Context: an optimization exercise on an open-source flow, tuned for small area, a short achievable clock period and few clock cycles. The choices shown serve that exercise and are no tape-out recipe. Where RTL was checked, it was by simulation tests only, not by an equivalence proof against the original. Not every run is shown, and edits may drop behaviour that the tests do not exercise. The RTL of runs 1 to 3 and 6 to 10 was laid out without a check of its function. No activity file was given, so power comes from the tool's default toggle rates.

**Run 1: port wiring**

(1 px per um)
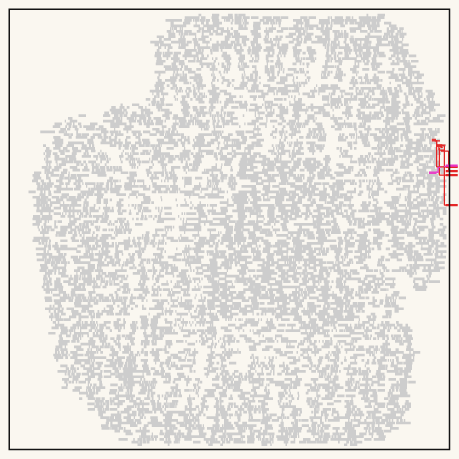
**Run 1: PDN straps and rails**

(1 px per um) Pins as bars on the die edge.
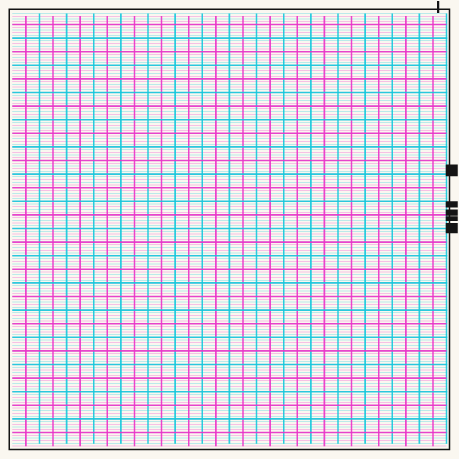
**Run 1: close-up of the layout**

Window x 199 to 239, y 112 to 152 um. Cells in grey, sequential cells in the stronger grey; small squares are vias.
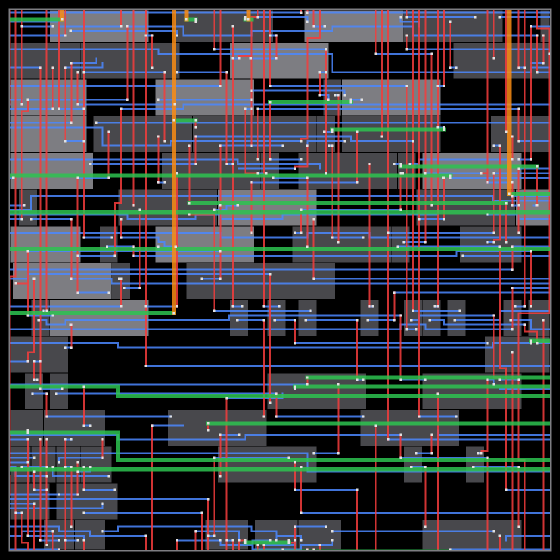
## flow/design.v in outline (module list and top-level ports)
// module LASER: 2471 lines
module LASER (
    input            CLK,
    input            RST,
    input      [3:0] X,
    input      [3:0] Y,
    output reg [3:0] C1X,
    output reg [3:0] C1Y,
    output reg [3:0] C2X,
    output reg [3:0] C2Y,
    output reg       DONE
);
  // ...
==> flow/run.sh <==
#!/bin/bash
# synth_recipe.tcl (not shown) runs the flow's synth.tcl, then flattens the netlist and writes it again
# the make line also repeats each setting of config.mk as NAME=value (left out here)
make -C /OpenROAD-flow-scripts/flow DESIGN_CONFIG=/design/flow/config.mk WORK_HOME=/design/flow/orfs CLKGATE_MAP_FILE= SYNTH_SCRIPT=/design/flow/synth_recipe.tcl finish
==> flow/config.mk <==
export PLATFORM = sky130hd
export DESIGN_NAME = LASER
export DESIGN_NICKNAME = LASER
export VERILOG_FILES = /design/flow/design.v
export SDC_FILE = /design/flow/constraint.sdc
export NUM_CORES = 4
export LEC_CHECK = 0
export CAP_MARGIN = 20
export CORE_MARGIN = 2
export CORE_UTILIZATION = 40
export SLEW_MARGIN = 20
==> flow/constraint.sdc <==
create_clock -name core_clock -period 11.0 [get_ports {CLK}]
set_input_delay 2.2000 -clock core_clock [delete_from_list [all_inputs] [get_ports {CLK}]]
set_output_delay 2.2000 -clock core_clock [all_outputs]
set_load 0.01 [all_outputs]
==> impl_results.md, run 1 <==
- CTS root buf: clkbuf_16
- GR Util met2: 38.7%
- Seq cells post-synth: 899
- Die W: 439 um
- Placement Setup Slack: 4.88 ns
- Fin crit share: 55.4%
- Fin Setup TNS: 0 ns
- Final worst slack: 4.90 ns
- Power Density: 218 nW/um^2
- DRT iter0 DRCs: 5,015
- Design Power: 17.9 mW
- Share of cells above drive strength 1: 4.70%
- Via-to-Cell Ratio: 5.48
- Switch share: 45.5%
- Antenna-violating nets left: 0
- Top cell type's share of synthesized area: 22.9%
- Area leader, netlist: dfxtp_1
- Clock power share: 20.5%
- Vias in the first global route: 58,531
- Netlist cell types: 104
- Non-Filler Instances: 10,762
- Initial antenna violation count: 7
- RD Place Congestion: 0.999
- Worst clock skew: 0.0775 ns
- Max Cap Viol: 0
- # nets final: 9,801
- Startpoint Class: flip-flop
- Clk latency of the worst-skew pair: 0.78 ns
- Routed WL: 241 mm
- # hold bufs at CTS: 0
- Die Span Y: 439 um
- Filler cells: 18,226
- Pre-Repair DR Iteration Count: 19
- Worst-margin pin slew: 1.08 ns
- LEAKAGE: 38.6 nW
- Critical path type: flip-flop to flip-flop
- Synth async-reset ratio: 0%
- Total GRT Usage: 24.9%
- Most frequent cell after synthesis: inv_1
- Top_reg_cell synth: dfxtp_1
- # resized after CTS: 0
- CP required: 11.52 ns
- Final setup vio count: 0
- Fin area: 82,400 sq um
- Status: complete, no violations
- Core Footprint: 188,000 sq um
- H-tree depth: 3
- Hold Path Stages: 0
- Port Buf Inserts: 26
- Vias: 58,980
- # IOs: 27
- Worst r2r path cells: 18
- Crit end category: flip-flop
- Placed cell count: 10,570
- Worst Hold Class: flip-flop to flip-flop
- Gr busiest metal: met2
- Synth Net Count: 9,762
- Routed WL per cell: 22.4 um
- Psw: 8.16 mW
- Tmin final: 6.10 ns
- Clock transition at path regs: 0.06 ns
- Global Route met1 Usage: 34.4%
- Post-synth EDFFs: 33
- Largest net degree at the start of global routing: 42
- First-pass GRT wire length: 364 mm
- Placed cell area: 78,700 sq um
- Initial Util: 40.3%
- CP arrival: 6.62 ns
- Mapped Area: 75,600 sq um
- Comb pwr share: 55.7%
- Post-DP HPWL: 199 mm
- Max FO, Critical Path: 16
- Final design utilization: 43.9%
- Clock sinks: 899
- Synth top area cells: dfxtp_1, fa_1, ha_1
- Final count of hold timing violations: 0
- Max clock buf depth: 3
- Yosys warns: 1
- R2R Setup Slk: 4.90 ns
- RSZ-0062 raised after global routing: false
- Rows: 159
- Seq pwr share: 23.8%
- Slew Viols, Final: 0
- DR DRC count: 0
- Global routing met3 resource utilization: 3.77%
- Cts bufs inserted: 101
- Die ar.: 193,000 sq um
- Most instantiated cells after synthesis: inv_1, ha_1, dfxtp_1, fa_1, nand2_1
- Slew margin rel.: 27.2%
- Int Pwr: 9.77 mW
- Peak supply drop: 0.000167 V
- Post-Syn Instances: 8,139
- Gr ovfl total: 0
- Mapped Avg Cell Area: 9.29 sq um
- Hold Slack: 0.320 ns
- Register area share after synthesis: 24.2%
- Area grow syn2layout: 8.89%
- CTS tree: yes
- Postcts setup bufs: 0
- Max Freq: 0.164 GHz
Back to the opening pictures, 'port wiring':
| port | colour | bits | direction | edge | end cells | buffers | wire |
|---|---|---|---|---|---|---|---|
| `DONE` | magenta | 1 | output | right | 1 | 1 | 15.3 um |
| `Y` | red | 4 | input | right | 4 | 4 | 195 um |

Back to the opening pictures, 'PDN straps and rails':
| net | colour |
|---|---|
| VSS | magenta |
| VDD | cyan |
signal pins: 27
met5 straps: 31
met4 straps: 32
met1 rails: 160
rows: 159

Back to the opening pictures, 'close-up of the layout':
| layer | colour |
|---|---|
| met2 | red |
| met4 | orange |
| met3 | green |
| met1 | blue |
most frequent: inv_1 (21), fa_1 (21), dfxtp_1 (14)
sequential cells in the window: 14
cells with their middle in the window: 71

==> run 1: cell type report <==
cell class / count / area [sq um] / area share [%]
inverter: 1275 / 4800 / 5.82
tap: 2495 / 3120 / 3.79
antenna: 3 / 7.51 / 0.00912
sequential: 899 / 18300 / 22.3
clock buffer: 126 / 2810 / 3.41
clock inverter: 63 / 816 / 0.991
timing repair buffer: 50 / 485 / 0.589
multi-input combinational: 5851 / 52000 / 63.1
==> run 1: placed cells by master, fill, tap and decap left out, types with 21 or more instances in the layout <==
cell type,n
a211o_1,22
edfxtp_1,33
mux2i_1,132
xor2_1,98
a21o_1,120
nor3b_1,23
nand2_1,475
a22o_1,37
and2_1,111
fa_1,657
or3_1,105
clkbuf_16,101
buf_4,21
a211oi_1,173
and3_1,32
nand3b_1,23
nor2b_1,209
o21bai_1,65
o221ai_1,31
a21oi_2,23
a221oi_1,34
o211ai_1,97
a21oi_1,407
nor3_1,129
nand3_1,92
and4_1,33
or2_2,36
inv_1,1264
nor2_1,364
o21ai_0,353
dfxtp_1,865
a41o_1,114
a31oi_1,40
o21a_1,138
nand2b_1,241
ha_1,956
clkdlybuf4s50_1,26
xnor2_1,124
==> run 1: cell families after synthesis <==
family,after synthesis,synth area share (%)
AOI/OAI and AO/OA,1889,17.2
adders and majority gates,1613,33.2
muxes,146,1.96
and+or+nand+nor,1981,13.8
DFF,899,24.2
buffers and inverters,1389,7.05
xor gates and xnor gates,222,2.57
==> run 1: critical path: stages, from the launching register on <==
cell and delay, ns:
dfxtp_1 0.36, inv_1 0.06, ha_1 0.30, a21o_1 0.18, a31oi_1 0.37, o21ai_1 0.27
a221oi_1 0.49, inv_1 0.09, ha_1 0.29, o21a_1 0.11, nor2_1 0.04, o31ai_2 0.91
mux2_2 0.45, ha_1 0.29, nor2b_1 0.04, o21ai_0 0.23, a41oi_2 0.29, nor2b_2 0.65
mux2_2 0.42
==> run 1: power by group through the flow <==
stage / logic (mW) / clock network, mW / registers [mW]
after global routing: 11.0 / 3.88 / 4.32
after CTS: 9.87 / 3.75 / 4.27
after floorplan: 6.66 / 0 / 4.16
after global placement: 9.60 / 0 / 4.34
final: 9.99 / 3.67 / 4.27
after detailed placement: 9.80 / 0 / 4.34
==> run 1: routing by layer <==
layer | routed length [um] | part of all wire (%) | vias to the layer above
li1 | - | - | 27921
met1 | 110000 | 46 | 28732
met2 | 105000 | 44 | 1953
met3 | 15700 | 6.5 | 374
met4 | 10700 | 4.4 | 0
met5 | 0 | 0 | -
==> run 2: too many edits to list; what changed since run 1 <==
flow/design.v: 2471 -> 2688 lines; modules unchanged: 0
  LASER: edited, 2471 -> 2688 lines
**Run 2: routed metal, one colour a layer**

(1 px per um) Two of the layers only.
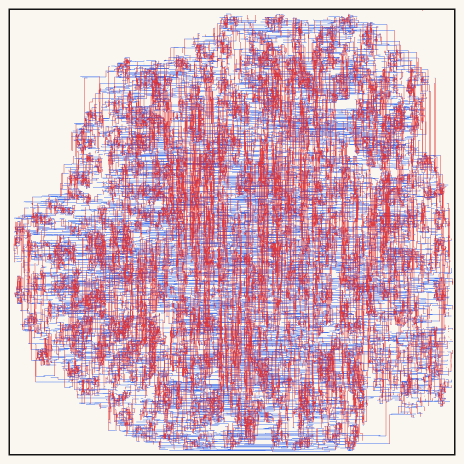
| layer | colour | wire length |
|---|---|---|
| met1 | blue | 114 mm |
| met2 | red | 113 mm |

**Run 2: PDN straps and rails**

(1 px per um) Pins as bars on the die edge.
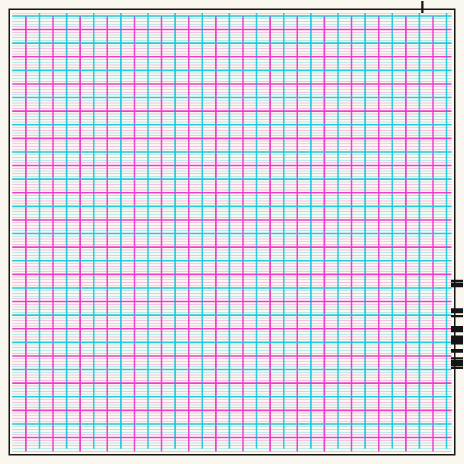
| net | colour |
|---|---|
| VDD | cyan |
| VSS | magenta |
rows: 161
met4 straps: 32

**Run 2: worst path highlighted**

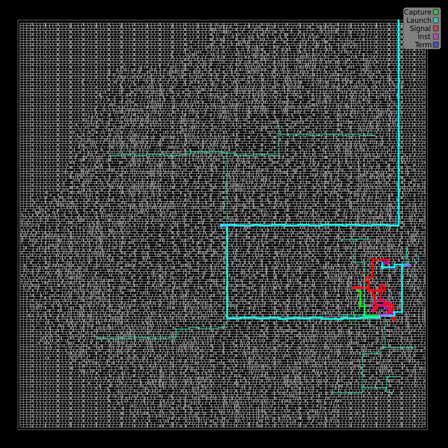
final design utilization: 44.0%
final worst slack: 6.45 ns
Non-Filler Instances: 10,984
Fin Setup TNS: 0 ns
Tmin final: 4.55 ns

==> run 2 against run 1 <==
Net effect: still clean; largest power group unchanged; critical path type unchanged; highest routed layer is now met5; register-to-register slack gained 1.5 ns; combinational power shrank 12%; total power shrank 1.0%.
==> impl_results.md, run 2 <==
- Most common cell after layout, fill and taps aside: inv_1 (unchanged)
- # resized after CTS: 0 (unchanged)
- Pre-Repair DR Iteration Count: 6 (was 19)
- Seq cells post-synth: 1,011 (was 899)
- Via-to-Cell Ratio: 5.48 (about the same)
- Buf+Inv Stages, Crit Path: 3 (was 2)
- Fin area: 84,700 sq um (was 82,400 sq um)
- Power Density: 210 nW/um^2 (was 218 nW/um^2)
- Vias in the first global route: 60,068 (was 58,531)
- Die W: 444 um (was 439 um)
- Peak supply drop: 0.000181 V (was 0.000167 V)
- Final setup vio count: 0 (unchanged)
- Cts bufs inserted: 118 (was 101)
- CTS root buf: clkbuf_16 (unchanged)
- Post-DP HPWL: 205 mm (was 199 mm)
- Worst-margin pin slew: 1.12 ns (was 1.08 ns)
- Worst clock skew: 0.0825 ns (was 0.0775 ns)
- Routed WL: 250 mm (was 241 mm)
- # nets final: 9,954 (was 9,801)
- Post-Syn Instances: 8,287 (was 8,139)
- Status: complete, no violations (unchanged)
- Worst path max stage delay: 0.55 ns (was 0.91 ns)
- Top cell type's share of synthesized area: 25.3% (was 22.9%)
- Synth Net Count: 9,892 (was 9,762)
- Clock transition at path regs: 0.06 ns (about the same)
- Netlist cell types: 94 (was 104)
- Synth top area cells: dfxtp_1, fa_1, ha_1 (unchanged)
- Global routing met3 resource utilization: 3.46% (was 3.77%)
- Most frequent cell after synthesis: inv_1 (unchanged)
- Register area share after synthesis: 26.6% (was 24.2%)
- Max Freq: 0.220 GHz (was 0.164 GHz)
- Routed WL per cell: 22.8 um (was 22.4 um)
- Vias: 60,223 (was 58,980)
- Top_reg_cell synth: dfxtp_1 (unchanged)
- Crit-path slowest cell: dfxtp_1 (was o31ai_2)
- CP arrival: 5.19 ns (was 6.62 ns)
- Area grow syn2layout: 9.37% (was 8.89%)
- Startpoint Class: flip-flop (unchanged)
- DR DRC count: 0 (unchanged)
- Hold Path Stages: 0 (unchanged)
- Core Footprint: 192,000 sq um (was 188,000 sq um)
- Final count of hold timing violations: 0 (unchanged)
- Max Cap Viol: 0 (unchanged)
- # IOs: 27 (unchanged)
- RD Place Congestion: 1.00 (was 0.999)
- Worst path most repeated cell: fa_1 (was ha_1)
- Initial antenna violation count: 10 (was 7)
- Gr ovfl total: 0 (unchanged)
- Delay-heaviest family, CP: adder cells (was compound AO/OA/AOI/OAI gates)
- Stages on the worst setup path: 16 (was 18)
- Mapped Area: 77,400 sq um (was 75,600 sq um)
- Clock sinks: 1,011 (was 899)
- Reg area: 20,600 sq um (was 18,300 sq um)
- First-pass GRT wire length: 375 mm (was 364 mm)
- GR Util met2: 40.1% (was 38.7%)
- CP required: 11.63 ns (was 11.52 ns)
- Total GRT Usage: 25.1% (was 24.9%)
- Commonest cells after routing, fill and taps aside: inv_1, dfxtp_1, ha_1, fa_1, nand2_1 (was inv_1, ha_1, dfxtp_1, fa_1, nand2_1)
- Critical path type: flip-flop to flip-flop (unchanged)
- H-tree depth: 3 (unchanged)
- Slew Viols, Final: 0 (unchanged)
- Yosys warns: 1 (unchanged)
- Port Buf Inserts: 26 (unchanged)
- Clk latency of the worst-skew pair: 0.81 ns (was 0.78 ns)
- Global Route met1 Usage: 34.5% (was 34.4%)
- Postcts setup bufs: 0 (unchanged)
- Worst r2r path cells: 16 (was 18)
- Max clock buf depth: 3 (unchanged)
- Synth async-reset ratio: 0% (unchanged)
- Die ar.: 197,000 sq um (was 193,000 sq um)
- Share of cells above drive strength 1: 4.41% (was 4.70%)
- Mapped Avg Cell Area: 9.34 sq um (was 9.29 sq um)
- Crit end category: flip-flop (unchanged)
- Area leader, netlist: dfxtp_1 (unchanged)
- Gr busiest metal: met2 (unchanged)
- Max FO, Critical Path: 10 (was 16)
- Slew margin rel.: 23.4% (was 27.2%)
- Rows: 161 (was 159)
- Filler cells: 18,576 (was 18,226)
- Largest net degree at the start of global routing: 38 (was 42)
- Multi-input gate area: 51,600 sq um (was 52,000 sq um)
- R2R Setup Slk: 6.45 ns (was 4.90 ns)
- Placed cell count: 10,755 (was 10,570)
- LEAKAGE: 40.0 nW (was 38.6 nW)
- Initial Util: 40.2% (was 40.3%)
- Most instantiated cells after synthesis: inv_1, dfxtp_1, ha_1, fa_1, nand2_1 (was inv_1, ha_1, dfxtp_1, fa_1, nand2_1)
- DRT iter0 DRCs: 5,021 (was 5,015)
- Fin crit share: 41.4% (was 55.4%)
- RSZ-0062 raised after global routing: false (unchanged)
- # hold bufs at CTS: 0 (unchanged)
- Crit path cell chain: and2_1 -> inv_1 -> fa_1 -> fa_1 -> fa_1 -> inv_1 -> fa_1 -> ha_1 -> inv_1 -> fa_1 -> xor2_1 -> xnor2_1 -> xnor2_1 -> nor3_1 -> a31oi_1 -> o41ai_1 (was inv_1 -> ha_1 -> a21o_1 -> a31oi_1 -> o21ai_1 -> a221oi_1 -> inv_1 -> ha_1 -> o21a_1 -> nor2_1 -> o31ai_2 -> mux2_2 -> ha_1 -> nor2b_1 -> o21ai_0 -> a41oi_2 -> nor2b_2 -> mux2_2)
- Placed cell area: 80,600 sq um (was 78,700 sq um)
- Worst Hold Class: flip-flop to flip-flop (unchanged)
- CTS tree: yes (unchanged)
- Die Span Y: 444 um (was 439 um)
- Antenna-violating nets left: 0 (unchanged)
- Post-synth EDFFs: 33 (unchanged)
-- run 2: cell types whose count changed in the layout (fill, tap and decap cells not counted), sizes merged, moves of 35 or more --
| cell | delta |
|---|---|
| a41o | -113 |
| and2 | -60 |
| dfxtp | +112 |
| nand2b | -58 |
| nand4 | +50 |
| nor2 | +52 |
| o21a | +72 |
| o21bai | -35 |
-- run 2: area by class of cell --
cell class	instances	share of cell area, %
multi-input cells	5899	61.0
inverters	1261	5.59
well taps	2526	3.73
diodes	9	0.0266
clock inverters	74	0.959
repair buffers	58	0.591
clock buffers	146	3.83
flip-flops and latches	1011	24.3
-- run 2: report_power, final --
part	internal [mW]	total (mW)	switching (mW)
clock network	2.32	4.08	1.75
registers	4.36	4.87	0.508
logic	3.45	8.80	5.35
total	10.1	17.7	7.61
-- run 2: metrics by stage --
step | total power, mW | hold WS, ns | util (%) | worst slack [ns]
after CTS | 17.7 | 0.295 | 44.0 | 6.43
after floorplan | 10.8 | 0.310 | - | 6.62
final | 17.7 | 0.291 | 44.0 | 6.45
after global placement | 13.4 | 0.310 | 41.9 | 6.41
after global routing | 19.0 | 0.306 | 44.0 | 6.15
after detailed placement | 13.6 | 0.314 | 41.9 | 6.46
-- run 2: kinds of logic after synthesis --
kind of cell             synth area share (%)
AO/OA/AOI/OAI                            16.2
XOR/XNOR                                 2.64
adder cells (fa/ha/maj)                  32.3
multiplexers                             2.16
buffers and inverters                    6.75
AND/OR/NAND/NOR                          13.4
flip-flops                               26.6
-- run 2: routing by layer --
layer  share of wire [%]  routed length (um)
met3                 5.4               13600
met2                  45              113000
met5              0.0048                  12
met1                  46              114000
met4                 4.1               10200
==> run 3, diff against run 2 <==
--- a/flow/config.mk
+++ b/flow/config.mk
@@ -9,3 +9,4 @@
 export CORE_MARGIN = 2
 export CORE_UTILIZATION = 40
+export SETUP_SLACK_MARGIN = 5
 export SLEW_MARGIN = 20
**Run 3: close-up of the layout**

Window x 202 to 242, y 113 to 153 um. Cells in grey, sequential cells in the stronger grey; small squares are vias.
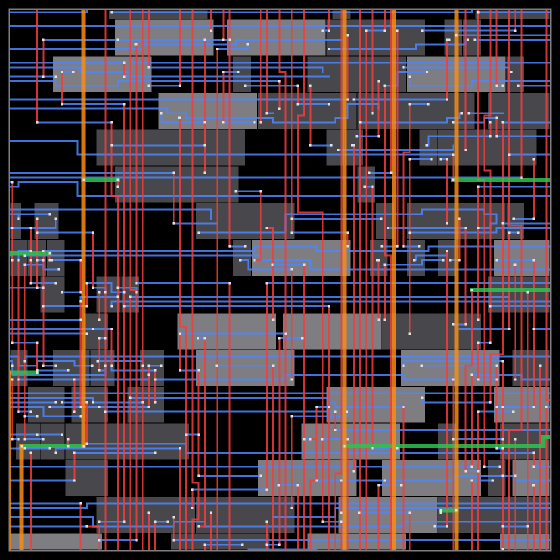
| layer | colour |
|---|---|
| met2 | red |
| met3 | green |
| met4 | orange |
| met1 | blue |
sequential cells in the window: 17
most frequent: inv_1 (17), dfxtp_1 (17), fa_1 (13)
cells with their middle in the window: 67

**Run 3: port wiring**

(1 px per um)
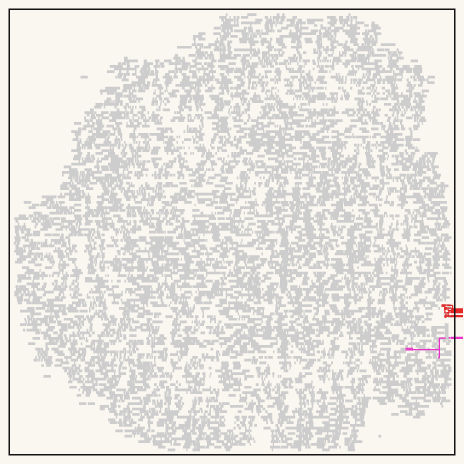
| port | colour | bits | direction | edge | end cells | buffers | wire |
|---|---|---|---|---|---|---|---|
| `Y` | red | 4 | input | right | 4 | 4 | 64.8 um |
| `DONE` | magenta | 1 | output | right | 1 | 1 | 59.0 um |

==> run 3 against run 2 <==
Net effect: sequential share of layout area unchanged; sequential cell count unchanged; largest cell class unchanged; final cell count unchanged; hold slack unchanged; count of clock-buffer cells in the layout unchanged; via count unchanged; total power unchanged; critical path type unchanged; critical endpoint unchanged; still clean.
==> impl_results.md, run 3 <==
- Worst path max stage delay: 0.55 ns (about the same)
- Top sig layer: met5 (unchanged)
- Worst path most repeated cell: fa_1 (unchanged)
- Crit-path slowest cell: dfxtp_1 (unchanged)
- Max clock buf depth: 3 (unchanged)
- Most instantiated cells after synthesis: inv_1, dfxtp_1, ha_1, fa_1, nand2_1 (unchanged)
- Slew margin rel.: 23.4% (unchanged)
- Largest family of logic cells by synthesized area: adder cells (unchanged)
- Synth async-reset ratio: 0% (unchanged)
- Fin Setup TNS: 0 ns (unchanged)
- Worst r2r path cells: 16 (unchanged)
- Top cell type's share of synthesized area: 25.3% (unchanged)
- Share of cells above drive strength 1: 4.41% (unchanged)
- Stages on the worst setup path: 16 (unchanged)
- Largest net degree at the start of global routing: 38 (unchanged)
- Post-synth EDFFs: 33 (unchanged)
- Worst clock skew: 0.0825 ns (unchanged)
- Gr ovfl total: 0 (unchanged)
- Placed cell count: 10,755 (unchanged)
- Core Footprint: 192,000 sq um (unchanged)
- Die W: 444 um (unchanged)
- RSZ-0062 raised after global routing: false (unchanged)
- R2R Setup Slk: 6.45 ns (about the same)
- CP required: 11.63 ns (about the same)
- RD Place Congestion: 1.00 (unchanged)
- Hold Path Stages: 0 (unchanged)
- Status: complete, no violations (unchanged)
- CTS root buf: clkbuf_16 (unchanged)
- Top_reg_cell synth: dfxtp_1 (unchanged)
- Area grow syn2layout: 9.37% (unchanged)
- Hold Slack: 0.291 ns (unchanged)
- Startpoint Class: flip-flop (unchanged)
- Max Cap Viol: 0 (unchanged)
- Worst-margin pin slew: 1.12 ns (unchanged)
- Max Freq: 0.220 GHz (unchanged)
- Adder-cell share of the synthesized area: 32.3% (unchanged)
- Mux share of post-synthesis cell area: 2.16% (unchanged)
- Total GRT Usage: 25.1% (unchanged)
- Power Density: 210 nW/um^2 (unchanged)
- Clk latency of the worst-skew pair: 0.81 ns (about the same)
- XOR/XNOR share of the synthesized area: 2.64% (unchanged)
- Simple-gate share of the synthesized area: 13.4% (unchanged)
- CP arrival: 5.19 ns (about the same)
- Routed WL: 250 mm (unchanged)
- Critical path type: flip-flop to flip-flop (unchanged)
- Antenna-violating nets left: 0 (unchanged)
- LEAKAGE: 40.0 nW (unchanged)
- Netlist cell types: 94 (unchanged)
- Final setup vio count: 0 (unchanged)
- Commonest cells after routing, fill and taps aside: inv_1, dfxtp_1, ha_1, fa_1, nand2_1 (unchanged)
[run 3: cell counts in the layout (fill, tap and decap cells not counted)]
No cell type changed its count.
[run 3: report_power, final]
group          switching [mW]  total, mW  internal (mW)
Clock                    1.75       4.08           2.32
Sequential              0.508       4.87           4.36
Combinational            5.35       8.80           3.45
Total                    7.61       17.7           10.1
[run 3: final cells by class]
type	instances	area [sq um]	area share [%]
repair buffers	58	500	0.591
multi-input cells	5899	51600	61.0
inverters	1261	4730	5.59
clock inverters	74	812	0.959
well taps	2526	3160	3.73
flip-flops and latches	1011	20600	24.3
diodes	9	22.5	0.0266
clock buffers	146	3240	3.83
[run 3: cell families (layout without fill, tap and decap cells)]
logic type	after synthesis	after routing
and+or+nand+nor	2018	2018
AOI/OAI and AO/OA	1877	1877
adders and majority gates	1606	1606
buffers and inverters	1377	1539
DFF	1011	1011
xor gates and xnor gates	233	233
muxes	165	165
other	0	9
[run 3: layer usage]
| layer | GRT usage, % | vias up |
|---|---|---|
| li1 | - | 28494 |
| met1 | 34.5 | 29432 |
| met2 | 40.1 | 1883 |
| met3 | 3.46 | 412 |
| met4 | 9.20 | 2 |
| met5 | 0 | - |
[run 3: per-stage QoR]
stage	area (sq um)	setup WS [ns]
3_3_place_gp	80600	6.41
3_5_place_dp	80600	6.46
4_1_cts	84600	6.43
5_1_grt	84600	6.15
6_report	84700	6.45
2_1_floorplan	77400	6.62
==> run 4, diff against run 3 <==
--- a/flow/design.v
+++ b/flow/design.v
@@ -15,9 +15,8 @@
   reg  [5:0]  icnt;
   reg  [3:0]  yq;            
-  reg         aV, aM;        
+  reg         aV;            
   reg         bV, bM, bL, cV, cL, dV, dL, eV, eL, fV, fL;
   reg  [3:0]  bY, cY, dY, eY, fY;
   reg  [3:0]  mx;            
-  reg         pe;            
   reg         mv;            
   reg  [5:0]  B;
@@ -108,44 +107,44 @@
   reg [2:0] ca39;
   always @(posedge CLK) begin
-    ca0 <= rclass(yq, ty[3:0]);
-    ca1 <= rclass(yq, ty[7:4]);
-    ca2 <= rclass(yq, ty[11:8]);
-    ca3 <= rclass(yq, ty[15:12]);
-    ca4 <= rclass(yq, ty[19:16]);
-    ca5 <= rclass(yq, ty[23:20]);
-    ca6 <= rclass(yq, ty[27:24]);
-    ca7 <= rclass(yq, ty[31:28]);
-    ca8 <= rclass(yq, ty[35:32]);
-    ca9 <= rclass(yq, ty[39:36]);
-    ca10 <= rclass(yq, ty[43:40]);
-    ca11 <= rclass(yq, ty[47:44]);
-    ca12 <= rclass(yq, ty[51:48]);
-    ca13 <= rclass(yq, ty[55:52]);
-    ca14 <= rclass(yq, ty[59:56]);
-    ca15 <= rclass(yq, ty[63:60]);
-    ca16 <= rclass(yq, ty[67:64]);
-    ca17 <= rclass(yq, ty[71:68]);
-    ca18 <= rclass(yq, ty[75:72]);
-    ca19 <= rclass(yq, ty[79:76]);
-    ca20 <= rclass(yq, ty[83:80]);
-    ca21 <= rclass(yq, ty[87:84]);
-    ca22 <= rclass(yq, ty[91:88]);
-    ca23 <= rclass(yq, ty[95:92]);
-    ca24 <= rclass(yq, ty[99:96]);
-    ca25 <= rclass(yq, ty[103:100]);
-    ca26 <= rclass(yq, ty[107:104]);
-    ca27 <= rclass(yq, ty[111:108]);
-    ca28 <= rclass(yq, ty[115:112]);
-    ca29 <= rclass(yq, ty[119:116]);
-    ca30 <= rclass(yq, ty[123:120]);
-    ca31 <= rclass(yq, ty[127:124]);
-    ca32 <= rclass(yq, ty[131:128]);
-    ca33 <= rclass(yq, ty[135:132]);
-    ca34 <= rclass(yq, ty[139:136]);
-    ca35 <= rclass(yq, ty[143:140]);
-    ca36 <= rclass(yq, ty[147:144]);
-    ca37 <= rclass(yq, ty[151:148]);
-    ca38 <= rclass(yq, ty[155:152]);
-    ca39 <= rclass(yq, ty[159:156]);
+    ca0 <= rclass(ya, ty[3:0]);
+    ca1 <= rclass(ya, ty[7:4]);
+    ca2 <= rclass(ya, ty[11:8]);
+    ca3 <= rclass(ya, ty[15:12]);
+    ca4 <= rclass(ya, ty[19:16]);
+    ca5 <= rclass(ya, ty[23:20]);
+    ca6 <= rclass(ya, ty[27:24]);
+    ca7 <= rclass(ya, ty[31:28]);
+    ca8 <= rclass(ya, ty[35:32]);
+    ca9 <= rclass(ya, ty[39:36]);
+    ca10 <= rclass(ya, ty[43:40]);
+    ca11 <= rclass(ya, ty[47:44]);
+    ca12 <= rclass(ya, ty[51:48]);
+    ca13 <= rclass(ya, ty[55:52]);
+    ca14 <= rclass(ya, ty[59:56]);
+    ca15 <= rclass(ya, ty[63:60]);
+    ca16 <= rclass(ya, ty[67:64]);
+    ca17 <= rclass(ya, ty[71:68]);
+    ca18 <= rclass(ya, ty[75:72]);
+    ca19 <= rclass(ya, ty[79:76]);
+    ca20 <= rclass(ya, ty[83:80]);
+    ca21 <= rclass(ya, ty[87:84]);
+    ca22 <= rclass(ya, ty[91:88]);
+    ca23 <= rclass(ya, ty[95:92]);
+    ca24 <= rclass(ya, ty[99:96]);
+    ca25 <= rclass(ya, ty[103:100]);
+    ca26 <= rclass(ya, ty[107:104]);
+    ca27 <= rclass(ya, ty[111:108]);
+    ca28 <= rclass(ya, ty[115:112]);
+    ca29 <= rclass(ya, ty[119:116]);
+    ca30 <= rclass(ya, ty[123:120]);
+    ca31 <= rclass(ya, ty[127:124]);
+    ca32 <= rclass(ya, ty[131:128]);
+    ca33 <= rclass(ya, ty[135:132]);
+    ca34 <= rclass(ya, ty[139:136]);
+    ca35 <= rclass(ya, ty[143:140]);
+    ca36 <= rclass(ya, ty[147:144]);
+    ca37 <= rclass(ya, ty[151:148]);
+    ca38 <= rclass(ya, ty[155:152]);
+    ca39 <= rclass(ya, ty[159:156]);
   end
   wire [8:0] lh0 = lohi(ca0, tx[7:4], tm[1]);
@@ -2630,11 +2629,14 @@
   wire [3:0] nbx = take ? fi : bx;
   wire [3:0] nby = take ? fY : by;
+  wire       pe  = fV & fL;                  
+  wire [3:0] ya  = pe ? nby : yq;            
   wire [3:0] ox = mv ? C2X : C1X;
   wire [3:0] oy = mv ? C2Y : C1Y;
-  wire       same = (bx == ox) && (by == oy);
-  wire       eqB  = (bcnt == B);
+  wire       same = (nbx == ox) && (nby == oy);
+  wire       eqB  = (nbc == B);
   wire       fin  = same | (eqB & (cnt == 2'd2));
   wire [3:0] hx = tx[3:0], hy = ty[3:0];
-  wire in00 = (hx <= 4'd4) && (hy <= 4'd4) && ({2'b0, hx} * {2'b0, hx} + {2'b0, hy} * {2'b0, hy} <= 6'd16);
+  wire in00 = ((hx == 4'd0) & (hy <= 4'd4)) | ((hx <= 4'd2) & (hy <= 4'd3)) |
+              ((hx <= 4'd3) & (hy <= 4'd2)) | ((hx <= 4'd4) & (hy == 4'd0));
   wire [39:0] hitv = {hit39,hit38,hit37,hit36,hit35,hit34,hit33,hit32,hit31,hit30,hit29,hit28,hit27,hit26,hit25,hit24,hit23,hit22,hit21,hit20,hit19,hit18,hit17,hit16,hit15,hit14,hit13,hit12,hit11,hit10,hit9,hit8,hit7,hit6,hit5,hit4,hit3,hit2,hit1,hit0};
   always @(posedge CLK) begin
@@ -2642,5 +2644,5 @@
     ty <= {ty[155:0], inp ? Y : ty[159:156]};
     if (bM)      tm <= {hitv[37:0], hitv[39:38]};
-    else if (aM) tm <= 40'd0;
+    else if (pe) tm <= 40'd0;
     else         tm <= {tm[38:1], inp_d ? in00 : tm[0], tm[39]};
     bY <= yq; cY <= bY; dY <= cY; eY <= dY; fY <= eY;
@@ -2649,10 +2651,8 @@
     if (RST) begin
       inp <= 1'b1; inp_d <= 1'b0; icnt <= 6'd0; DONE <= 1'b0;
-      aV <= 1'b0; aM <= 1'b0; bV <= 1'b0; bM <= 1'b0; cV <= 1'b0; dV <= 1'b0; eV <= 1'b0; fV <= 1'b0;
-      pe <= 1'b0;
+      aV <= 1'b0; bV <= 1'b0; bM <= 1'b0; cV <= 1'b0; dV <= 1'b0; eV <= 1'b0; fV <= 1'b0;
     end else begin
       inp_d <= inp;
-      bV <= aV & ~aM; bM <= aM; cV <= bV; dV <= cV; eV <= dV; fV <= eV;
-      pe <= 1'b0; aM <= 1'b0;
+      bV <= aV; bM <= pe; cV <= bV; dV <= cV; eV <= dV; fV <= eV;
       if (inp) begin
         icnt <= icnt + 6'd1;
@@ -2667,15 +2667,13 @@
         DONE <= 1'b0; inp <= 1'b1; icnt <= 6'd0;
       end
-      if (aV & ~aM) begin
+      if (aV) begin
         yq <= yq + 4'd1;
         if (yq == 4'd15) aV <= 1'b0;
       end
-      if (fV & fL) begin
-        pe <= 1'b1; aM <= 1'b1; yq <= nby; mx <= nbx;
-      end
       if (pe) begin
-        if (mv) begin C2X <= bx; C2Y <= by; end
-        else    begin C1X <= bx; C1Y <= by; end
-        B <= bcnt; cnt <= eqB ? cnt + 2'd1 : 2'd0;
+        mx <= nbx;
+        if (mv) begin C2X <= nbx; C2Y <= nby; end
+        else    begin C1X <= nbx; C1Y <= nby; end
+        B <= nbc; cnt <= eqB ? cnt + 2'd1 : 2'd0;
         bcnt <= 6'd0;
         if (fin) DONE <= 1'b1;
==> flow/flow/run.sh (new file) <==
#!/bin/bash
# The standard layout (standard.sh), with one change: the buffer that
# buffer_ports puts on every input and output port is sky130_fd_sc_hd__buf_2.
set -euo pipefail
bash standard.sh BUFFER_PORTS_ARGS="-buffer_cell sky130_fd_sc_hd__buf_2" finish > orfs_make.log 2>&1
==> flow/standard.sh (new file) <==
#!/bin/bash
# synth_recipe.tcl (not shown) runs the flow's synth.tcl, then flattens the netlist and writes it again
# the make line also repeats each setting of config.mk as NAME=value (left out here)
make -C /OpenROAD-flow-scripts/flow DESIGN_CONFIG=/design/flow/config.mk WORK_HOME=/design/flow/orfs CLKGATE_MAP_FILE= SYNTH_SCRIPT=/design/flow/synth_recipe.tcl "${@:-finish}"
--- a/flow/config.mk
+++ b/flow/config.mk
@@ -9,4 +9,3 @@
 export CORE_MARGIN = 2
 export CORE_UTILIZATION = 40
-export SETUP_SLACK_MARGIN = 5
 export SLEW_MARGIN = 20
removed: flow/run.sh
**Run 4: port wiring**

(1 px per um)
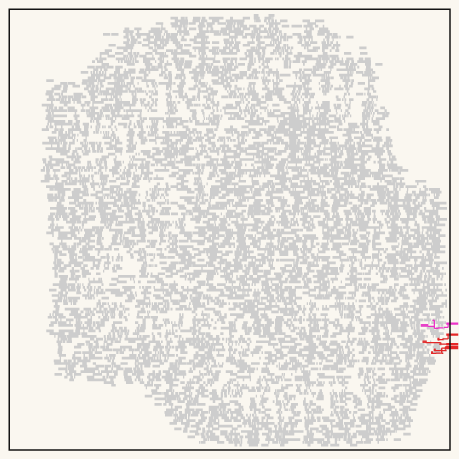
| port | colour | bits | direction | edge | end cells | buffers | wire |
|---|---|---|---|---|---|---|---|
| `Y` | red | 4 | input | right | 4 | 4 | 83.6 um |
| `DONE` | magenta | 1 | output | right | 1 | 1 | 33.0 um |

**Run 4: PDN straps and rails**

(1 px per um) Pins as bars on the die edge.
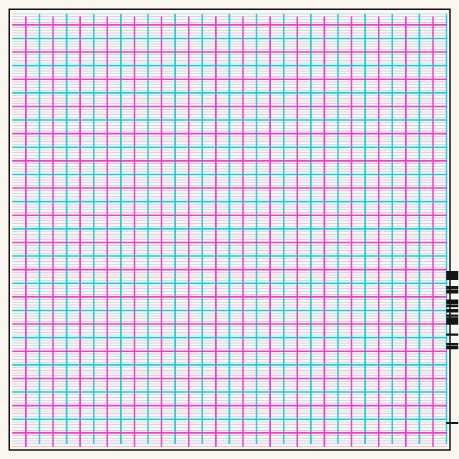
| net | colour |
|---|---|
| VDD | cyan |
| VSS | magenta |
met5 straps: 31
signal pins: 27

**Run 4: routed metal, one colour a layer**

(1 px per um) Two of the layers only.
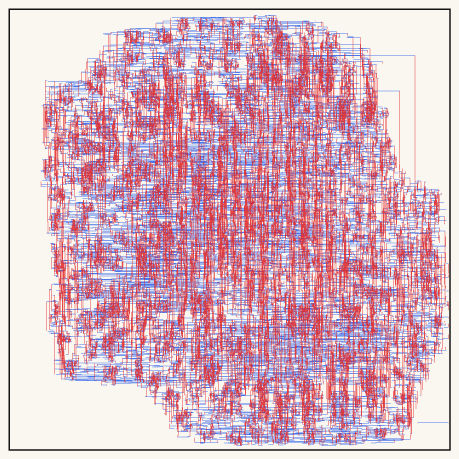
| layer | colour | wire length |
|---|---|---|
| met2 | red | 109 mm |
| met1 | blue | 108 mm |

==> run 4 against run 3 <==
Net effect: clock power fell by 1%; maximum frequency shrank 10%; largest power group unchanged; area after synthesis decreased by 2.1%; combinational power rose by 12%; non-clock buffer count unchanged; clock skew decreased by 0.036 ns; via count is 2.2% lower; hold slack better by 0.033 ns.
==> impl_results.md, run 4 <==
- Status: complete, no violations (unchanged)
- Pre-Repair DR Iteration Count: 9 (was 6)
- Placed cell area: 78,900 sq um (was 80,600 sq um)
- Simple-gate share of the synthesized area: 12.6% (was 13.4%)
- XOR/XNOR share of the synthesized area: 3.34% (was 2.64%)
- Mapped Area: 75,800 sq um (was 77,400 sq um)
- Vias: 58,872 (was 60,223)
- Fin area: 82,900 sq um (was 84,700 sq um)
- Power Density: 227 nW/um^2 (was 210 nW/um^2)
- Switch share: 43.9% (was 42.9%)
- Most frequent cell after synthesis: inv_1 (unchanged)
- Worst-margin pin slew: 1.03 ns (was 1.12 ns)
- Hold Path Stages: 0 (unchanged)
- Rows: 159 (was 161)
- Placement Setup Slack: 5.91 ns (was 6.46 ns)
- Largest net degree at the start of global routing: 41 (was 38)
- Core Footprint: 188,000 sq um (was 192,000 sq um)
- Peak supply drop: 0.000150 V (was 0.000181 V)
- Final setup vio count: 0 (unchanged)
- # nets final: 9,864 (was 9,954)
- Max FO, Critical Path: 33 (was 10)
- Startpoint Class: flip-flop (unchanged)
- Clk latency of the worst-skew pair: 0.80 ns (was 0.81 ns)
- Design Power: 18.8 mW (was 17.7 mW)
- Synth Net Count: 9,787 (was 9,892)
- Antenna-violating nets left: 0 (unchanged)
- Seq cells post-synth: 1,010 (was 1,011)
- LEAKAGE: 39.6 nW (was 40.0 nW)
- Non-Filler Instances: 10,857 (was 10,984)
- Max clock buf depth: 3 (unchanged)
- Synth async-reset ratio: 0% (unchanged)
- RSZ-0062 raised after global routing: false (unchanged)
- Crit-path slowest cell: buf_4 (was dfxtp_1)
- Critical path type: flip-flop to flip-flop (unchanged)
- H-tree depth: 3 (unchanged)
- First-pass GRT wire length: 365 mm (was 375 mm)
- Int Pwr: 10.5 mW (was 10.1 mW)
- Die Span Y: 439 um (was 444 um)
- Comb pwr share: 52.2% (was 49.6%)
- Final design utilization: 44.1% (was 44.0%)
- Clock sinks: 1,010 (was 1,011)
- Max Freq: 0.197 GHz (was 0.220 GHz)
- Routed WL per cell: 22.4 um (was 22.8 um)
- Die ar.: 193,000 sq um (was 197,000 sq um)
- Top cell type's share of synthesized area: 25.8% (was 25.3%)
- Die W: 439 um (was 444 um)
- Register area share after synthesis: 27.1% (was 26.6%)
- Area leader, netlist: dfxtp_1 (unchanged)
- Clock transition at path regs: 0.06 ns (about the same)
- Final worst slack: 5.91 ns (was 6.45 ns)
- Cts bufs inserted: 114 (was 118)
- Slew Viols, Final: 0 (unchanged)
- # IOs: 27 (unchanged)
- Port Buf Inserts: 26 (unchanged)
- Clock power share: 21.5% (was 23.0%)
- Psw: 8.27 mW (was 7.61 mW)
- Yosys warns: 1 (unchanged)
- Initial antenna violation count: 15 (was 10)
- Hold Slack: 0.324 ns (was 0.291 ns)
- Worst clock skew: 0.0461 ns (was 0.0825 ns)
- Share of cells above drive strength 1: 4.99% (was 4.41%)
- Gr ovfl total: 0 (unchanged)
- Tmin final: 5.09 ns (was 4.55 ns)
- Worst r2r path cells: 17 (was 16)
- Crit end category: flip-flop (unchanged)
- DR DRC count: 0 (unchanged)
- Post-DP HPWL: 198 mm (was 205 mm)
- Area grow syn2layout: 9.41% (was 9.37%)
- Total GRT Usage: 25.0% (was 25.1%)
- Seq pwr share: 26.3% (was 27.4%)
- Mux share of post-synthesis cell area: 2.31% (was 2.16%)
- # resized after CTS: 0 (unchanged)
- Fin Setup TNS: 0 ns (unchanged)
- Initial Util: 40.3% (was 40.2%)
- Routed WL: 243 mm (was 250 mm)
- CP arrival: 5.76 ns (was 5.19 ns)
- Netlist cell types: 85 (was 94)
- Via-to-Cell Ratio: 5.42 (was 5.48)
- CTS tree: yes (unchanged)
- Most instantiated cells after synthesis: inv_1, dfxtp_1, ha_1, fa_1, nand2_1 (unchanged)
- Synth top area cells: dfxtp_1, fa_1, ha_1 (unchanged)
- Slew margin rel.: 29.3% (was 23.4%)
- DRT iter0 DRCs: 5,721 (was 5,021)
- Placed cell count: 10,638 (was 10,755)
- Adder-cell share of the synthesized area: 32.8% (was 32.3%)
- Largest family of logic cells by synthesized area: adder cells (unchanged)
- Fin crit share: 46.2% (was 41.4%)
- Vias in the first global route: 58,436 (was 60,068)
- Final count of hold timing violations: 0 (unchanged)
- Crit path cell chain: inv_1 -> ha_1 -> nor3b_1 -> o21ai_2 -> a41oi_4 -> mux2i_1 -> nor2_1 -> a21oi_4 -> buf_4 -> ha_1 -> inv_1 -> a21o_1 -> a21oi_1 -> xor2_1 -> a2111o_1 -> mux2_2 -> o22ai_1 (was and2_1 -> inv_1 -> fa_1 -> fa_1 -> fa_1 -> inv_1 -> fa_1 -> ha_1 -> inv_1 -> fa_1 -> xor2_1 -> xnor2_1 -> xnor2_1 -> nor3_1 -> a31oi_1 -> o41ai_1)
- Postcts setup bufs: 0 (unchanged)
- # hold bufs at CTS: 0 (unchanged)
- Mapped Avg Cell Area: 9.26 sq um (was 9.34 sq um)
- CTS root buf: clkbuf_16 (unchanged)
- Commonest cells after routing, fill and taps aside: inv_1, dfxtp_1, ha_1, fa_1, nand2_1 (unchanged)
- Post-synth EDFFs: 33 (unchanged)
- Worst Hold Class: flip-flop to flip-flop (unchanged)
Testbench counts for the RTL of run 4, summed over its fixed seeds: cycles 6,950.
run 4: cells by family after synthesis:
kind of cell	Yosys count
DFF	1010
adders and majority gates	1595
xor gates and xnor gates	289
buffers and inverters	1391
and+or+nand+nor	1971
AOI/OAI and AO/OA	1758
muxes	168
run 4: power groups by stage:
| stage | logic, mW | registers [mW] | clock network (mW) |
|---|---|---|---|
| CTS | 9.72 | 4.96 | 4.11 |
| global route | 11.0 | 4.99 | 4.26 |
| floorplan | 6.77 | 4.72 | 0 |
| detailed placement | 9.63 | 5.03 | 0 |
| global placement | 9.49 | 5.02 | 0 |
| finish | 9.83 | 4.95 | 4.04 |
run 4: per-layer routing:
layer / track usage [%] / wire length [um] / vias to the layer above
met1: 34.3 / 108000 / 28592
met5: 0 / 46 / -
met3: 3.38 / 16100 / 411
met2: 40.1 / 109000 / 2133
li1: - / - / 27730
met4: 9.23 / 9870 / 6
run 4: area by class of cell:
class	count	area (sq um)
clock inverters	77	925
inverters	1294	4870
clock buffers	138	3030
fillers	18060	105000
well taps	2495	3120
repair buffers	58	370
multi-input cells	5781	50000
flip-flops and latches	1010	20600
diodes	4	10.0
run 4: critical path, delay by kind of cell (launching register included):
| family | cells | cell delay (ns) |
|---|---|---|
| multiplexers | 2 | 0.62 |
| flip-flops | 1 | 0.37 |
| buffers and inverters | 3 | 0.81 |
| AND/OR/NAND/NOR | 2 | 0.34 |
| adder cells (fa/ha/maj) | 2 | 0.59 |
| AO/OA/AOI/OAI | 7 | 1.98 |
| XOR/XNOR | 1 | 0.13 |
==> run 5, diff against run 4 <==
==> flow/run.sh (new file) <==
#!/bin/bash
# synth_recipe.tcl (not shown) runs the flow's synth.tcl, then flattens the netlist and writes it again
# the make line also repeats each setting of config.mk as NAME=value (left out here)
make -C /OpenROAD-flow-scripts/flow DESIGN_CONFIG=/design/flow/config.mk WORK_HOME=/design/flow/orfs CLKGATE_MAP_FILE= SYNTH_SCRIPT=/design/flow/synth_recipe.tcl finish
removed: flow/flow/run.sh
removed: flow/standard.sh
**Run 5: port wiring**

(1 px per um)
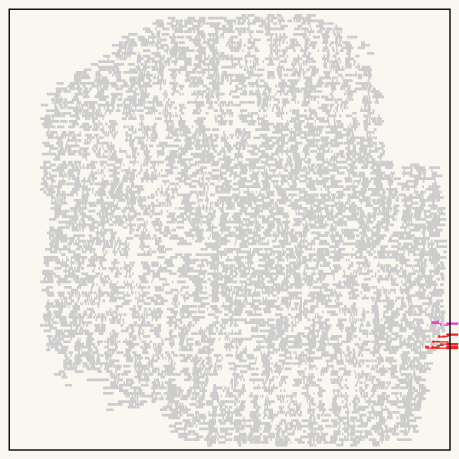
| port | colour | bits | direction | edge | end cells | buffers | wire |
|---|---|---|---|---|---|---|---|
| `DONE` | magenta | 1 | output | right | 1 | 1 | 12.1 um |
| `Y` | red | 4 | input | right | 4 | 4 | 86.1 um |

**Run 5: routed metal, one colour a layer**

(1 px per um) Two of the layers only.
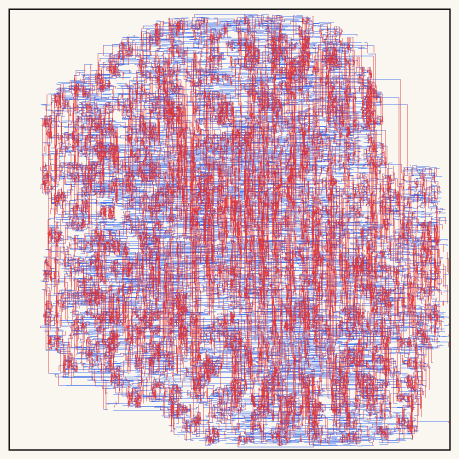
| layer | colour | wire length |
|---|---|---|
| met1 | blue | 112 mm |
| met2 | red | 109 mm |

**Run 5: worst path highlighted**

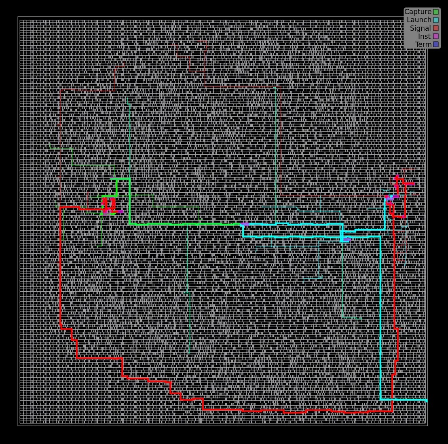
final worst slack: 5.45 ns
Non-Filler Instances: 10,854
Tmin final: 5.55 ns

==> run 5 against run 4 <==
Net effect: still clean; routed wire length grew 0.79%; combinational power grew 0.7%; sequential power is essentially flat; global-route usage grew 0.26 points; sequential share of layout area shrank 0.10 points; via count shrank 0.16%; clock skew grew 0.042 ns; die area is the same; largest power group unchanged; highest routed layer unchanged.
==> impl_results.md, run 5 <==
- Post-DP HPWL: 200 mm (was 198 mm)
- CTS root buf: clkbuf_16 (unchanged)
- First-pass GRT wire length: 369 mm (was 365 mm)
- # hold bufs at CTS: 0 (unchanged)
- Worst r2r path cells: 17 (unchanged)
- Comb pwr share: 52.0% (was 52.2%)
- CP arrival: 6.23 ns (was 5.76 ns)
- Routed WL: 245 mm (was 243 mm)
- Synth top area cells: dfxtp_1, fa_1, ha_1 (unchanged)
- Top_reg_cell synth: dfxtp_1 (unchanged)
- # nets final: 9,862 (was 9,864)
- # resized after CTS: 0 (unchanged)
- Final count of hold timing violations: 0 (unchanged)
- Postcts setup bufs: 0 (unchanged)
- Area grow syn2layout: 9.86% (was 9.41%)
- Critical path type: flip-flop to flip-flop (unchanged)
- Peak supply drop: 0.000136 V (was 0.000150 V)
- Post-synth EDFFs: 33 (unchanged)
- Routed WL per cell: 22.6 um (was 22.4 um)
- Psw: 8.31 mW (was 8.27 mW)
- R2R Setup Slk: 5.45 ns (was 5.91 ns)
- Final design utilization: 44.3% (was 44.1%)
- Startpoint Class: flip-flop (unchanged)
- Largest net degree at the start of global routing: 54 (was 41)
- Total GRT Usage: 25.3% (was 25.0%)
- Pre-Repair DR Iteration Count: 7 (was 9)
- Vias in the first global route: 58,684 (was 58,436)
- Fin Setup TNS: 0 ns (unchanged)
- Yosys warns: 1 (unchanged)
- Cts bufs inserted: 114 (unchanged)
- Core Footprint: 188,000 sq um (unchanged)
- Area leader, netlist: dfxtp_1 (unchanged)
- Most frequent cell after synthesis: inv_1 (unchanged)
- Status: complete, no violations (unchanged)
- DR DRC count: 0 (unchanged)
- Placed cell area: 79,000 sq um (was 78,900 sq um)
- Mapped Area: 75,800 sq um (unchanged)
- Clk latency of the worst-skew pair: 0.82 ns (was 0.80 ns)
- Hold Slack: 0.296 ns (was 0.324 ns)
- Crit end category: flip-flop (unchanged)
- Via-to-Cell Ratio: 5.42 (about the same)
- Design Power: 19.0 mW (was 18.8 mW)
- DRT iter0 DRCs: 5,165 (was 5,721)
- Die W: 439 um (unchanged)
- Slew Viols, Final: 0 (unchanged)
- Worst-margin pin slew: 1.04 ns (was 1.03 ns)
- Clock power share: 22.0% (was 21.5%)
- Most common cell after layout, fill and taps aside: inv_1 (unchanged)
- Most instantiated cells after synthesis: inv_1, dfxtp_1, ha_1, fa_1, nand2_1 (unchanged)
- Post-Syn Instances: 8,182 (unchanged)
- CTS tree: yes (unchanged)
- RSZ-0062 raised after global routing: false (unchanged)
- Synth async-reset ratio: 0% (unchanged)
- Register area share after synthesis: 27.1% (unchanged)
- Synth Net Count: 9,787 (unchanged)
- Placement Setup Slack: 5.50 ns (was 5.91 ns)
- Final setup vio count: 0 (unchanged)
## run 5: layout make-up
class	count	area [sq um]
clock buffer	148	3170
antenna	3	7.51
clock inverter	67	1010
fill	18102	105000
multi-input combinational	5781	50000
timing repair buffer	56	485
sequential	1010	20600
tap	2495	3120
inverter	1294	4870
## run 5: cells by family after synthesis
group | after synthesis | synth area share, %
compound gates | 1758 | 14.9
xor+xnor | 289 | 3.34
fa+ha+maj | 1595 | 32.8
buf+inv | 1391 | 6.93
flops | 1010 | 27.1
mux | 168 | 2.31
simple gates | 1971 | 12.6
## run 5: per-layer routing
| layer | track usage (%) | routed length (um) | vias up |
|---|---|---|---|
| met5 | 0 | 63 | - |
| met1 | 35.2 | 112000 | 28708 |
| li1 | - | - | 27725 |
| met2 | 40.2 | 109000 | 1941 |
| met3 | 3.24 | 14300 | 393 |
| met4 | 8.99 | 9520 | 10 |
## run 5: critical path: stages (launching register included)
cell and delay (ns):
dfxtp_1 0.36, inv_1 0.06, ha_1 0.29, o211ai_1 0.20
o21ai_2 0.11, a41oi_4 0.75, mux2i_1 0.38, nor2_1 0.13
a21oi_4 0.56, buf_4 0.62, ha_1 0.33, inv_1 0.05
a21o_1 0.17, a21oi_1 0.20, xor2_1 0.14, a2111o_1 0.43
mux2_2 0.28, o22ai_1 0.14
## run 5: power by group through the flow
stage | logic (mW) | clock network (mW) | registers (mW)
floorplan | 6.77 | 0 | 4.72
global placement | 9.53 | 0 | 5.03
detailed placement | 9.69 | 0 | 5.03
CTS | 9.79 | 4.27 | 4.96
global route | 11.0 | 4.42 | 5.00
finish | 9.90 | 4.19 | 4.95
==> run 6, diff against run 5 <==
--- a/flow/design.v
+++ b/flow/design.v
@@ -19,4 +19,5 @@
   reg  [3:0]  bY, cY, dY, eY, fY;
   reg  [3:0]  mx;            
+  wire        tk15;
   reg         mv;            
   reg  [5:0]  B;
@@ -107,44 +108,44 @@
   reg [2:0] ca39;
   always @(posedge CLK) begin
-    ca0 <= rclass(ya, ty[3:0]);
-    ca1 <= rclass(ya, ty[7:4]);
-    ca2 <= rclass(ya, ty[11:8]);
-    ca3 <= rclass(ya, ty[15:12]);
-    ca4 <= rclass(ya, ty[19:16]);
-    ca5 <= rclass(ya, ty[23:20]);
-    ca6 <= rclass(ya, ty[27:24]);
-    ca7 <= rclass(ya, ty[31:28]);
-    ca8 <= rclass(ya, ty[35:32]);
-    ca9 <= rclass(ya, ty[39:36]);
-    ca10 <= rclass(ya, ty[43:40]);
-    ca11 <= rclass(ya, ty[47:44]);
-    ca12 <= rclass(ya, ty[51:48]);
-    ca13 <= rclass(ya, ty[55:52]);
-    ca14 <= rclass(ya, ty[59:56]);
-    ca15 <= rclass(ya, ty[63:60]);
-    ca16 <= rclass(ya, ty[67:64]);
-    ca17 <= rclass(ya, ty[71:68]);
-    ca18 <= rclass(ya, ty[75:72]);
-    ca19 <= rclass(ya, ty[79:76]);
-    ca20 <= rclass(ya, ty[83:80]);
-    ca21 <= rclass(ya, ty[87:84]);
-    ca22 <= rclass(ya, ty[91:88]);
-    ca23 <= rclass(ya, ty[95:92]);
-    ca24 <= rclass(ya, ty[99:96]);
-    ca25 <= rclass(ya, ty[103:100]);
-    ca26 <= rclass(ya, ty[107:104]);
-    ca27 <= rclass(ya, ty[111:108]);
-    ca28 <= rclass(ya, ty[115:112]);
-    ca29 <= rclass(ya, ty[119:116]);
-    ca30 <= rclass(ya, ty[123:120]);
-    ca31 <= rclass(ya, ty[127:124]);
-    ca32 <= rclass(ya, ty[131:128]);
-    ca33 <= rclass(ya, ty[135:132]);
-    ca34 <= rclass(ya, ty[139:136]);
-    ca35 <= rclass(ya, ty[143:140]);
-    ca36 <= rclass(ya, ty[147:144]);
-    ca37 <= rclass(ya, ty[151:148]);
-    ca38 <= rclass(ya, ty[155:152]);
-    ca39 <= rclass(ya, ty[159:156]);
+    ca0 <= tk15 ? rclass(4'd15, ty[3:0]) : rclass(yq, ty[3:0]);
+    ca1 <= tk15 ? rclass(4'd15, ty[7:4]) : rclass(yq, ty[7:4]);
+    ca2 <= tk15 ? rclass(4'd15, ty[11:8]) : rclass(yq, ty[11:8]);
+    ca3 <= tk15 ? rclass(4'd15, ty[15:12]) : rclass(yq, ty[15:12]);
+    ca4 <= tk15 ? rclass(4'd15, ty[19:16]) : rclass(yq, ty[19:16]);
+    ca5 <= tk15 ? rclass(4'd15, ty[23:20]) : rclass(yq, ty[23:20]);
+    ca6 <= tk15 ? rclass(4'd15, ty[27:24]) : rclass(yq, ty[27:24]);
+    ca7 <= tk15 ? rclass(4'd15, ty[31:28]) : rclass(yq, ty[31:28]);
+    ca8 <= tk15 ? rclass(4'd15, ty[35:32]) : rclass(yq, ty[35:32]);
+    ca9 <= tk15 ? rclass(4'd15, ty[39:36]) : rclass(yq, ty[39:36]);
+    ca10 <= tk15 ? rclass(4'd15, ty[43:40]) : rclass(yq, ty[43:40]);
+    ca11 <= tk15 ? rclass(4'd15, ty[47:44]) : rclass(yq, ty[47:44]);
+    ca12 <= tk15 ? rclass(4'd15, ty[51:48]) : rclass(yq, ty[51:48]);
+    ca13 <= tk15 ? rclass(4'd15, ty[55:52]) : rclass(yq, ty[55:52]);
+    ca14 <= tk15 ? rclass(4'd15, ty[59:56]) : rclass(yq, ty[59:56]);
+    ca15 <= tk15 ? rclass(4'd15, ty[63:60]) : rclass(yq, ty[63:60]);
+    ca16 <= tk15 ? rclass(4'd15, ty[67:64]) : rclass(yq, ty[67:64]);
+    ca17 <= tk15 ? rclass(4'd15, ty[71:68]) : rclass(yq, ty[71:68]);
+    ca18 <= tk15 ? rclass(4'd15, ty[75:72]) : rclass(yq, ty[75:72]);
+    ca19 <= tk15 ? rclass(4'd15, ty[79:76]) : rclass(yq, ty[79:76]);
+    ca20 <= tk15 ? rclass(4'd15, ty[83:80]) : rclass(yq, ty[83:80]);
+    ca21 <= tk15 ? rclass(4'd15, ty[87:84]) : rclass(yq, ty[87:84]);
+    ca22 <= tk15 ? rclass(4'd15, ty[91:88]) : rclass(yq, ty[91:88]);
+    ca23 <= tk15 ? rclass(4'd15, ty[95:92]) : rclass(yq, ty[95:92]);
+    ca24 <= tk15 ? rclass(4'd15, ty[99:96]) : rclass(yq, ty[99:96]);
+    ca25 <= tk15 ? rclass(4'd15, ty[103:100]) : rclass(yq, ty[103:100]);
+    ca26 <= tk15 ? rclass(4'd15, ty[107:104]) : rclass(yq, ty[107:104]);
+    ca27 <= tk15 ? rclass(4'd15, ty[111:108]) : rclass(yq, ty[111:108]);
+    ca28 <= tk15 ? rclass(4'd15, ty[115:112]) : rclass(yq, ty[115:112]);
+    ca29 <= tk15 ? rclass(4'd15, ty[119:116]) : rclass(yq, ty[119:116]);
+    ca30 <= tk15 ? rclass(4'd15, ty[123:120]) : rclass(yq, ty[123:120]);
+    ca31 <= tk15 ? rclass(4'd15, ty[127:124]) : rclass(yq, ty[127:124]);
+    ca32 <= tk15 ? rclass(4'd15, ty[131:128]) : rclass(yq, ty[131:128]);
+    ca33 <= tk15 ? rclass(4'd15, ty[135:132]) : rclass(yq, ty[135:132]);
+    ca34 <= tk15 ? rclass(4'd15, ty[139:136]) : rclass(yq, ty[139:136]);
+    ca35 <= tk15 ? rclass(4'd15, ty[143:140]) : rclass(yq, ty[143:140]);
+    ca36 <= tk15 ? rclass(4'd15, ty[147:144]) : rclass(yq, ty[147:144]);
+    ca37 <= tk15 ? rclass(4'd15, ty[151:148]) : rclass(yq, ty[151:148]);
+    ca38 <= tk15 ? rclass(4'd15, ty[155:152]) : rclass(yq, ty[155:152]);
+    ca39 <= tk15 ? rclass(4'd15, ty[159:156]) : rclass(yq, ty[159:156]);
   end
   wire [8:0] lh0 = lohi(ca0, tx[7:4], tm[1]);
@@ -2630,5 +2631,5 @@
   wire [3:0] nby = take ? fY : by;
   wire       pe  = fV & fL;                  
-  wire [3:0] ya  = pe ? nby : yq;            
+  assign     tk15 = pe & take;
   wire [3:0] ox = mv ? C2X : C1X;
   wire [3:0] oy = mv ? C2Y : C1Y;
@@ -2670,5 +2671,6 @@
         yq <= yq + 4'd1;
         if (yq == 4'd15) aV <= 1'b0;
-      end
+      end else if (~inp)
+        yq <= nby;
       if (pe) begin
         mx <= nbx;
==> flow/flow/run.sh (new file) <==
#!/bin/bash
# The standard layout (standard.sh), with one change: the buffer that
# buffer_ports puts on every input and output port is sky130_fd_sc_hd__buf_2.
set -euo pipefail
bash standard.sh BUFFER_PORTS_ARGS="-buffer_cell sky130_fd_sc_hd__buf_2" finish > orfs_make.log 2>&1
==> flow/standard.sh (new file) <==
#!/bin/bash
# synth_recipe.tcl (not shown) runs the flow's synth.tcl, then flattens the netlist and writes it again
# the make line also repeats each setting of config.mk as NAME=value (left out here)
make -C /OpenROAD-flow-scripts/flow DESIGN_CONFIG=/design/flow/config.mk WORK_HOME=/design/flow/orfs CLKGATE_MAP_FILE= SYNTH_SCRIPT=/design/flow/synth_recipe.tcl "${@:-finish}"
removed: flow/run.sh
**Run 6: close-up of the layout**

Window x 202 to 242, y 113 to 153 um. Cells in grey, sequential cells in the stronger grey; small squares are vias.
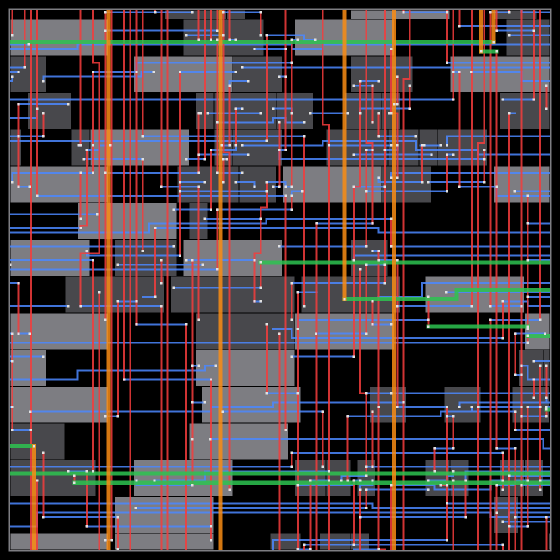
| layer | colour |
|---|---|
| met4 | orange |
| met2 | red |
| met3 | green |
| met1 | blue |
sequential cells in the window: 20
most frequent: dfxtp_1 (20), ha_1 (6)
cells with their middle in the window: 63

**Run 6: routed metal, one colour a layer**

(1 px per um) Two of the layers only.
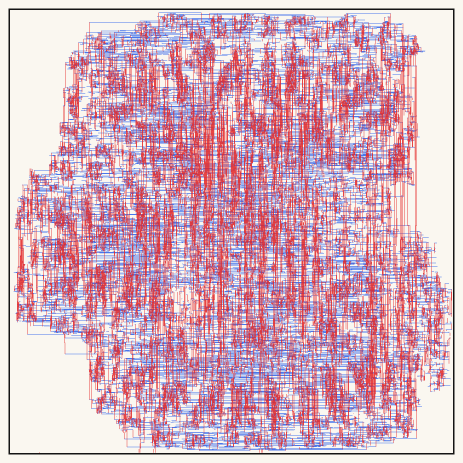
| layer | colour | wire length |
|---|---|---|
| met2 | red | 116 mm |
| met1 | blue | 117 mm |

**Run 6: PDN straps and rails**

(1 px per um) Pins as bars on the die edge.
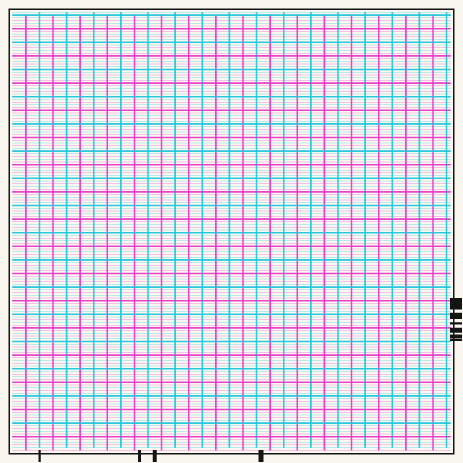
| net | colour |
|---|---|
| VSS | magenta |
| VDD | cyan |
met5 straps: 32
met1 rails: 162

==> run 6 against run 5 <==
Net effect: still clean on timing, DRC and antenna; count of clock-buffer cells in the layout is 8 higher; final cell count rose by 2.4%; clock power fell by 1%; register-to-register slack gained 1.1 ns; via count rose by 4.2%; core utilization is 0.32 points lower; sequential share of layout area is 0.34 points lower; global-route usage rose by 0.45 points; critical path type unchanged; highest routed layer unchanged.
==> impl_results.md, run 6 <==
- Area grow syn2layout: 9.44% (was 9.86%)
- Die ar.: 196,000 sq um (was 193,000 sq um)
- Critical path type: flip-flop to flip-flop (unchanged)
- Synth async-reset ratio: 0% (unchanged)
- Final design utilization: 43.9% (was 44.3%)
- Worst Hold Class: flip-flop to flip-flop (unchanged)
- H-tree depth: 3 (unchanged)
- Fin crit share: 40.4% (was 50.4%)
- Max clock buf depth: 3 (unchanged)
- CTS root buf: clkbuf_16 (unchanged)
- Gr ovfl total: 0 (unchanged)
- Routed WL: 256 mm (was 245 mm)
- Worst-margin pin slew: 0.964 ns (was 1.04 ns)
- # resized after CTS: 0 (unchanged)
- CTS tree: yes (unchanged)
- Worst r2r path cells: 19 (was 17)
- Status: complete, no violations (unchanged)
- Register area share after synthesis: 26.7% (was 27.1%)
- Slew margin rel.: 35.3% (was 29.2%)
- First-pass GRT wire length: 382 mm (was 369 mm)
- Most instantiated cells after synthesis: inv_1, dfxtp_1, ha_1, fa_1, nor2_1 (was inv_1, dfxtp_1, ha_1, fa_1, nand2_1)
- R2R Setup Slk: 6.56 ns (was 5.45 ns)
- RSZ-0062 raised after global routing: false (unchanged)
- Share of cells above drive strength 1: 4.25% (was 4.69%)
- Port Buf Inserts: 26 (unchanged)
- Largest net degree at the start of global routing: 61 (was 54)
- Cts bufs inserted: 114 (unchanged)
- Pre-Repair DR Iteration Count: 6 (was 7)
- Yosys warns: 1 (unchanged)
- Total GRT Usage: 25.7% (was 25.3%)
- Power Density: 227 nW/um^2 (was 229 nW/um^2)
- # nets final: 10,076 (was 9,862)
- Clk latency of the worst-skew pair: 0.79 ns (was 0.82 ns)
- Top_reg_cell synth: dfxtp_1 (unchanged)
- Tmin final: 4.44 ns (was 5.55 ns)
- Vias: 61,274 (was 58,777)
- Startpoint Class: flip-flop (unchanged)
- Top cell type's share of synthesized area: 25.4% (was 25.8%)
- Mapped Avg Cell Area: 9.15 sq um (was 9.26 sq um)
- Final count of hold timing violations: 0 (unchanged)
- Seq cells post-synth: 1,010 (unchanged)
- Worst clock skew: 0.0496 ns (was 0.0885 ns)
- Clock transition at path regs: 0.06 ns (about the same)
- Routed WL per cell: 23.1 um (was 22.6 um)
- Rows: 161 (was 159)
- Hold Path Stages: 0 (unchanged)
- Synth top area cells: dfxtp_1, fa_1, ha_1 (unchanged)
- Final setup vio count: 0 (unchanged)
- Peak supply drop: 0.000154 V (was 0.000136 V)
- DRT iter0 DRCs: 5,230 (was 5,165)
- Slew Viols, Final: 0 (unchanged)
- # hold bufs at CTS: 0 (unchanged)
- CP arrival: 5.12 ns (was 6.23 ns)
- Netlist cell types: 79 (was 85)
- Initial antenna violation count: 10 (was 15)
- Postcts setup bufs: 0 (unchanged)
- Clock sinks: 1,010 (unchanged)
- Max FO, Critical Path: 8 (was 32)
- Max Cap Viol: 0 (unchanged)
- Most frequent cell after synthesis: inv_1 (unchanged)
- Die W: 443 um (was 439 um)
- Crit end category: flip-flop (unchanged)
- DR DRC count: 0 (unchanged)
- Synth Net Count: 10,014 (was 9,787)
- Post-DP HPWL: 211 mm (was 200 mm)
- Mapped Area: 77,100 sq um (was 75,800 sq um)
- Core Footprint: 192,000 sq um (was 188,000 sq um)
- Initial Util: 40.2% (was 40.3%)
- CP required: 11.68 ns (about the same)
- # IOs: 27 (unchanged)
- Most common cell after layout, fill and taps aside: inv_1 (unchanged)
- Fin Setup TNS: 0 ns (unchanged)
- Design Power: 19.2 mW (was 19.0 mW)
- Die Span Y: 443 um (was 439 um)
- Via-to-Cell Ratio: 5.51 (was 5.42)
- LEAKAGE: 39.9 nW (was 39.6 nW)
- RD Place Congestion: 1.01 (was 0.985)
- Vias in the first global route: 60,268 (was 58,684)
- Post-Syn Instances: 8,427 (was 8,182)
- Post-synth EDFFs: 33 (unchanged)
- Area leader, netlist: dfxtp_1 (unchanged)
- Max Freq: 0.225 GHz (was 0.180 GHz)
- Commonest cells after routing, fill and taps aside: inv_1, dfxtp_1, ha_1, fa_1, nor2_1 (was inv_1, dfxtp_1, ha_1, fa_1, nand2_1)
- Antenna-violating nets left: 0 (unchanged)
run 6: cell count changes in the layout (fill, tap and decap cells not counted), sizes merged, moves of 70 or more:
| cell | delta |
|---|---|
| nand2 | -84 |
| a31oi | +70 |
| nor2 | +182 |
| a21oi | +103 |
| o211ai | +72 |
| inv | -72 |
run 6: worst max-delay path, cell delays in order, from the launching register on:
cell and delay [ns]:
dfxtp_1 0.33, inv_1 0.05, ha_1 0.26, nand2b_1 0.14, a21o_1 0.17, a21o_1 0.17
a21o_1 0.17, a21o_1 0.18, a21oi_2 0.52, mux2i_1 0.45, inv_1 0.10, ha_1 0.28
nand2b_1 0.14, a21o_1 0.17, a21oi_1 0.15, nor2b_1 0.06, o21ai_0 0.14, nand2b_1 0.10
a21oi_2 0.45, mux2i_1 0.33
run 6: cell type report:
type	count	area (sq um)
multi-input combinational	6081	51500
tap	2526	3160
clock buffer	156	3260
sequential	1010	20600
fill	18595	108000
clock inverter	54	877
inverter	1223	4600
timing repair buffer	59	378
antenna	7	17.5
run 6: cells by family after synthesis:
logic type / count (synthesis) / synth area share, %
adders and majority gates: 1579 / 31.9
DFF: 1010 / 26.7
AOI/OAI and AO/OA: 1956 / 16.3
muxes: 180 / 2.39
buffers and inverters: 1336 / 6.53
xor gates and xnor gates: 344 / 3.91
and+or+nand+nor: 2022 / 12.3
run 6: layer usage:
metal,GRT usage (%),up-vias,wire length [um]
met5,0,-,13
met4,8.76,2,9580
li1,-,28832,-
met3,3.42,391,14700
met2,41.2,2022,116000
met1,35.6,30027,117000
run 6: stage by stage:
step                instance area, sq um  hold WS, ns  instances  setup WS, ns
finish                             84400        0.323      11116          6.56
detailed placement                 80200        0.312      10898          6.39
floorplan                          77100        0.310       8427          6.70
global placement                   80200        0.311      10898          6.33
global route                       84400        0.332      11110          6.36
CTS                                84300        0.323      11108          6.35
run 6: report_power, final:
group | switching [mW] | internal, mW
logic | 6.10 | 3.92
registers | 0.585 | 4.41
clock network | 1.69 | 2.47
==> run 7, diff against run 6 <==
--- a/flow/design.v
+++ b/flow/design.v
@@ -37,9 +37,12 @@
   endfunction
   function [8:0] lohi(input [2:0] c, input [3:0] px, input full);
-    reg [2:0] wd; reg [4:0] lo, hi;
+    reg [4:0] lo, hi;
     begin
-      wd = (c[1:0] == 2'd0) ? 3'd0 : {1'b0, c[1:0]} + 3'd1;
-      lo = {1'b0, px} - {2'b0, wd};
-      hi = {1'b0, px} + {2'b0, wd};
+      case (c[1:0])
+        2'd0:    begin lo = {1'b0, px};         hi = {1'b0, px};         end
+        2'd1:    begin lo = {1'b0, px} - 5'd2;  hi = {1'b0, px} + 5'd2;  end
+        2'd2:    begin lo = {1'b0, px} - 5'd3;  hi = {1'b0, px} + 5'd3;  end
+        default: begin lo = {1'b0, px} - 5'd4;  hi = {1'b0, px} + 5'd4;  end
+      endcase
       lohi[8]   = full | c[2];
       lohi[7:4] = (full | lo[4]) ? 4'd0 : lo[3:0];
**Run 7: PDN straps and rails**

(1 px per um) Pins as bars on the die edge.
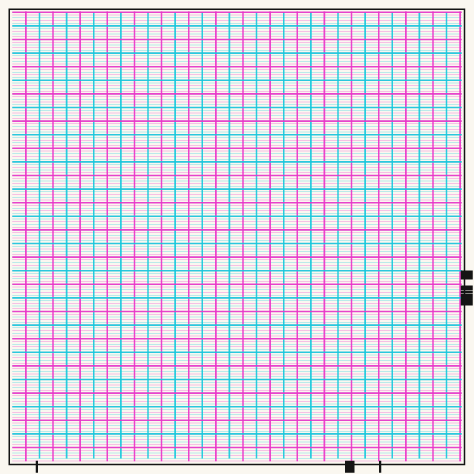
| net | colour |
|---|---|
| VDD | cyan |
| VSS | magenta |
rows: 165
met1 rails: 166
met4 straps: 33

**Run 7: port wiring**

(1 px per um)
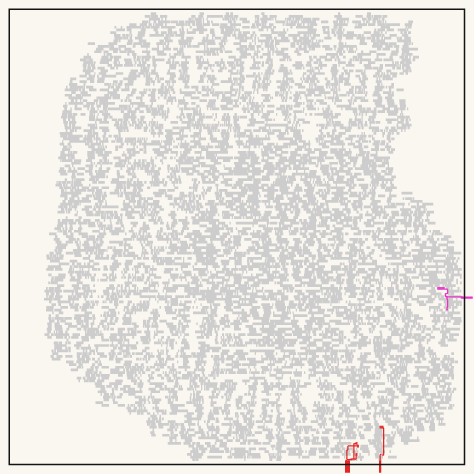
| port | colour | bits | direction | edge | end cells | buffers | wire |
|---|---|---|---|---|---|---|---|
| `DONE` | magenta | 1 | output | right | 1 | 1 | 47.0 um |
| `Y` | red | 4 | input | bottom | 4 | 4 | 110 um |

**Run 7: routed metal, one colour a layer**

(1 px per um) Two of the layers only.
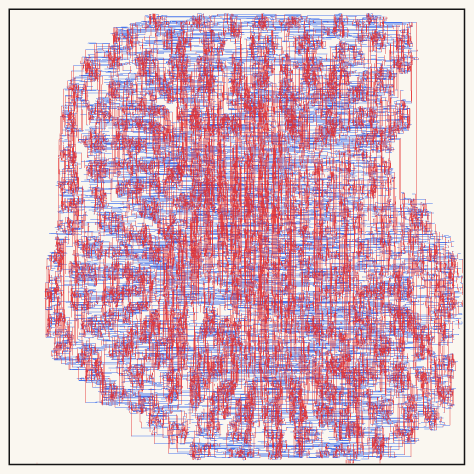
| layer | colour | wire length |
|---|---|---|
| met1 | blue | 119 mm |
| met2 | red | 118 mm |

==> run 7 against run 6 <==
Net effect: critical endpoint is now fc[0]; total power up 7.4%; non-clock buffer count up 2; routed wire length up 3.9%; still clean on timing, DRC and antenna; cell area up 4.2%; synthesized cell count up 11%; first-iteration DRC count up 20%; setup slack worse by 0.35 ns; sequential power up 7.4%; hold slack worse by 0.0014 ns; clock power down 2%.
==> impl_results.md, run 7 <==
- Placed cell area: 83,900 sq um (was 80,200 sq um)
- Area grow syn2layout: 8.61% (was 9.44%)
- Worst Hold Class: flip-flop to flip-flop (unchanged)
- Slew margin rel.: 26.1% (was 35.3%)
- # resized after CTS: 0 (unchanged)
- Hold Slack: 0.322 ns (was 0.323 ns)
- Fin Setup TNS: 0 ns (unchanged)
- Max Cap Viol: 0 (unchanged)
- Synth async-reset ratio: 0% (unchanged)
- Max clock buf depth: 3 (unchanged)
- Filler cells: 19,539 (was 18,595)
- Worst-margin pin slew: 1.11 ns (was 0.964 ns)
- Max Freq: 0.209 GHz (was 0.225 GHz)
- Pre-Repair DR Iteration Count: 9 (was 6)
- CP required: 11.66 ns (was 11.68 ns)
- DR DRC count: 0 (unchanged)
- Die ar.: 206,000 sq um (was 196,000 sq um)
- Synth Net Count: 10,890 (was 10,014)
- Slew Viols, Final: 0 (unchanged)
- CTS root buf: clkbuf_16 (unchanged)
- Worst path max stage delay: 0.86 ns (was 0.52 ns)
- Final setup vio count: 0 (unchanged)
- Mapped Avg Cell Area: 8.63 sq um (was 9.15 sq um)
- Tmin final: 4.79 ns (was 4.44 ns)
- Post-DP HPWL: 211 mm (about the same)
- Initial Util: 40.1% (was 40.2%)
- Total GRT Usage: 25.5% (was 25.7%)
- Register area share after synthesis: 25.4% (was 26.7%)
- Commonest cells after routing, fill and taps aside: inv_1, dfxtp_1, ha_1, nand2_1, a21oi_1 (was inv_1, dfxtp_1, ha_1, fa_1, nor2_1)
- Largest net degree at the start of global routing: 83 (was 61)
- Vias: 67,792 (was 61,274)
- Status: complete, no violations (unchanged)
- Vias in the first global route: 65,640 (was 60,268)
- Critical path type: flip-flop to flip-flop (unchanged)
- Clock sinks: 1,010 (unchanged)
- Post-Syn Instances: 9,379 (was 8,427)
- Most common cell after layout, fill and taps aside: inv_1 (unchanged)
- # IOs: 27 (unchanged)
- Final count of hold timing violations: 0 (unchanged)
- Max FO, Critical Path: 11 (was 8)
- Worst path most repeated cell: a21o_1 (unchanged)
- Area leader, netlist: dfxtp_1 (unchanged)
- Initial antenna violation count: 12 (was 10)
- Clk latency of the worst-skew pair: 0.81 ns (was 0.79 ns)
- Post-synth EDFFs: 33 (unchanged)
- Yosys warns: 1 (unchanged)
- LEAKAGE: 41.4 nW (was 39.9 nW)
- Most frequent cell after synthesis: inv_1 (unchanged)
- Final worst slack: 6.21 ns (was 6.56 ns)
- CP arrival: 5.46 ns (was 5.12 ns)
- Routed WL: 266 mm (was 256 mm)
- Final design utilization: 43.6% (was 43.9%)
- Core Footprint: 202,000 sq um (was 192,000 sq um)
- Gr ovfl total: 0 (unchanged)
- RSZ-0062 raised after global routing: false (unchanged)
- Rows: 165 (was 161)
- Seq cells post-synth: 1,010 (unchanged)
- Netlist cell types: 95 (was 79)
- Peak supply drop: 0.000239 V (was 0.000154 V)
- Top cell type's share of synthesized area: 24.2% (was 25.4%)
- Die Span Y: 454 um (was 443 um)
- Placement Setup Slack: 5.89 ns (was 6.39 ns)
- Via-to-Cell Ratio: 5.59 (was 5.51)
- CTS tree: yes (unchanged)
- Worst clock skew: 0.0592 ns (was 0.0496 ns)
- Synth top area cells: dfxtp_1, ha_1, fa_1 (was dfxtp_1, fa_1, ha_1)
- Top_reg_cell synth: dfxtp_1 (unchanged)
- Worst r2r path cells: 18 (was 19)
- Most instantiated cells after synthesis: inv_1, dfxtp_1, ha_1, nand2_1, a21oi_1 (was inv_1, dfxtp_1, ha_1, fa_1, nor2_1)
- Share of cells above drive strength 1: 4.12% (was 4.25%)
- Crit end category: flip-flop (unchanged)
- Fin area: 87,900 sq um (was 84,400 sq um)
- Port Buf Inserts: 26 (unchanged)
- First-pass GRT wire length: 403 mm (was 382 mm)
## run 7: per-layer routing
metal	vias up	GRT usage [%]	part of all wire [%]
met1	32755	35.1	45
li1	32156	-	-
met4	0	9.13	3.7
met5	-	0	0
met3	424	4.15	7.1
met2	2457	40.2	44
## run 7: logic make-up after synthesis
family	Yosys count	share of synthesized area, %
xor gates and xnor gates	296	3.20
AOI/OAI and AO/OA	2479	19.7
muxes	177	2.25
and+or+nand+nor	2372	13.7
adders and majority gates	1512	28.6
buffers and inverters	1533	7.17
DFF	1010	25.4
## run 7: where the power goes
| group | internal, mW | leakage (nW) | switching [mW] | total [mW] |
|---|---|---|---|---|
| clock | 2.31 | 1.92 | 1.74 | 4.05 |
| combinational | 4.41 | 31.1 | 6.76 | 11.2 |
| sequential | 4.56 | 8.46 | 0.795 | 5.36 |
## run 7: area by class of cell
type	instances	area [sq um]	share of cell area [%]
timing repair buffer	61	402	0.457
multi-input combinational	6836	54600	62.1
clock buffer	136	3040	3.46
antenna	6	15.0	0.0171
tap	2672	3340	3.80
sequential	1010	20600	23.4
inverter	1332	5010	5.70
clock inverter	73	933	1.06
## run 7: worst max-delay path, delay by kind of cell, from the launching register on
family	cells	cell delay (ns)
buffers and inverters	2	0.23
and+or+nand+nor	2	0.30
muxes	2	0.50
AOI/OAI and AO/OA	10	2.79
DFF	1	0.33
adders and majority gates	2	0.53
## run 7: metrics by stage
step	instances	total power, mW
final	12126	20.6
after global routing	12121	22.1
after detailed placement	11911	16.4
after CTS	12120	20.5
after global placement	11910	16.2
after floorplan	9379	12.6
==> run 8, diff against run 7 <==
--- a/flow/design.v
+++ b/flow/design.v
@@ -37,12 +37,9 @@
   endfunction
   function [8:0] lohi(input [2:0] c, input [3:0] px, input full);
-    reg [4:0] lo, hi;
+    reg [2:0] wd; reg [4:0] lo, hi;
     begin
-      case (c[1:0])
-        2'd0:    begin lo = {1'b0, px};         hi = {1'b0, px};         end
-        2'd1:    begin lo = {1'b0, px} - 5'd2;  hi = {1'b0, px} + 5'd2;  end
-        2'd2:    begin lo = {1'b0, px} - 5'd3;  hi = {1'b0, px} + 5'd3;  end
-        default: begin lo = {1'b0, px} - 5'd4;  hi = {1'b0, px} + 5'd4;  end
-      endcase
+      wd = (c[1:0] == 2'd0) ? 3'd0 : {1'b0, c[1:0]} + 3'd1;
+      lo = {1'b0, px} - {2'b0, wd};
+      hi = {1'b0, px} + {2'b0, wd};
       lohi[8]   = full | c[2];
       lohi[7:4] = (full | lo[4]) ? 4'd0 : lo[3:0];
@@ -70,4 +67,29 @@
     end
   endfunction
+  function [3:0] rclass4(input [3:0] y, input [3:0] p);
+    reg [4:0] d;
+    begin
+      d = {1'b0, y} - {1'b0, p};
+      rclass4[3] = (d <= 5'd4) | (d >= 5'd28);
+      rclass4[2] = (d <= 5'd3) | (d >= 5'd29);
+      rclass4[1] = (d <= 5'd2) | (d >= 5'd30);
+      rclass4[0] = (d == 5'd0);
+    end
+  endfunction
+  function [15:0] rings2(input [3:0] g, input [3:0] px, input full);
+    reg [3:0] ph, pl; reg [23:0] oh; reg G0, G2, G3, G4; integer k, x;
+    begin
+      for (k = 0; k < 4; k = k + 1) begin
+        ph[k] = full | (px[3:2] == k);
+        pl[k] = full | (px[1:0] == k);
+      end
+      oh = 24'd0;
+      for (k = 0; k < 16; k = k + 1) oh[k + 4] = ph[k / 4] & pl[k % 4];
+      G0 = full | g[3]; G2 = full | g[2]; G3 = full | g[1]; G4 = full | g[0];
+      for (x = 0; x < 16; x = x + 1)
+        rings2[x] = (G0 & oh[x+4]) | (G2 & (oh[x+3] | oh[x+5] | oh[x+2] | oh[x+6]))
+                  | (G3 & (oh[x+1] | oh[x+7])) | (G4 & (oh[x] | oh[x+8]));
+    end
+  endfunction
   reg [2:0] ca0;
   reg [2:0] ca1;
@@ -2573,59 +2595,74 @@
     cn15 <= sum15[5:0];
   end
-  wire td0_0 = (cn1 >= cn0);
-  wire [5:0] cd0_0 = td0_0 ? cn1 : cn0;
-  wire [3:0] id0_0 = td0_0 ? 4'd1 : 4'd0;
-  wire td0_1 = (cn3 >= cn2);
-  wire [5:0] cd0_1 = td0_1 ? cn3 : cn2;
-  wire [3:0] id0_1 = td0_1 ? 4'd3 : 4'd2;
-  wire td0_2 = (cn5 >= cn4);
-  wire [5:0] cd0_2 = td0_2 ? cn5 : cn4;
-  wire [3:0] id0_2 = td0_2 ? 4'd5 : 4'd4;
-  wire td0_3 = (cn7 >= cn6);
-  wire [5:0] cd0_3 = td0_3 ? cn7 : cn6;
-  wire [3:0] id0_3 = td0_3 ? 4'd7 : 4'd6;
-  wire td0_4 = (cn9 >= cn8);
-  wire [5:0] cd0_4 = td0_4 ? cn9 : cn8;
-  wire [3:0] id0_4 = td0_4 ? 4'd9 : 4'd8;
-  wire td0_5 = (cn11 >= cn10);
-  wire [5:0] cd0_5 = td0_5 ? cn11 : cn10;
-  wire [3:0] id0_5 = td0_5 ? 4'd11 : 4'd10;
-  wire td0_6 = (cn13 >= cn12);
-  wire [5:0] cd0_6 = td0_6 ? cn13 : cn12;
-  wire [3:0] id0_6 = td0_6 ? 4'd13 : 4'd12;
-  wire td0_7 = (cn15 >= cn14);
-  wire [5:0] cd0_7 = td0_7 ? cn15 : cn14;
-  wire [3:0] id0_7 = td0_7 ? 4'd15 : 4'd14;
-  wire td1_0 = (cd0_1 >= cd0_0);
-  wire [5:0] cd1_0 = td1_0 ? cd0_1 : cd0_0;
-  wire [3:0] id1_0 = td1_0 ? id0_1 : id0_0;
-  wire td1_1 = (cd0_3 >= cd0_2);
-  wire [5:0] cd1_1 = td1_1 ? cd0_3 : cd0_2;
-  wire [3:0] id1_1 = td1_1 ? id0_3 : id0_2;
-  wire td1_2 = (cd0_5 >= cd0_4);
-  wire [5:0] cd1_2 = td1_2 ? cd0_5 : cd0_4;
-  wire [3:0] id1_2 = td1_2 ? id0_5 : id0_4;
-  wire td1_3 = (cd0_7 >= cd0_6);
-  wire [5:0] cd1_3 = td1_3 ? cd0_7 : cd0_6;
-  wire [3:0] id1_3 = td1_3 ? id0_7 : id0_6;
+  wire d_0_ge10 = (cn1 >= cn0);
+  wire d_0_ge20 = (cn2 >= cn0);
+  wire d_0_ge21 = (cn2 >= cn1);
+  wire d_0_ge30 = (cn3 >= cn0);
+  wire d_0_ge31 = (cn3 >= cn1);
+  wire d_0_ge32 = (cn3 >= cn2);
+  wire d_0_s0 = ~d_0_ge10 & ~d_0_ge20 & ~d_0_ge30;
+  wire d_0_s1 = d_0_ge10 & ~d_0_ge21 & ~d_0_ge31;
+  wire d_0_s2 = d_0_ge20 & d_0_ge21 & ~d_0_ge32;
+  wire d_0_s3 = d_0_ge30 & d_0_ge31 & d_0_ge32;
+  wire [5:0] cd_0 = ({6{d_0_s0}} & cn0) | ({6{d_0_s1}} & cn1) | ({6{d_0_s2}} & cn2) | ({6{d_0_s3}} & cn3);
+  wire [3:0] id_0 = ({4{d_0_s0}} & 4'd0) | ({4{d_0_s1}} & 4'd1) | ({4{d_0_s2}} & 4'd2) | ({4{d_0_s3}} & 4'd3);
+  wire d_1_ge10 = (cn5 >= cn4);
+  wire d_1_ge20 = (cn6 >= cn4);
+  wire d_1_ge21 = (cn6 >= cn5);
+  wire d_1_ge30 = (cn7 >= cn4);
+  wire d_1_ge31 = (cn7 >= cn5);
+  wire d_1_ge32 = (cn7 >= cn6);
+  wire d_1_s0 = ~d_1_ge10 & ~d_1_ge20 & ~d_1_ge30;
+  wire d_1_s1 = d_1_ge10 & ~d_1_ge21 & ~d_1_ge31;
+  wire d_1_s2 = d_1_ge20 & d_1_ge21 & ~d_1_ge32;
+  wire d_1_s3 = d_1_ge30 & d_1_ge31 & d_1_ge32;
+  wire [5:0] cd_1 = ({6{d_1_s0}} & cn4) | ({6{d_1_s1}} & cn5) | ({6{d_1_s2}} & cn6) | ({6{d_1_s3}} & cn7);
+  wire [3:0] id_1 = ({4{d_1_s0}} & 4'd4) | ({4{d_1_s1}} & 4'd5) | ({4{d_1_s2}} & 4'd6) | ({4{d_1_s3}} & 4'd7);
+  wire d_2_ge10 = (cn9 >= cn8);
+  wire d_2_ge20 = (cn10 >= cn8);
+  wire d_2_ge21 = (cn10 >= cn9);
+  wire d_2_ge30 = (cn11 >= cn8);
+  wire d_2_ge31 = (cn11 >= cn9);
+  wire d_2_ge32 = (cn11 >= cn10);
+  wire d_2_s0 = ~d_2_ge10 & ~d_2_ge20 & ~d_2_ge30;
+  wire d_2_s1 = d_2_ge10 & ~d_2_ge21 & ~d_2_ge31;
+  wire d_2_s2 = d_2_ge20 & d_2_ge21 & ~d_2_ge32;
+  wire d_2_s3 = d_2_ge30 & d_2_ge31 & d_2_ge32;
+  wire [5:0] cd_2 = ({6{d_2_s0}} & cn8) | ({6{d_2_s1}} & cn9) | ({6{d_2_s2}} & cn10) | ({6{d_2_s3}} & cn11);
+  wire [3:0] id_2 = ({4{d_2_s0}} & 4'd8) | ({4{d_2_s1}} & 4'd9) | ({4{d_2_s2}} & 4'd10) | ({4{d_2_s3}} & 4'd11);
+  wire d_3_ge10 = (cn13 >= cn12);
+  wire d_3_ge20 = (cn14 >= cn12);
+  wire d_3_ge21 = (cn14 >= cn13);
+  wire d_3_ge30 = (cn15 >= cn12);
+  wire d_3_ge31 = (cn15 >= cn13);
+  wire d_3_ge32 = (cn15 >= cn14);
+  wire d_3_s0 = ~d_3_ge10 & ~d_3_ge20 & ~d_3_ge30;
+  wire d_3_s1 = d_3_ge10 & ~d_3_ge21 & ~d_3_ge31;
+  wire d_3_s2 = d_3_ge20 & d_3_ge21 & ~d_3_ge32;
+  wire d_3_s3 = d_3_ge30 & d_3_ge31 & d_3_ge32;
+  wire [5:0] cd_3 = ({6{d_3_s0}} & cn12) | ({6{d_3_s1}} & cn13) | ({6{d_3_s2}} & cn14) | ({6{d_3_s3}} & cn15);
+  wire [3:0] id_3 = ({4{d_3_s0}} & 4'd12) | ({4{d_3_s1}} & 4'd13) | ({4{d_3_s2}} & 4'd14) | ({4{d_3_s3}} & 4'd15);
   reg [5:0] gc0, gc1, gc2, gc3; reg [3:0] gi0, gi1, gi2, gi3;
   always @(posedge CLK) begin
-    gc0 <= cd1_0; gi0 <= id1_0;
-    gc1 <= cd1_1; gi1 <= id1_1;
-    gc2 <= cd1_2; gi2 <= id1_2;
-    gc3 <= cd1_3; gi3 <= id1_3;
+    gc0 <= cd_0; gi0 <= id_0;
+    gc1 <= cd_1; gi1 <= id_1;
+    gc2 <= cd_2; gi2 <= id_2;
+    gc3 <= cd_3; gi3 <= id_3;
   end
-  wire te0_0 = (gc1 >= gc0);
-  wire [5:0] ce0_0 = te0_0 ? gc1 : gc0;
-  wire [3:0] ie0_0 = te0_0 ? gi1 : gi0;
-  wire te0_1 = (gc3 >= gc2);
-  wire [5:0] ce0_1 = te0_1 ? gc3 : gc2;
-  wire [3:0] ie0_1 = te0_1 ? gi3 : gi2;
-  wire te1_0 = (ce0_1 >= ce0_0);
-  wire [5:0] ce1_0 = te1_0 ? ce0_1 : ce0_0;
-  wire [3:0] ie1_0 = te1_0 ? ie0_1 : ie0_0;
+  wire e_0_ge10 = (gc1 >= gc0);
+  wire e_0_ge20 = (gc2 >= gc0);
+  wire e_0_ge21 = (gc2 >= gc1);
+  wire e_0_ge30 = (gc3 >= gc0);
+  wire e_0_ge31 = (gc3 >= gc1);
+  wire e_0_ge32 = (gc3 >= gc2);
+  wire e_0_s0 = ~e_0_ge10 & ~e_0_ge20 & ~e_0_ge30;
+  wire e_0_s1 = e_0_ge10 & ~e_0_ge21 & ~e_0_ge31;
+  wire e_0_s2 = e_0_ge20 & e_0_ge21 & ~e_0_ge32;
+  wire e_0_s3 = e_0_ge30 & e_0_ge31 & e_0_ge32;
+  wire [5:0] ce_0 = ({6{e_0_s0}} & gc0) | ({6{e_0_s1}} & gc1) | ({6{e_0_s2}} & gc2) | ({6{e_0_s3}} & gc3);
+  wire [3:0] ie_0 = ({4{e_0_s0}} & gi0) | ({4{e_0_s1}} & gi1) | ({4{e_0_s2}} & gi2) | ({4{e_0_s3}} & gi3);
   reg [5:0] fc; reg [3:0] fi;
   always @(posedge CLK) begin
-    fc <= ce1_0; fi <= ie1_0;
+    fc <= ce_0; fi <= ie_0;
   end
   wire       take = fV & (fc >= bcnt);
**Run 8: close-up of the layout**

Window x 203 to 243, y 114 to 154 um. Cells in grey, sequential cells in the stronger grey; small squares are vias.
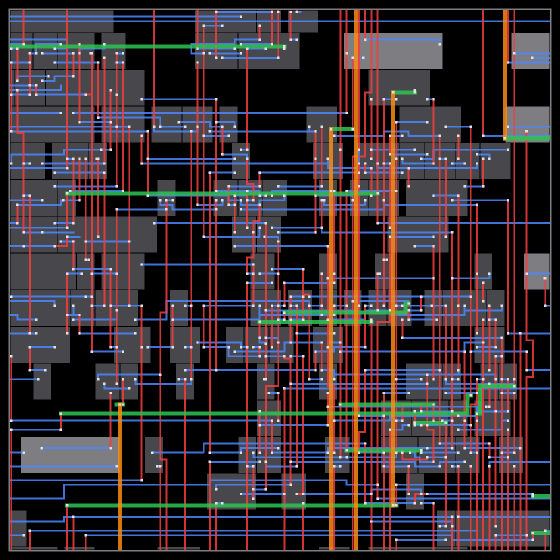
| layer | colour |
|---|---|
| met2 | red |
| met1 | blue |
| met4 | orange |
| met3 | green |
sequential cells in the window: 2
cells with their middle in the window: 103
most frequent: nor2_1 (11), nand2_1 (11), ha_1 (11)

**Run 8: routed metal, one colour a layer**

(1 px per um) Two of the layers only.
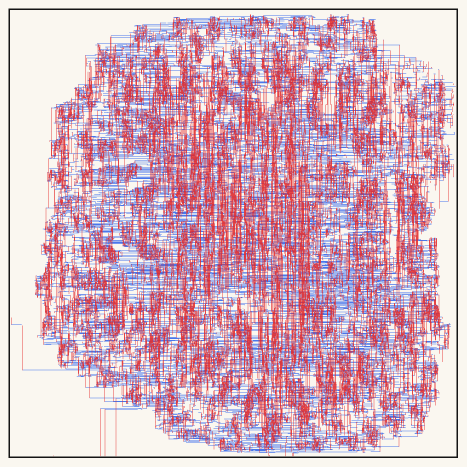
| layer | colour | wire length |
|---|---|---|
| met1 | blue | 119 mm |
| met2 | red | 115 mm |

**Run 8: worst path highlighted**

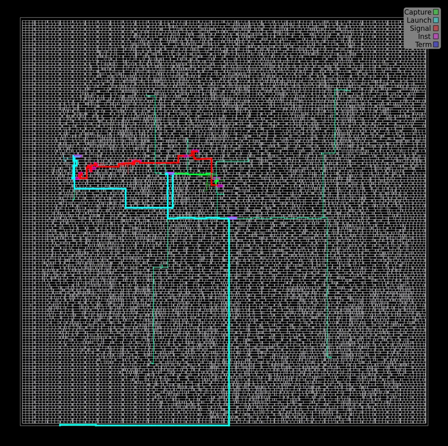
final worst slack: 6.90 ns
Tmin final: 4.10 ns

==> run 8 against run 7 <==
Net effect: synthesized cell count fell by 8.5%; highest routed layer is now met5; sequential power shrank 6.7%; routed wire length decreased by 1.1%; still clean; hold slack hardly changed; register-to-register slack improved by 0.69 ns; clock power up 5.7%; core utilization increased by 0.51 points; non-clock buffer count down 2; clock skew shrank 0.021 ns; setup slack improved by 0.69 ns; critical path depth fell by 4; maximum frequency grew 17%.
==> impl_results.md, run 8 <==
- Yosys warns: 1 (unchanged)
- Commonest cells after routing, fill and taps aside: inv_1, ha_1, dfxtp_1, fa_1, nor2_1 (was inv_1, dfxtp_1, ha_1, nand2_1, a21oi_1)
- Postcts setup bufs: 0 (unchanged)
- Startpoint Class: flip-flop (unchanged)
- LEAKAGE: 40.5 nW (was 41.4 nW)
- Comb pwr share: 49.4% (was 54.3%)
- Int Pwr: 10.4 mW (was 11.3 mW)
- Crit-path slowest cell: fa_1 (was a21oi_1)
- Area leader, netlist: dfxtp_1 (unchanged)
- RSZ-0062 raised after global routing: false (unchanged)
- Final count of hold timing violations: 0 (unchanged)
- Slew margin rel.: 24.5% (was 26.1%)
- Seq pwr share: 27.3% (was 26.0%)
- Synth async-reset ratio: 0% (unchanged)
- R2R Setup Slk: 6.90 ns (was 6.21 ns)
- Routed WL: 263 mm (was 266 mm)
- Port Buf Inserts: 26 (unchanged)
- Top cell type's share of synthesized area: 25.0% (was 24.2%)
- Top_reg_cell synth: dfxtp_1 (unchanged)
- Routed WL per cell: 23.2 um (was 22.0 um)
- Largest net degree at the start of global routing: 61 (was 83)
- CTS tree: yes (unchanged)
- Critical path type: flip-flop to flip-flop (unchanged)
- Psw: 7.99 mW (was 9.30 mW)
- Clock transition at path regs: 0.06 ns (about the same)
- Hold Path Stages: 0 (unchanged)
- Max clock buf depth: 3 (unchanged)
- Netlist cell types: 83 (was 95)
- Post-synth EDFFs: 33 (unchanged)
- Die Span Y: 447 um (was 454 um)
- CTS root buf: clkbuf_16 (unchanged)
- H-tree depth: 3 (unchanged)
- Total GRT Usage: 26.2% (was 25.5%)
- Via-to-Cell Ratio: 5.51 (was 5.59)
- Switch share: 43.5% (was 45.2%)
- First-pass GRT wire length: 394 mm (was 403 mm)
- Max Cap Viol: 0 (unchanged)
- Worst Hold Class: flip-flop to flip-flop (unchanged)
- Max FO, Critical Path: 8 (was 11)
- Most instantiated cells after synthesis: inv_1, ha_1, dfxtp_1, fa_1, nor2_1 (was inv_1, dfxtp_1, ha_1, nand2_1, a21oi_1)
- Initial Util: 40.2% (was 40.1%)
- Vias in the first global route: 62,235 (was 65,640)
- Fin crit share: 37.3% (was 43.6%)
- DR DRC count: 0 (unchanged)
- Clk latency of the worst-skew pair: 0.78 ns (was 0.81 ns)
- Seq cells post-synth: 1,013 (was 1,010)
- Pre-Repair DR Iteration Count: 7 (was 9)
- Hold Slack: 0.322 ns (about the same)
- Synth top area cells: dfxtp_1, ha_1, fa_1 (unchanged)
- Clock power share: 23.3% (was 19.7%)
- # hold bufs at CTS: 0 (unchanged)
- Crit end category: flip-flop (unchanged)
- Cts bufs inserted: 112 (was 113)
- Final setup vio count: 0 (unchanged)
- # nets final: 10,338 (was 10,865)
- Status: complete, no violations (unchanged)
- Most common cell after layout, fill and taps aside: inv_1 (unchanged)
- Area grow syn2layout: 9.61% (was 8.61%)
- Mapped Area: 78,400 sq um (was 80,900 sq um)
- Post-DP HPWL: 216 mm (was 211 mm)
- Post-Syn Instances: 8,581 (was 9,379)
- Crit path cell chain: inv_1 -> ha_1 -> inv_1 -> fa_1 -> nor2b_1 -> o21ai_0 -> nand2b_1 -> a21oi_1 -> nor2_1 -> o21ai_0 -> a31oi_1 -> a21boi_0 -> fa_1 -> fa_1 (was inv_1 -> ha_1 -> nand2b_1 -> a21o_1 -> a21o_1 -> a21o_1 -> a21o_1 -> a21oi_1 -> mux2i_1 -> ha_1 -> nand2b_1 -> a21o_1 -> a21o_1 -> a21o_1 -> a21o_1 -> a21oi_2 -> inv_1 -> mux2i_1)
- Fin Setup TNS: 0 ns (unchanged)
-- run 8: logic make-up (layout without fill, tap and decap cells) --
| kind of cell | after synthesis | in the layout | synth area share (%) |
|---|---|---|---|
| flops | 1013 | 1013 | 26.3 |
| buf+inv | 1282 | 1441 | 6.16 |
| compound gates | 1992 | 1992 | 16.3 |
| mux | 68 | 68 | 0.915 |
| xor+xnor | 358 | 358 | 4.00 |
| other cells | 0 | 3 | 0 |
| simple gates | 2182 | 2182 | 13.2 |
| fa+ha+maj | 1686 | 1686 | 33.1 |
-- run 8: power groups by stage --
stage	Clock, mW	Combinational (mW)	Sequential, mW
after floorplan	0	6.11	4.70
after global placement	0	8.64	5.07
after detailed placement	0	8.82	5.07
after CTS	4.36	8.90	5.00
after global routing	4.48	10.1	5.04
final	4.28	9.07	5.00
-- run 8: layout make-up --
cell class / instances / area, sq um / area share [%]
multi-input cells: 6286 / 53000 / 61.7
flip-flops and latches: 1013 / 20600 / 24.0
inverters: 1171 / 4410 / 5.13
well taps: 2624 / 3280 / 3.82
clock buffers: 138 / 3110 / 3.62
clock inverters: 73 / 1090 / 1.27
repair buffers: 59 / 400 / 0.466
diodes: 3 / 7.51 / 0.00874
-- run 8: routing by layer --
metal | up-vias | wire length [um] | GRT usage (%)
li1 | 29430 | - | -
met1 | 30550 | 119000 | 36.4
met2 | 2180 | 115000 | 41.0
met3 | 433 | 16600 | 3.40
met4 | 2 | 11900 | 10.9
met5 | - | 8 | 0
-- run 8: worst max-delay path, delay by kind of cell, from the launching register on --
family / cells / cell delay, ns
DFF: 1 / 0.33
and+or+nand+nor: 3 / 0.45
AOI/OAI and AO/OA: 5 / 1.24
adders and majority gates: 4 / 1.79
buffers and inverters: 2 / 0.15
-- run 8: stage by stage --
stage | cells | instance area [sq um] | util [%] | power, mW | worst slack, ns
2_1_floorplan | 8581 | 78400 | - | 10.8 | 6.70
3_3_place_gp | 11152 | 81600 | 41.9 | 13.7 | 6.88
3_5_place_dp | 11152 | 81600 | 41.9 | 13.9 | 6.94
4_1_cts | 11363 | 85900 | 44.1 | 18.2 | 6.95
5_1_grt | 11365 | 85900 | 44.1 | 19.6 | 6.53
6_report | 11367 | 85900 | 44.1 | 18.4 | 6.90
==> run 9: too many edits to list; what changed since run 8 <==
flow/design.v: 2728 -> 2984 lines; modules unchanged: 0
  LASER: edited, 2728 -> 2984 lines
**Run 9: port wiring**

(1 px per um)
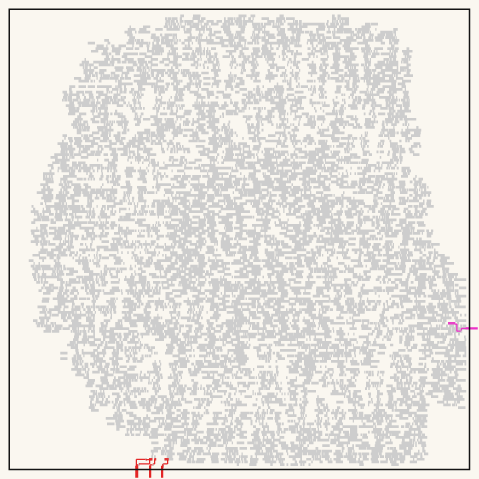
| port | colour | bits | direction | edge | end cells | buffers | wire |
|---|---|---|---|---|---|---|---|
| `DONE` | magenta | 1 | output | right | 1 | 1 | 21.7 um |
| `Y` | red | 4 | input | bottom | 4 | 4 | 67.5 um |

**Run 9: PDN straps and rails**

(1 px per um) Pins as bars on the die edge.
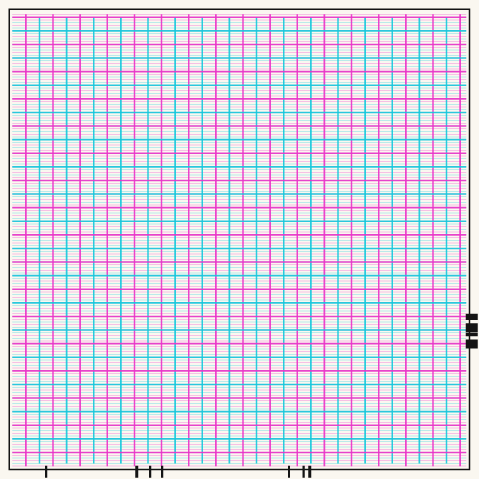
| net | colour |
|---|---|
| VSS | magenta |
| VDD | cyan |
met1 rails: 167
rows: 166

**Run 9: worst path highlighted**

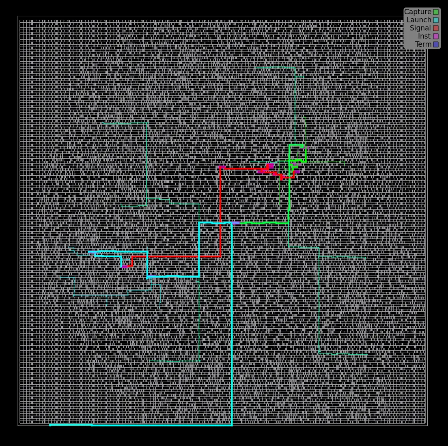
final design utilization: 44.2%
final worst slack: 7.14 ns
Non-Filler Instances: 12,037
Tmin final: 3.86 ns

==> run 9 against run 8 <==
Net effect: cell area is 5.5% higher; final cell count is 5.9% higher; hold slack worse by 0.0017 ns; synthesized cell count is 7.1% higher; largest cell class unchanged.
==> impl_results.md, run 9 <==
- RD Place Congestion: 0.992 (was 1.03)
- Initial Util: 40.4% (was 40.2%)
- CP arrival: 4.55 ns (was 4.73 ns)
- Global Route met1 Usage: 35.5% (was 36.4%)
- H-tree depth: 4 (was 3)
- Placement Setup Slack: 7.19 ns (was 6.94 ns)
- CTS root buf: clkbuf_16 (unchanged)
- Yosys warns: 1 (unchanged)
- Synth top area cells: dfxtp_1, fa_1, ha_1 (was dfxtp_1, ha_1, fa_1)
- Clock transition at path regs: 0.06 ns (about the same)
- Die ar.: 210,000 sq um (was 199,000 sq um)
- Routed WL per cell: 22.7 um (was 23.2 um)
- Port Buf Inserts: 26 (unchanged)
- Area grow syn2layout: 9.57% (was 9.61%)
- Slew Viols, Final: 0 (unchanged)
- Via-to-Cell Ratio: 5.43 (was 5.51)
- Most common cell after layout, fill and taps aside: inv_1 (unchanged)
- Worst path most repeated cell: fa_1 (unchanged)
- Peak supply drop: 0.000224 V (was 0.000174 V)
- Reg area: 23,200 sq um (was 20,600 sq um)
- Core Footprint: 205,000 sq um (was 195,000 sq um)
- Seq cells post-synth: 1,141 (was 1,013)
- Fin crit share: 35.1% (was 37.3%)
- Antenna-violating nets left: 0 (unchanged)
- R2R Setup Slk: 7.14 ns (was 6.90 ns)
- Hold Path Stages: 0 (unchanged)
- Startpoint Class: flip-flop (unchanged)
- Max FO, Critical Path: 3 (was 8)
- Vias: 65,382 (was 62,595)
- Cts bufs inserted: 134 (was 112)
- GR Util met2: 40.6% (was 41.0%)
- CP required: 11.70 ns (was 11.63 ns)
- Worst Hold Class: flip-flop to flip-flop (unchanged)
- Mapped Area: 82,700 sq um (was 78,400 sq um)
- Worst path max stage delay: 0.56 ns (about the same)
- # resized after CTS: 0 (unchanged)
- Post-Syn Instances: 9,194 (was 8,581)
- Rows: 166 (was 162)
- Max Freq: 0.259 GHz (was 0.244 GHz)
- Register area share after synthesis: 28.0% (was 26.3%)
- DRT iter0 DRCs: 5,406 (was 5,863)
- Gr ovfl total: 0 (unchanged)
- Most instantiated cells after synthesis: inv_1, dfxtp_1, ha_1, nand2_1, fa_1 (was inv_1, ha_1, dfxtp_1, fa_1, nor2_1)
- Multi-input gate area: 53,000 sq um (about the same)
- Filler cells: 19,693 (was 18,609)
- Final count of hold timing violations: 0 (unchanged)
- Commonest cells after routing, fill and taps aside: inv_1, dfxtp_1, ha_1, nand2_1, fa_1 (was inv_1, ha_1, dfxtp_1, fa_1, nor2_1)
- CTS tree: yes (unchanged)
- First-pass GRT wire length: 409 mm (was 394 mm)
- Critical path type: flip-flop to flip-flop (unchanged)
- RSZ-0062 raised after global routing: false (unchanged)
- Die W: 459 um (was 447 um)
- Top_reg_cell synth: dfxtp_1 (unchanged)
- Routed WL: 274 mm (was 263 mm)
- Initial antenna violation count: 20 (was 12)
- Die Span Y: 459 um (was 447 um)
- # nets final: 10,928 (was 10,338)
- Worst-margin pin slew: 1.19 ns (was 1.13 ns)
- Global routing met3 resource utilization: 3.94% (was 3.40%)
- Final setup vio count: 0 (unchanged)
- Power Density: 232 nW/um^2 (was 214 nW/um^2)
- Max Cap Viol: 0 (unchanged)
- Mapped Avg Cell Area: 9.00 sq um (was 9.13 sq um)
- Largest net degree at the start of global routing: 64 (was 61)
- LEAKAGE: 43.1 nW (was 40.5 nW)
- Post-synth EDFFs: 33 (unchanged)
- Clk latency of the worst-skew pair: 0.81 ns (was 0.78 ns)
- Synth Net Count: 10,888 (was 10,276)
- Fin Setup TNS: 0 ns (unchanged)
- Total GRT Usage: 25.8% (was 26.2%)
- Most frequent cell after synthesis: inv_1 (unchanged)
- Clock sinks: 1,141 (was 1,013)
- DR DRC count: 0 (unchanged)
- Max clock buf depth: 3 (unchanged)
- Post-DP HPWL: 224 mm (was 216 mm)
- Netlist cell types: 78 (was 83)
- Crit path cell chain: fa_1 -> fa_1 -> fa_1 -> fa_1 -> fa_1 -> ha_1 -> a31oi_1 -> xnor2_1 (was inv_1 -> ha_1 -> inv_1 -> fa_1 -> nor2b_1 -> o21ai_0 -> nand2b_1 -> a21oi_1 -> nor2_1 -> o21ai_0 -> a31oi_1 -> a21boi_0 -> fa_1 -> fa_1)
- Pre-Repair DR Iteration Count: 8 (was 7)
- Area leader, netlist: dfxtp_1 (unchanged)
- Slew margin rel.: 19.9% (was 24.5%)
- Postcts setup bufs: 0 (unchanged)
- Share of cells above drive strength 1: 4.20% (was 4.29%)
- Worst r2r path cells: 8 (was 14)
- Vias in the first global route: 64,775 (was 62,235)
- Status: complete, no violations (unchanged)
- Crit-path slowest cell: dfxtp_1 (was fa_1)
- Worst clock skew: 0.0371 ns (was 0.0379 ns)
- Crit end category: flip-flop (unchanged)
- Top cell type's share of synthesized area: 26.8% (was 25.0%)
- # hold bufs at CTS: 0 (unchanged)
- Gr busiest metal: met2 (unchanged)
- Synth async-reset ratio: 0% (unchanged)
- # IOs: 27 (unchanged)
-- run 9: cell types whose count changed in the layout (fill, tap and decap cells not counted), sizes merged, moves of 51 or more --
cell    previous run  this run
a211oi           109        50
dfxtp            980      1108
inv             1186      1603
nand2            566       661
nand2b           238       187
nand3            156       221
nor2             640       569
nor2b            209       149
o211ai           103       192
-- run 9: worst max-delay path: cells and delay by family (launching register included) --
family	cells	cell delay, ns
AO/OA/AOI/OAI	1	0.22
XOR/XNOR	1	0.15
adder cells (fa/ha/maj)	6	2.81
flip-flops	1	0.56
-- run 9: cells by family (layout without fill, tap and decap cells) --
group                    after synthesis  after routing  share of synthesized area [%]
AO/OA/AOI/OAI                       2055           2055                           16.0
XOR/XNOR                             353            353                           3.74
adder cells (fa/ha/maj)             1684           1684                           31.4
buffers and inverters               1751           1894                           7.99
flip-flops                          1141           1141                           28.0
multiplexers                          70             70                          0.894
other                                  0             12                              0
AND/OR/NAND/NOR                     2140           2140                           12.0
-- run 9: metal layers --
metal | vias up | wire (um)
li1 | 30813 | -
met1 | 31936 | 124000
met2 | 2189 | 121000
met3 | 442 | 17400
met4 | 2 | 10800
met5 | - | 12
-- run 9: final cells by class --
type | count | share of cell area (%)
inverter | 1594 | 6.61
antenna | 12 | 0.0331
timing repair buffer | 61 | 0.433
multi-input combinational | 6302 | 58.5
clock inverter | 76 | 1.13
sequential | 1141 | 25.6
clock buffer | 163 | 4.05
tap | 2688 | 3.71
-- run 9: power by group --
part / internal (mW) / switching, mW
Sequential: 4.93 / 0.591
Clock: 2.85 / 1.94
Combinational: 4.06 / 6.70
Total: 11.8 / 9.23
-- run 9: through the flow --
stage                     hold WS [ns]  util [%]  instances  cell area, sq um  power, mW
after floorplan                  0.310         -       9194             82700       12.2
after global placement           0.312      41.9      11786             85900       15.9
after detailed placement         0.312      41.9      11786             85900       16.1
after CTS                        0.320      44.2      12025             90600       20.9
after global routing             0.330      44.2      12026             90600       22.5
final                            0.320      44.2      12037             90600       21.1
==> run 10, diff against run 9 <==
--- a/flow/design.v
+++ b/flow/design.v
@@ -19,5 +19,7 @@
   reg  [3:0]  bY, cY, dY, eY, fY;
   reg  [3:0]  mx;            
-  wire        tk15;
+  wire [3:0]  ya;            
+  reg         aS, bS, cS, dS, eS, fS;    
+  reg         tail, tfirst, tookd, ended;
   reg         mv;            
   reg  [5:0]  B;
@@ -133,44 +135,44 @@
   reg [2:0] ca39;
   always @(posedge CLK) begin
-    ca0 <= tk15 ? rclass(4'd15, ty[3:0]) : rclass(yq, ty[3:0]);
-    ca1 <= tk15 ? rclass(4'd15, ty[7:4]) : rclass(yq, ty[7:4]);
-    ca2 <= tk15 ? rclass(4'd15, ty[11:8]) : rclass(yq, ty[11:8]);
-    ca3 <= tk15 ? rclass(4'd15, ty[15:12]) : rclass(yq, ty[15:12]);
-    ca4 <= tk15 ? rclass(4'd15, ty[19:16]) : rclass(yq, ty[19:16]);
-    ca5 <= tk15 ? rclass(4'd15, ty[23:20]) : rclass(yq, ty[23:20]);
-    ca6 <= tk15 ? rclass(4'd15, ty[27:24]) : rclass(yq, ty[27:24]);
-    ca7 <= tk15 ? rclass(4'd15, ty[31:28]) : rclass(yq, ty[31:28]);
-    ca8 <= tk15 ? rclass(4'd15, ty[35:32]) : rclass(yq, ty[35:32]);
-    ca9 <= tk15 ? rclass(4'd15, ty[39:36]) : rclass(yq, ty[39:36]);
-    ca10 <= tk15 ? rclass(4'd15, ty[43:40]) : rclass(yq, ty[43:40]);
-    ca11 <= tk15 ? rclass(4'd15, ty[47:44]) : rclass(yq, ty[47:44]);
-    ca12 <= tk15 ? rclass(4'd15, ty[51:48]) : rclass(yq, ty[51:48]);
-    ca13 <= tk15 ? rclass(4'd15, ty[55:52]) : rclass(yq, ty[55:52]);
-    ca14 <= tk15 ? rclass(4'd15, ty[59:56]) : rclass(yq, ty[59:56]);
-    ca15 <= tk15 ? rclass(4'd15, ty[63:60]) : rclass(yq, ty[63:60]);
-    ca16 <= tk15 ? rclass(4'd15, ty[67:64]) : rclass(yq, ty[67:64]);
-    ca17 <= tk15 ? rclass(4'd15, ty[71:68]) : rclass(yq, ty[71:68]);
-    ca18 <= tk15 ? rclass(4'd15, ty[75:72]) : rclass(yq, ty[75:72]);
-    ca19 <= tk15 ? rclass(4'd15, ty[79:76]) : rclass(yq, ty[79:76]);
-    ca20 <= tk15 ? rclass(4'd15, ty[83:80]) : rclass(yq, ty[83:80]);
-    ca21 <= tk15 ? rclass(4'd15, ty[87:84]) : rclass(yq, ty[87:84]);
-    ca22 <= tk15 ? rclass(4'd15, ty[91:88]) : rclass(yq, ty[91:88]);
-    ca23 <= tk15 ? rclass(4'd15, ty[95:92]) : rclass(yq, ty[95:92]);
-    ca24 <= tk15 ? rclass(4'd15, ty[99:96]) : rclass(yq, ty[99:96]);
-    ca25 <= tk15 ? rclass(4'd15, ty[103:100]) : rclass(yq, ty[103:100]);
-    ca26 <= tk15 ? rclass(4'd15, ty[107:104]) : rclass(yq, ty[107:104]);
-    ca27 <= tk15 ? rclass(4'd15, ty[111:108]) : rclass(yq, ty[111:108]);
-    ca28 <= tk15 ? rclass(4'd15, ty[115:112]) : rclass(yq, ty[115:112]);
-    ca29 <= tk15 ? rclass(4'd15, ty[119:116]) : rclass(yq, ty[119:116]);
-    ca30 <= tk15 ? rclass(4'd15, ty[123:120]) : rclass(yq, ty[123:120]);
-    ca31 <= tk15 ? rclass(4'd15, ty[127:124]) : rclass(yq, ty[127:124]);
-    ca32 <= tk15 ? rclass(4'd15, ty[131:128]) : rclass(yq, ty[131:128]);
-    ca33 <= tk15 ? rclass(4'd15, ty[135:132]) : rclass(yq, ty[135:132]);
-    ca34 <= tk15 ? rclass(4'd15, ty[139:136]) : rclass(yq, ty[139:136]);
-    ca35 <= tk15 ? rclass(4'd15, ty[143:140]) : rclass(yq, ty[143:140]);
-    ca36 <= tk15 ? rclass(4'd15, ty[147:144]) : rclass(yq, ty[147:144]);
-    ca37 <= tk15 ? rclass(4'd15, ty[151:148]) : rclass(yq, ty[151:148]);
-    ca38 <= tk15 ? rclass(4'd15, ty[155:152]) : rclass(yq, ty[155:152]);
-    ca39 <= tk15 ? rclass(4'd15, ty[159:156]) : rclass(yq, ty[159:156]);
+    ca0 <= rclass(ya, ty[3:0]);
+    ca1 <= rclass(ya, ty[7:4]);
+    ca2 <= rclass(ya, ty[11:8]);
+    ca3 <= rclass(ya, ty[15:12]);
+    ca4 <= rclass(ya, ty[19:16]);
+    ca5 <= rclass(ya, ty[23:20]);
+    ca6 <= rclass(ya, ty[27:24]);
+    ca7 <= rclass(ya, ty[31:28]);
+    ca8 <= rclass(ya, ty[35:32]);
+    ca9 <= rclass(ya, ty[39:36]);
+    ca10 <= rclass(ya, ty[43:40]);
+    ca11 <= rclass(ya, ty[47:44]);
+    ca12 <= rclass(ya, ty[51:48]);
+    ca13 <= rclass(ya, ty[55:52]);
+    ca14 <= rclass(ya, ty[59:56]);
+    ca15 <= rclass(ya, ty[63:60]);
+    ca16 <= rclass(ya, ty[67:64]);
+    ca17 <= rclass(ya, ty[71:68]);
+    ca18 <= rclass(ya, ty[75:72]);
+    ca19 <= rclass(ya, ty[79:76]);
+    ca20 <= rclass(ya, ty[83:80]);
+    ca21 <= rclass(ya, ty[87:84]);
+    ca22 <= rclass(ya, ty[91:88]);
+    ca23 <= rclass(ya, ty[95:92]);
+    ca24 <= rclass(ya, ty[99:96]);
+    ca25 <= rclass(ya, ty[103:100]);
+    ca26 <= rclass(ya, ty[107:104]);
+    ca27 <= rclass(ya, ty[111:108]);
+    ca28 <= rclass(ya, ty[115:112]);
+    ca29 <= rclass(ya, ty[119:116]);
+    ca30 <= rclass(ya, ty[123:120]);
+    ca31 <= rclass(ya, ty[127:124]);
+    ca32 <= rclass(ya, ty[131:128]);
+    ca33 <= rclass(ya, ty[135:132]);
+    ca34 <= rclass(ya, ty[139:136]);
+    ca35 <= rclass(ya, ty[143:140]);
+    ca36 <= rclass(ya, ty[147:144]);
+    ca37 <= rclass(ya, ty[151:148]);
+    ca38 <= rclass(ya, ty[155:152]);
+    ca39 <= rclass(ya, ty[159:156]);
   end
   wire [8:0] lh0 = lohi(ca0, tx[7:4], tm[1]);
@@ -2922,10 +2924,10 @@
     fc <= ce_0; fi <= ie_0;
   end
-  wire       take = fV & (fc >= bcnt);
+  wire       cur  = fV & ~fS;                  
+  wire       take = cur & (fc >= bcnt);
   wire [5:0] nbc = take ? fc : bcnt;
   wire [3:0] nbx = take ? fi : bx;
   wire [3:0] nby = take ? fY : by;
-  wire       pe  = fV & fL;                  
-  assign     tk15 = pe & take;
+  wire       pe  = cur & fL;                   
   wire [3:0] ox = mv ? C2X : C1X;
   wire [3:0] oy = mv ? C2Y : C1Y;
@@ -2933,4 +2935,7 @@
   wire       eqB  = (nbc == B);
   wire       fin  = same | (eqB & (cnt == 2'd2));
+  wire       kall = pe & (fin | take);         
+  wire       issue = tail & (tfirst | tookd);
+  assign     ya = issue ? by : yq;
   wire [3:0] hx = tx[3:0], hy = ty[3:0];
   wire in00 = ((hx == 4'd0) & (hy <= 4'd4)) | ((hx <= 4'd2) & (hy <= 4'd3)) |
@@ -2940,21 +2945,31 @@
     tx <= {tx[155:0], inp ? X : tx[159:156]};
     ty <= {ty[155:0], inp ? Y : ty[159:156]};
-    if (bM)      tm <= {hitv[37:0], hitv[39:38]};
-    else if (pe) tm <= 40'd0;
+    if (issue)   tm <= 40'd0;
+    else if (bM) tm <= {hitv[37:0], hitv[39:38]};
     else         tm <= {tm[38:1], inp_d ? in00 : tm[0], tm[39]};
     bY <= yq; cY <= bY; dY <= cY; eY <= dY; fY <= eY;
     bL <= (yq == 4'd15); cL <= bL; dL <= cL; eL <= dL; fL <= eL;
+    bS <= aS & ~pe; cS <= bS & ~pe; dS <= cS & ~pe; eS <= dS & ~pe; fS <= eS & ~pe;
     bcnt <= nbc; bx <= nbx; by <= nby;
+    tookd <= take;
+    if (issue) mx <= bx;
     if (RST) begin
       inp <= 1'b1; inp_d <= 1'b0; icnt <= 6'd0; DONE <= 1'b0;
       aV <= 1'b0; bV <= 1'b0; bM <= 1'b0; cV <= 1'b0; dV <= 1'b0; eV <= 1'b0; fV <= 1'b0;
+      tail <= 1'b0; tfirst <= 1'b0; ended <= 1'b0;
     end else begin
       inp_d <= inp;
-      bV <= aV; bM <= pe; cV <= bV; dV <= cV; eV <= dV; fV <= eV;
+      bV <= aV & ~issue & ~kall;
+      bM <= issue & ~kall;
+      cV <= bV & ~(issue & bS) & ~kall;
+      dV <= cV & ~(issue & cS) & ~kall;
+      eV <= dV & ~(issue & dS) & ~kall;
+      fV <= eV & ~(issue & eS) & ~kall;
+      tfirst <= 1'b0;
       if (inp) begin
         icnt <= icnt + 6'd1;
         C1X <= 4'd0; C1Y <= 4'd0; C2X <= 4'd0; C2Y <= 4'd0;
         mv <= 1'b0; B <= 6'd0; cnt <= 2'd0; bcnt <= 6'd0;
-        yq <= 4'd0;
+        yq <= 4'd0; aS <= 1'b0;
         if (icnt == 6'd39) begin
           inp <= 1'b0; aV <= 1'b1;
@@ -2964,18 +2979,27 @@
         DONE <= 1'b0; inp <= 1'b1; icnt <= 6'd0;
       end
-      if (aV) begin
+      if (issue) begin
+        aV <= 1'b1; yq <= 4'd0; aS <= ~(ended | pe);
+        if (ended | pe) begin tail <= 1'b0; ended <= 1'b0; end
+      end else if (aV) begin
         yq <= yq + 4'd1;
-        if (yq == 4'd15) aV <= 1'b0;
-      end else if (~inp)
-        yq <= nby;
+        if (yq == 4'd15) begin
+          aV <= 1'b0;
+          if (~aS) begin tail <= 1'b1; tfirst <= 1'b1; end
+        end
+      end
       if (pe) begin
-        mx <= nbx;
+        aS <= 1'b0;
         if (mv) begin C2X <= nbx; C2Y <= nby; end
         else    begin C1X <= nbx; C1Y <= nby; end
         B <= nbc; cnt <= eqB ? cnt + 2'd1 : 2'd0;
         bcnt <= 6'd0;
-        if (fin) DONE <= 1'b1;
-        else begin
-          mv <= ~mv; aV <= 1'b1; yq <= 4'd0;
+        mv <= ~mv;
+        if (fin) begin
+          DONE <= 1'b1; tail <= 1'b0; ended <= 1'b0; aV <= 1'b0;
+        end else if (take) begin
+          tail <= 1'b1; ended <= 1'b1; aV <= 1'b0;
+        end else begin
+          tail <= 1'b0; ended <= 1'b0;
         end
       end
**Run 10: port wiring**

(1 px per um)
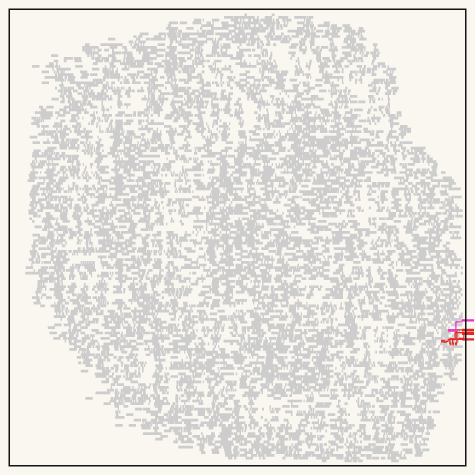
| port | colour | bits | direction | edge | end cells | buffers | wire |
|---|---|---|---|---|---|---|---|
| `Y` | red | 4 | input | right | 4 | 4 | 93.1 um |
| `DONE` | magenta | 1 | output | right | 1 | 1 | 18.0 um |

**Run 10: routed metal, one colour a layer**

(1 px per um) Two of the layers only.
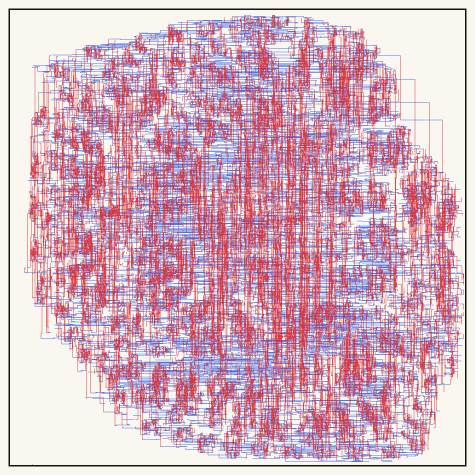
| layer | colour | wire length |
|---|---|---|
| met1 | blue | 121 mm |
| met2 | red | 118 mm |

**Run 10: worst path highlighted**

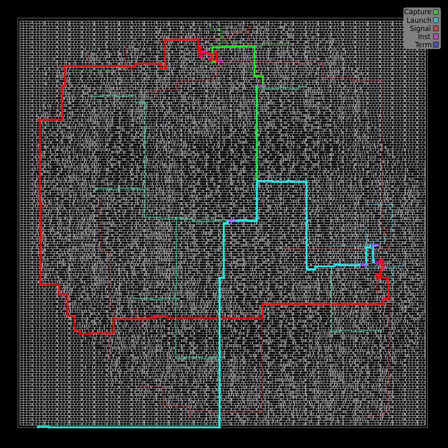
final worst slack: 6.70 ns
Tmin final: 4.30 ns
Non-Filler Instances: 11,728
final design utilization: 44.2%

==> run 10 against run 9 <==
Net effect: maximum frequency fell by 10%; core utilization barely moved; via count fell by 3.7%; die area fell by 1.7%; largest power group unchanged; still clean on timing, DRC and antenna; first-iteration DRC count rose by 12%; area after synthesis fell by 1.7%.
==> impl_results.md, run 10 <==
- Status: complete, no violations (unchanged)
- CP arrival: 5.03 ns (was 4.55 ns)
- Clock transition at path regs: 0.06 ns (about the same)
- Total GRT Usage: 25.7% (was 25.8%)
- # hold bufs at CTS: 0 (unchanged)
- Vias in the first global route: 62,995 (was 64,775)
- Antenna-violating nets left: 0 (unchanged)
- Max Freq: 0.233 GHz (was 0.259 GHz)
- Commonest cells after routing, fill and taps aside: inv_1, dfxtp_1, ha_1, fa_1, nand2_1 (was inv_1, dfxtp_1, ha_1, nand2_1, fa_1)
- RSZ-0062 raised after global routing: false (unchanged)
- Postcts setup bufs: 0 (unchanged)
- Worst path max stage delay: 0.68 ns (was 0.56 ns)
- Area grow syn2layout: 9.95% (was 9.57%)
- Initial Util: 40.2% (was 40.4%)
- Fin Setup TNS: 0 ns (unchanged)
- Slew margin rel.: 34.5% (was 19.9%)
- Largest net degree at the start of global routing: 43 (was 64)
- Max FO, Critical Path: 26 (was 3)
- Fin crit share: 39.1% (was 35.1%)
- Area leader, netlist: dfxtp_1 (unchanged)
- Max Cap Viol: 0 (unchanged)
- Pre-Repair DR Iteration Count: 8 (unchanged)
- Clock sinks: 1,151 (was 1,141)
- Netlist cell types: 74 (was 78)
- # nets final: 10,640 (was 10,928)
- Most frequent cell after synthesis: inv_1 (unchanged)
- RD Place Congestion: 1.00 (was 0.992)
- Synth top area cells: dfxtp_1, ha_1, fa_1 (was dfxtp_1, fa_1, ha_1)
- Via-to-Cell Ratio: 5.37 (was 5.43)
- Crit-path slowest cell: nand2_2 (was dfxtp_1)
- Placed cell count: 11,479 (was 11,786)
- Share of cells above drive strength 1: 4.31% (was 4.20%)
- Peak supply drop: 0.000212 V (was 0.000224 V)
- Die ar.: 207,000 sq um (was 210,000 sq um)
- Mapped Area: 81,300 sq um (was 82,700 sq um)
- Die Span Y: 455 um (was 459 um)
- Placement Setup Slack: 6.72 ns (was 7.19 ns)
- Mapped Avg Cell Area: 9.15 sq um (was 9.00 sq um)
- Clk latency of the worst-skew pair: 0.84 ns (was 0.81 ns)
- Seq cells post-synth: 1,151 (was 1,141)
- Routed WL per cell: 22.8 um (was 22.7 um)
- Crit path cell chain: o21ai_1 -> buf_4 -> inv_2 -> nand2_1 -> nand2_2 -> buf_4 -> ha_1 -> a21oi_1 -> xnor2_1 -> o21bai_1 -> or2_2 -> mux2i_1 -> a21o_1 (was fa_1 -> fa_1 -> fa_1 -> fa_1 -> fa_1 -> ha_1 -> a31oi_1 -> xnor2_1)
- Startpoint Class: flip-flop (unchanged)
- DRT iter0 DRCs: 6,042 (was 5,406)
- Yosys warns: 1 (unchanged)
- DR DRC count: 0 (unchanged)
- Worst Hold Class: flip-flop to flip-flop (unchanged)
- Crit end category: flip-flop (unchanged)
- # resized after CTS: 0 (unchanged)
- CTS root buf: clkbuf_16 (unchanged)
- Hold Slack: 0.324 ns (was 0.320 ns)
- Most common cell after layout, fill and taps aside: inv_1 (unchanged)
- Register area share after synthesis: 28.8% (was 28.0%)
- Post-DP HPWL: 217 mm (was 224 mm)
- Top cell type's share of synthesized area: 27.5% (was 26.8%)
- Post-synth EDFFs: 34 (was 33)
- CTS tree: yes (unchanged)
- Power Density: 249 nW/um^2 (was 232 nW/um^2)
- Worst clock skew: 0.0563 ns (was 0.0371 ns)
- Post-Syn Instances: 8,891 (was 9,194)
- Routed WL: 267 mm (was 274 mm)
- Gr ovfl total: 0 (unchanged)
- Slew Viols, Final: 0 (unchanged)
- Max clock buf depth: 3 (unchanged)
- Vias: 62,952 (was 65,382)
- Final count of hold timing violations: 0 (unchanged)
- Worst path most repeated cell: buf_4 (was fa_1)
- Worst-margin pin slew: 0.975 ns (was 1.19 ns)
- Synth async-reset ratio: 0% (unchanged)
- Cts bufs inserted: 136 (was 134)
- LEAKAGE: 42.8 nW (was 43.1 nW)
- Critical path type: flip-flop to flip-flop (unchanged)
- R2R Setup Slk: 6.70 ns (was 7.14 ns)
- Synth Net Count: 10,586 (was 10,888)
- Final setup vio count: 0 (unchanged)
- Hold Path Stages: 0 (unchanged)
- # IOs: 27 (unchanged)
- First-pass GRT wire length: 397 mm (was 409 mm)
- Initial antenna violation count: 10 (was 20)
- CP required: 11.73 ns (was 11.70 ns)
- Die W: 455 um (was 459 um)
- Rows: 165 (was 166)
- H-tree depth: 4 (unchanged)
- Top_reg_cell synth: dfxtp_1 (unchanged)
- Most instantiated cells after synthesis: inv_1, dfxtp_1, ha_1, fa_1, nand2_1 (was inv_1, dfxtp_1, ha_1, nand2_1, fa_1)
- Core Footprint: 202,000 sq um (was 205,000 sq um)
- Worst r2r path cells: 13 (was 8)
- Port Buf Inserts: 26 (unchanged)
run 10: changes by cell type in the layout (fill, tap and decap cells not counted), moves of 68 or more:
| cell | previous run | this run |
|---|---|---|
| o211ai_1 | 192 | 124 |
| a21o_1 | 167 | 262 |
| o21ai_0 | 498 | 429 |
| a21oi_1 | 551 | 448 |
| nor2_1 | 568 | 444 |
| nand4_1 | 11 | 133 |
run 10: routing by layer:
| layer | vias to the layer above | wire length [um] | GRT usage (%) |
|---|---|---|---|
| met5 | - | 12 | 0 |
| met4 | 2 | 10800 | 9.50 |
| met3 | 429 | 17000 | 4.08 |
| met2 | 2156 | 118000 | 40.5 |
| met1 | 30628 | 121000 | 35.4 |
| li1 | 29737 | - | - |
run 10: kinds of logic after synthesis:
kind of cell	after synthesis	synth area share, %
and+or+nand+nor	2122	12.6
DFF	1151	28.8
muxes	58	0.752
AOI/OAI and AO/OA	1867	14.8
adders and majority gates	1685	31.9
buffers and inverters	1707	7.91
xor gates and xnor gates	301	3.24
run 10: stage by stage:
step	cell area, sq um	power (mW)
after CTS	89400	22.2
after detailed placement	84500	17.2
after global routing	89400	23.8
after global placement	84500	17.0
after floorplan	81300	13.2
final	89400	22.3
run 10: worst max-delay path, delay by kind of cell (launching register included):
kind	cells	cell delay, ns
compound gates	4	0.56
mux	1	0.17
fa+ha+maj	1	0.38
simple gates	3	1.15
buf+inv	3	1.40
flops	1	0.33
xor+xnor	1	0.10
run 10: power breakdown:
group	internal (mW)	switching (mW)	total, mW	leakage, nW
clock	2.94	2.00	4.94	2.38
combinational	4.47	7.27	11.7	30.8
sequential	5.02	0.592	5.61	9.58
run 10: cell type report:
type                    count  area [sq um]
diodes                      7          17.5
clock buffers             171          3690
clock inverters            71          1200
fillers                 19398        113000
repair buffers             55           348
well taps                2672          3340
inverters                1568          5900
multi-input cells        6033         51500
flip-flops and latches   1151         23400

## what the ideal ports hide
The results above use ideal ports. As a check the final layouts listed here were re-extracted and re-timed, cells and wires unchanged.
Step 1 assumes that a clkbuf_16 drives the clock port and a buf_2 every other input.
Step 2 adds t to the input delays and takes it off the output delays; t is the mean of the earliest and latest rising clock arrival at the registers after step 1. Input paths then give back, and output paths get back, about the clock's delay inside the block.
a / b / c = no drivers / after step 1 / after step 2; a / b = the first two.
run	shift t [ns]	slack for setup (ns)	worst data-port slew with drivers (ns)
run 1	0.831	4.904 / 4.904 / 4.904	0.06
run 2	0.865	6.446 / 6.446 / 6.446	0.04
run 3	0.865	6.446 / 6.446 / 6.446	0.04
run 4	0.866	5.915 / 5.915 / 5.915	0.03
run 5	0.861	5.452 / 5.452 / 5.452	0.03
run 6	0.851	6.555 / 6.555 / 6.555	0.04
run 7	0.861	6.206 / 6.206 / 6.206	0.04
run 8	0.842	6.898 / 6.898 / 6.898	0.07
run 9	0.870	7.144 / 7.144 / 7.144	0.03
run 10	0.895	6.704 / 6.704 / 6.704	0.04
After both steps every run listed still meets setup and hold.
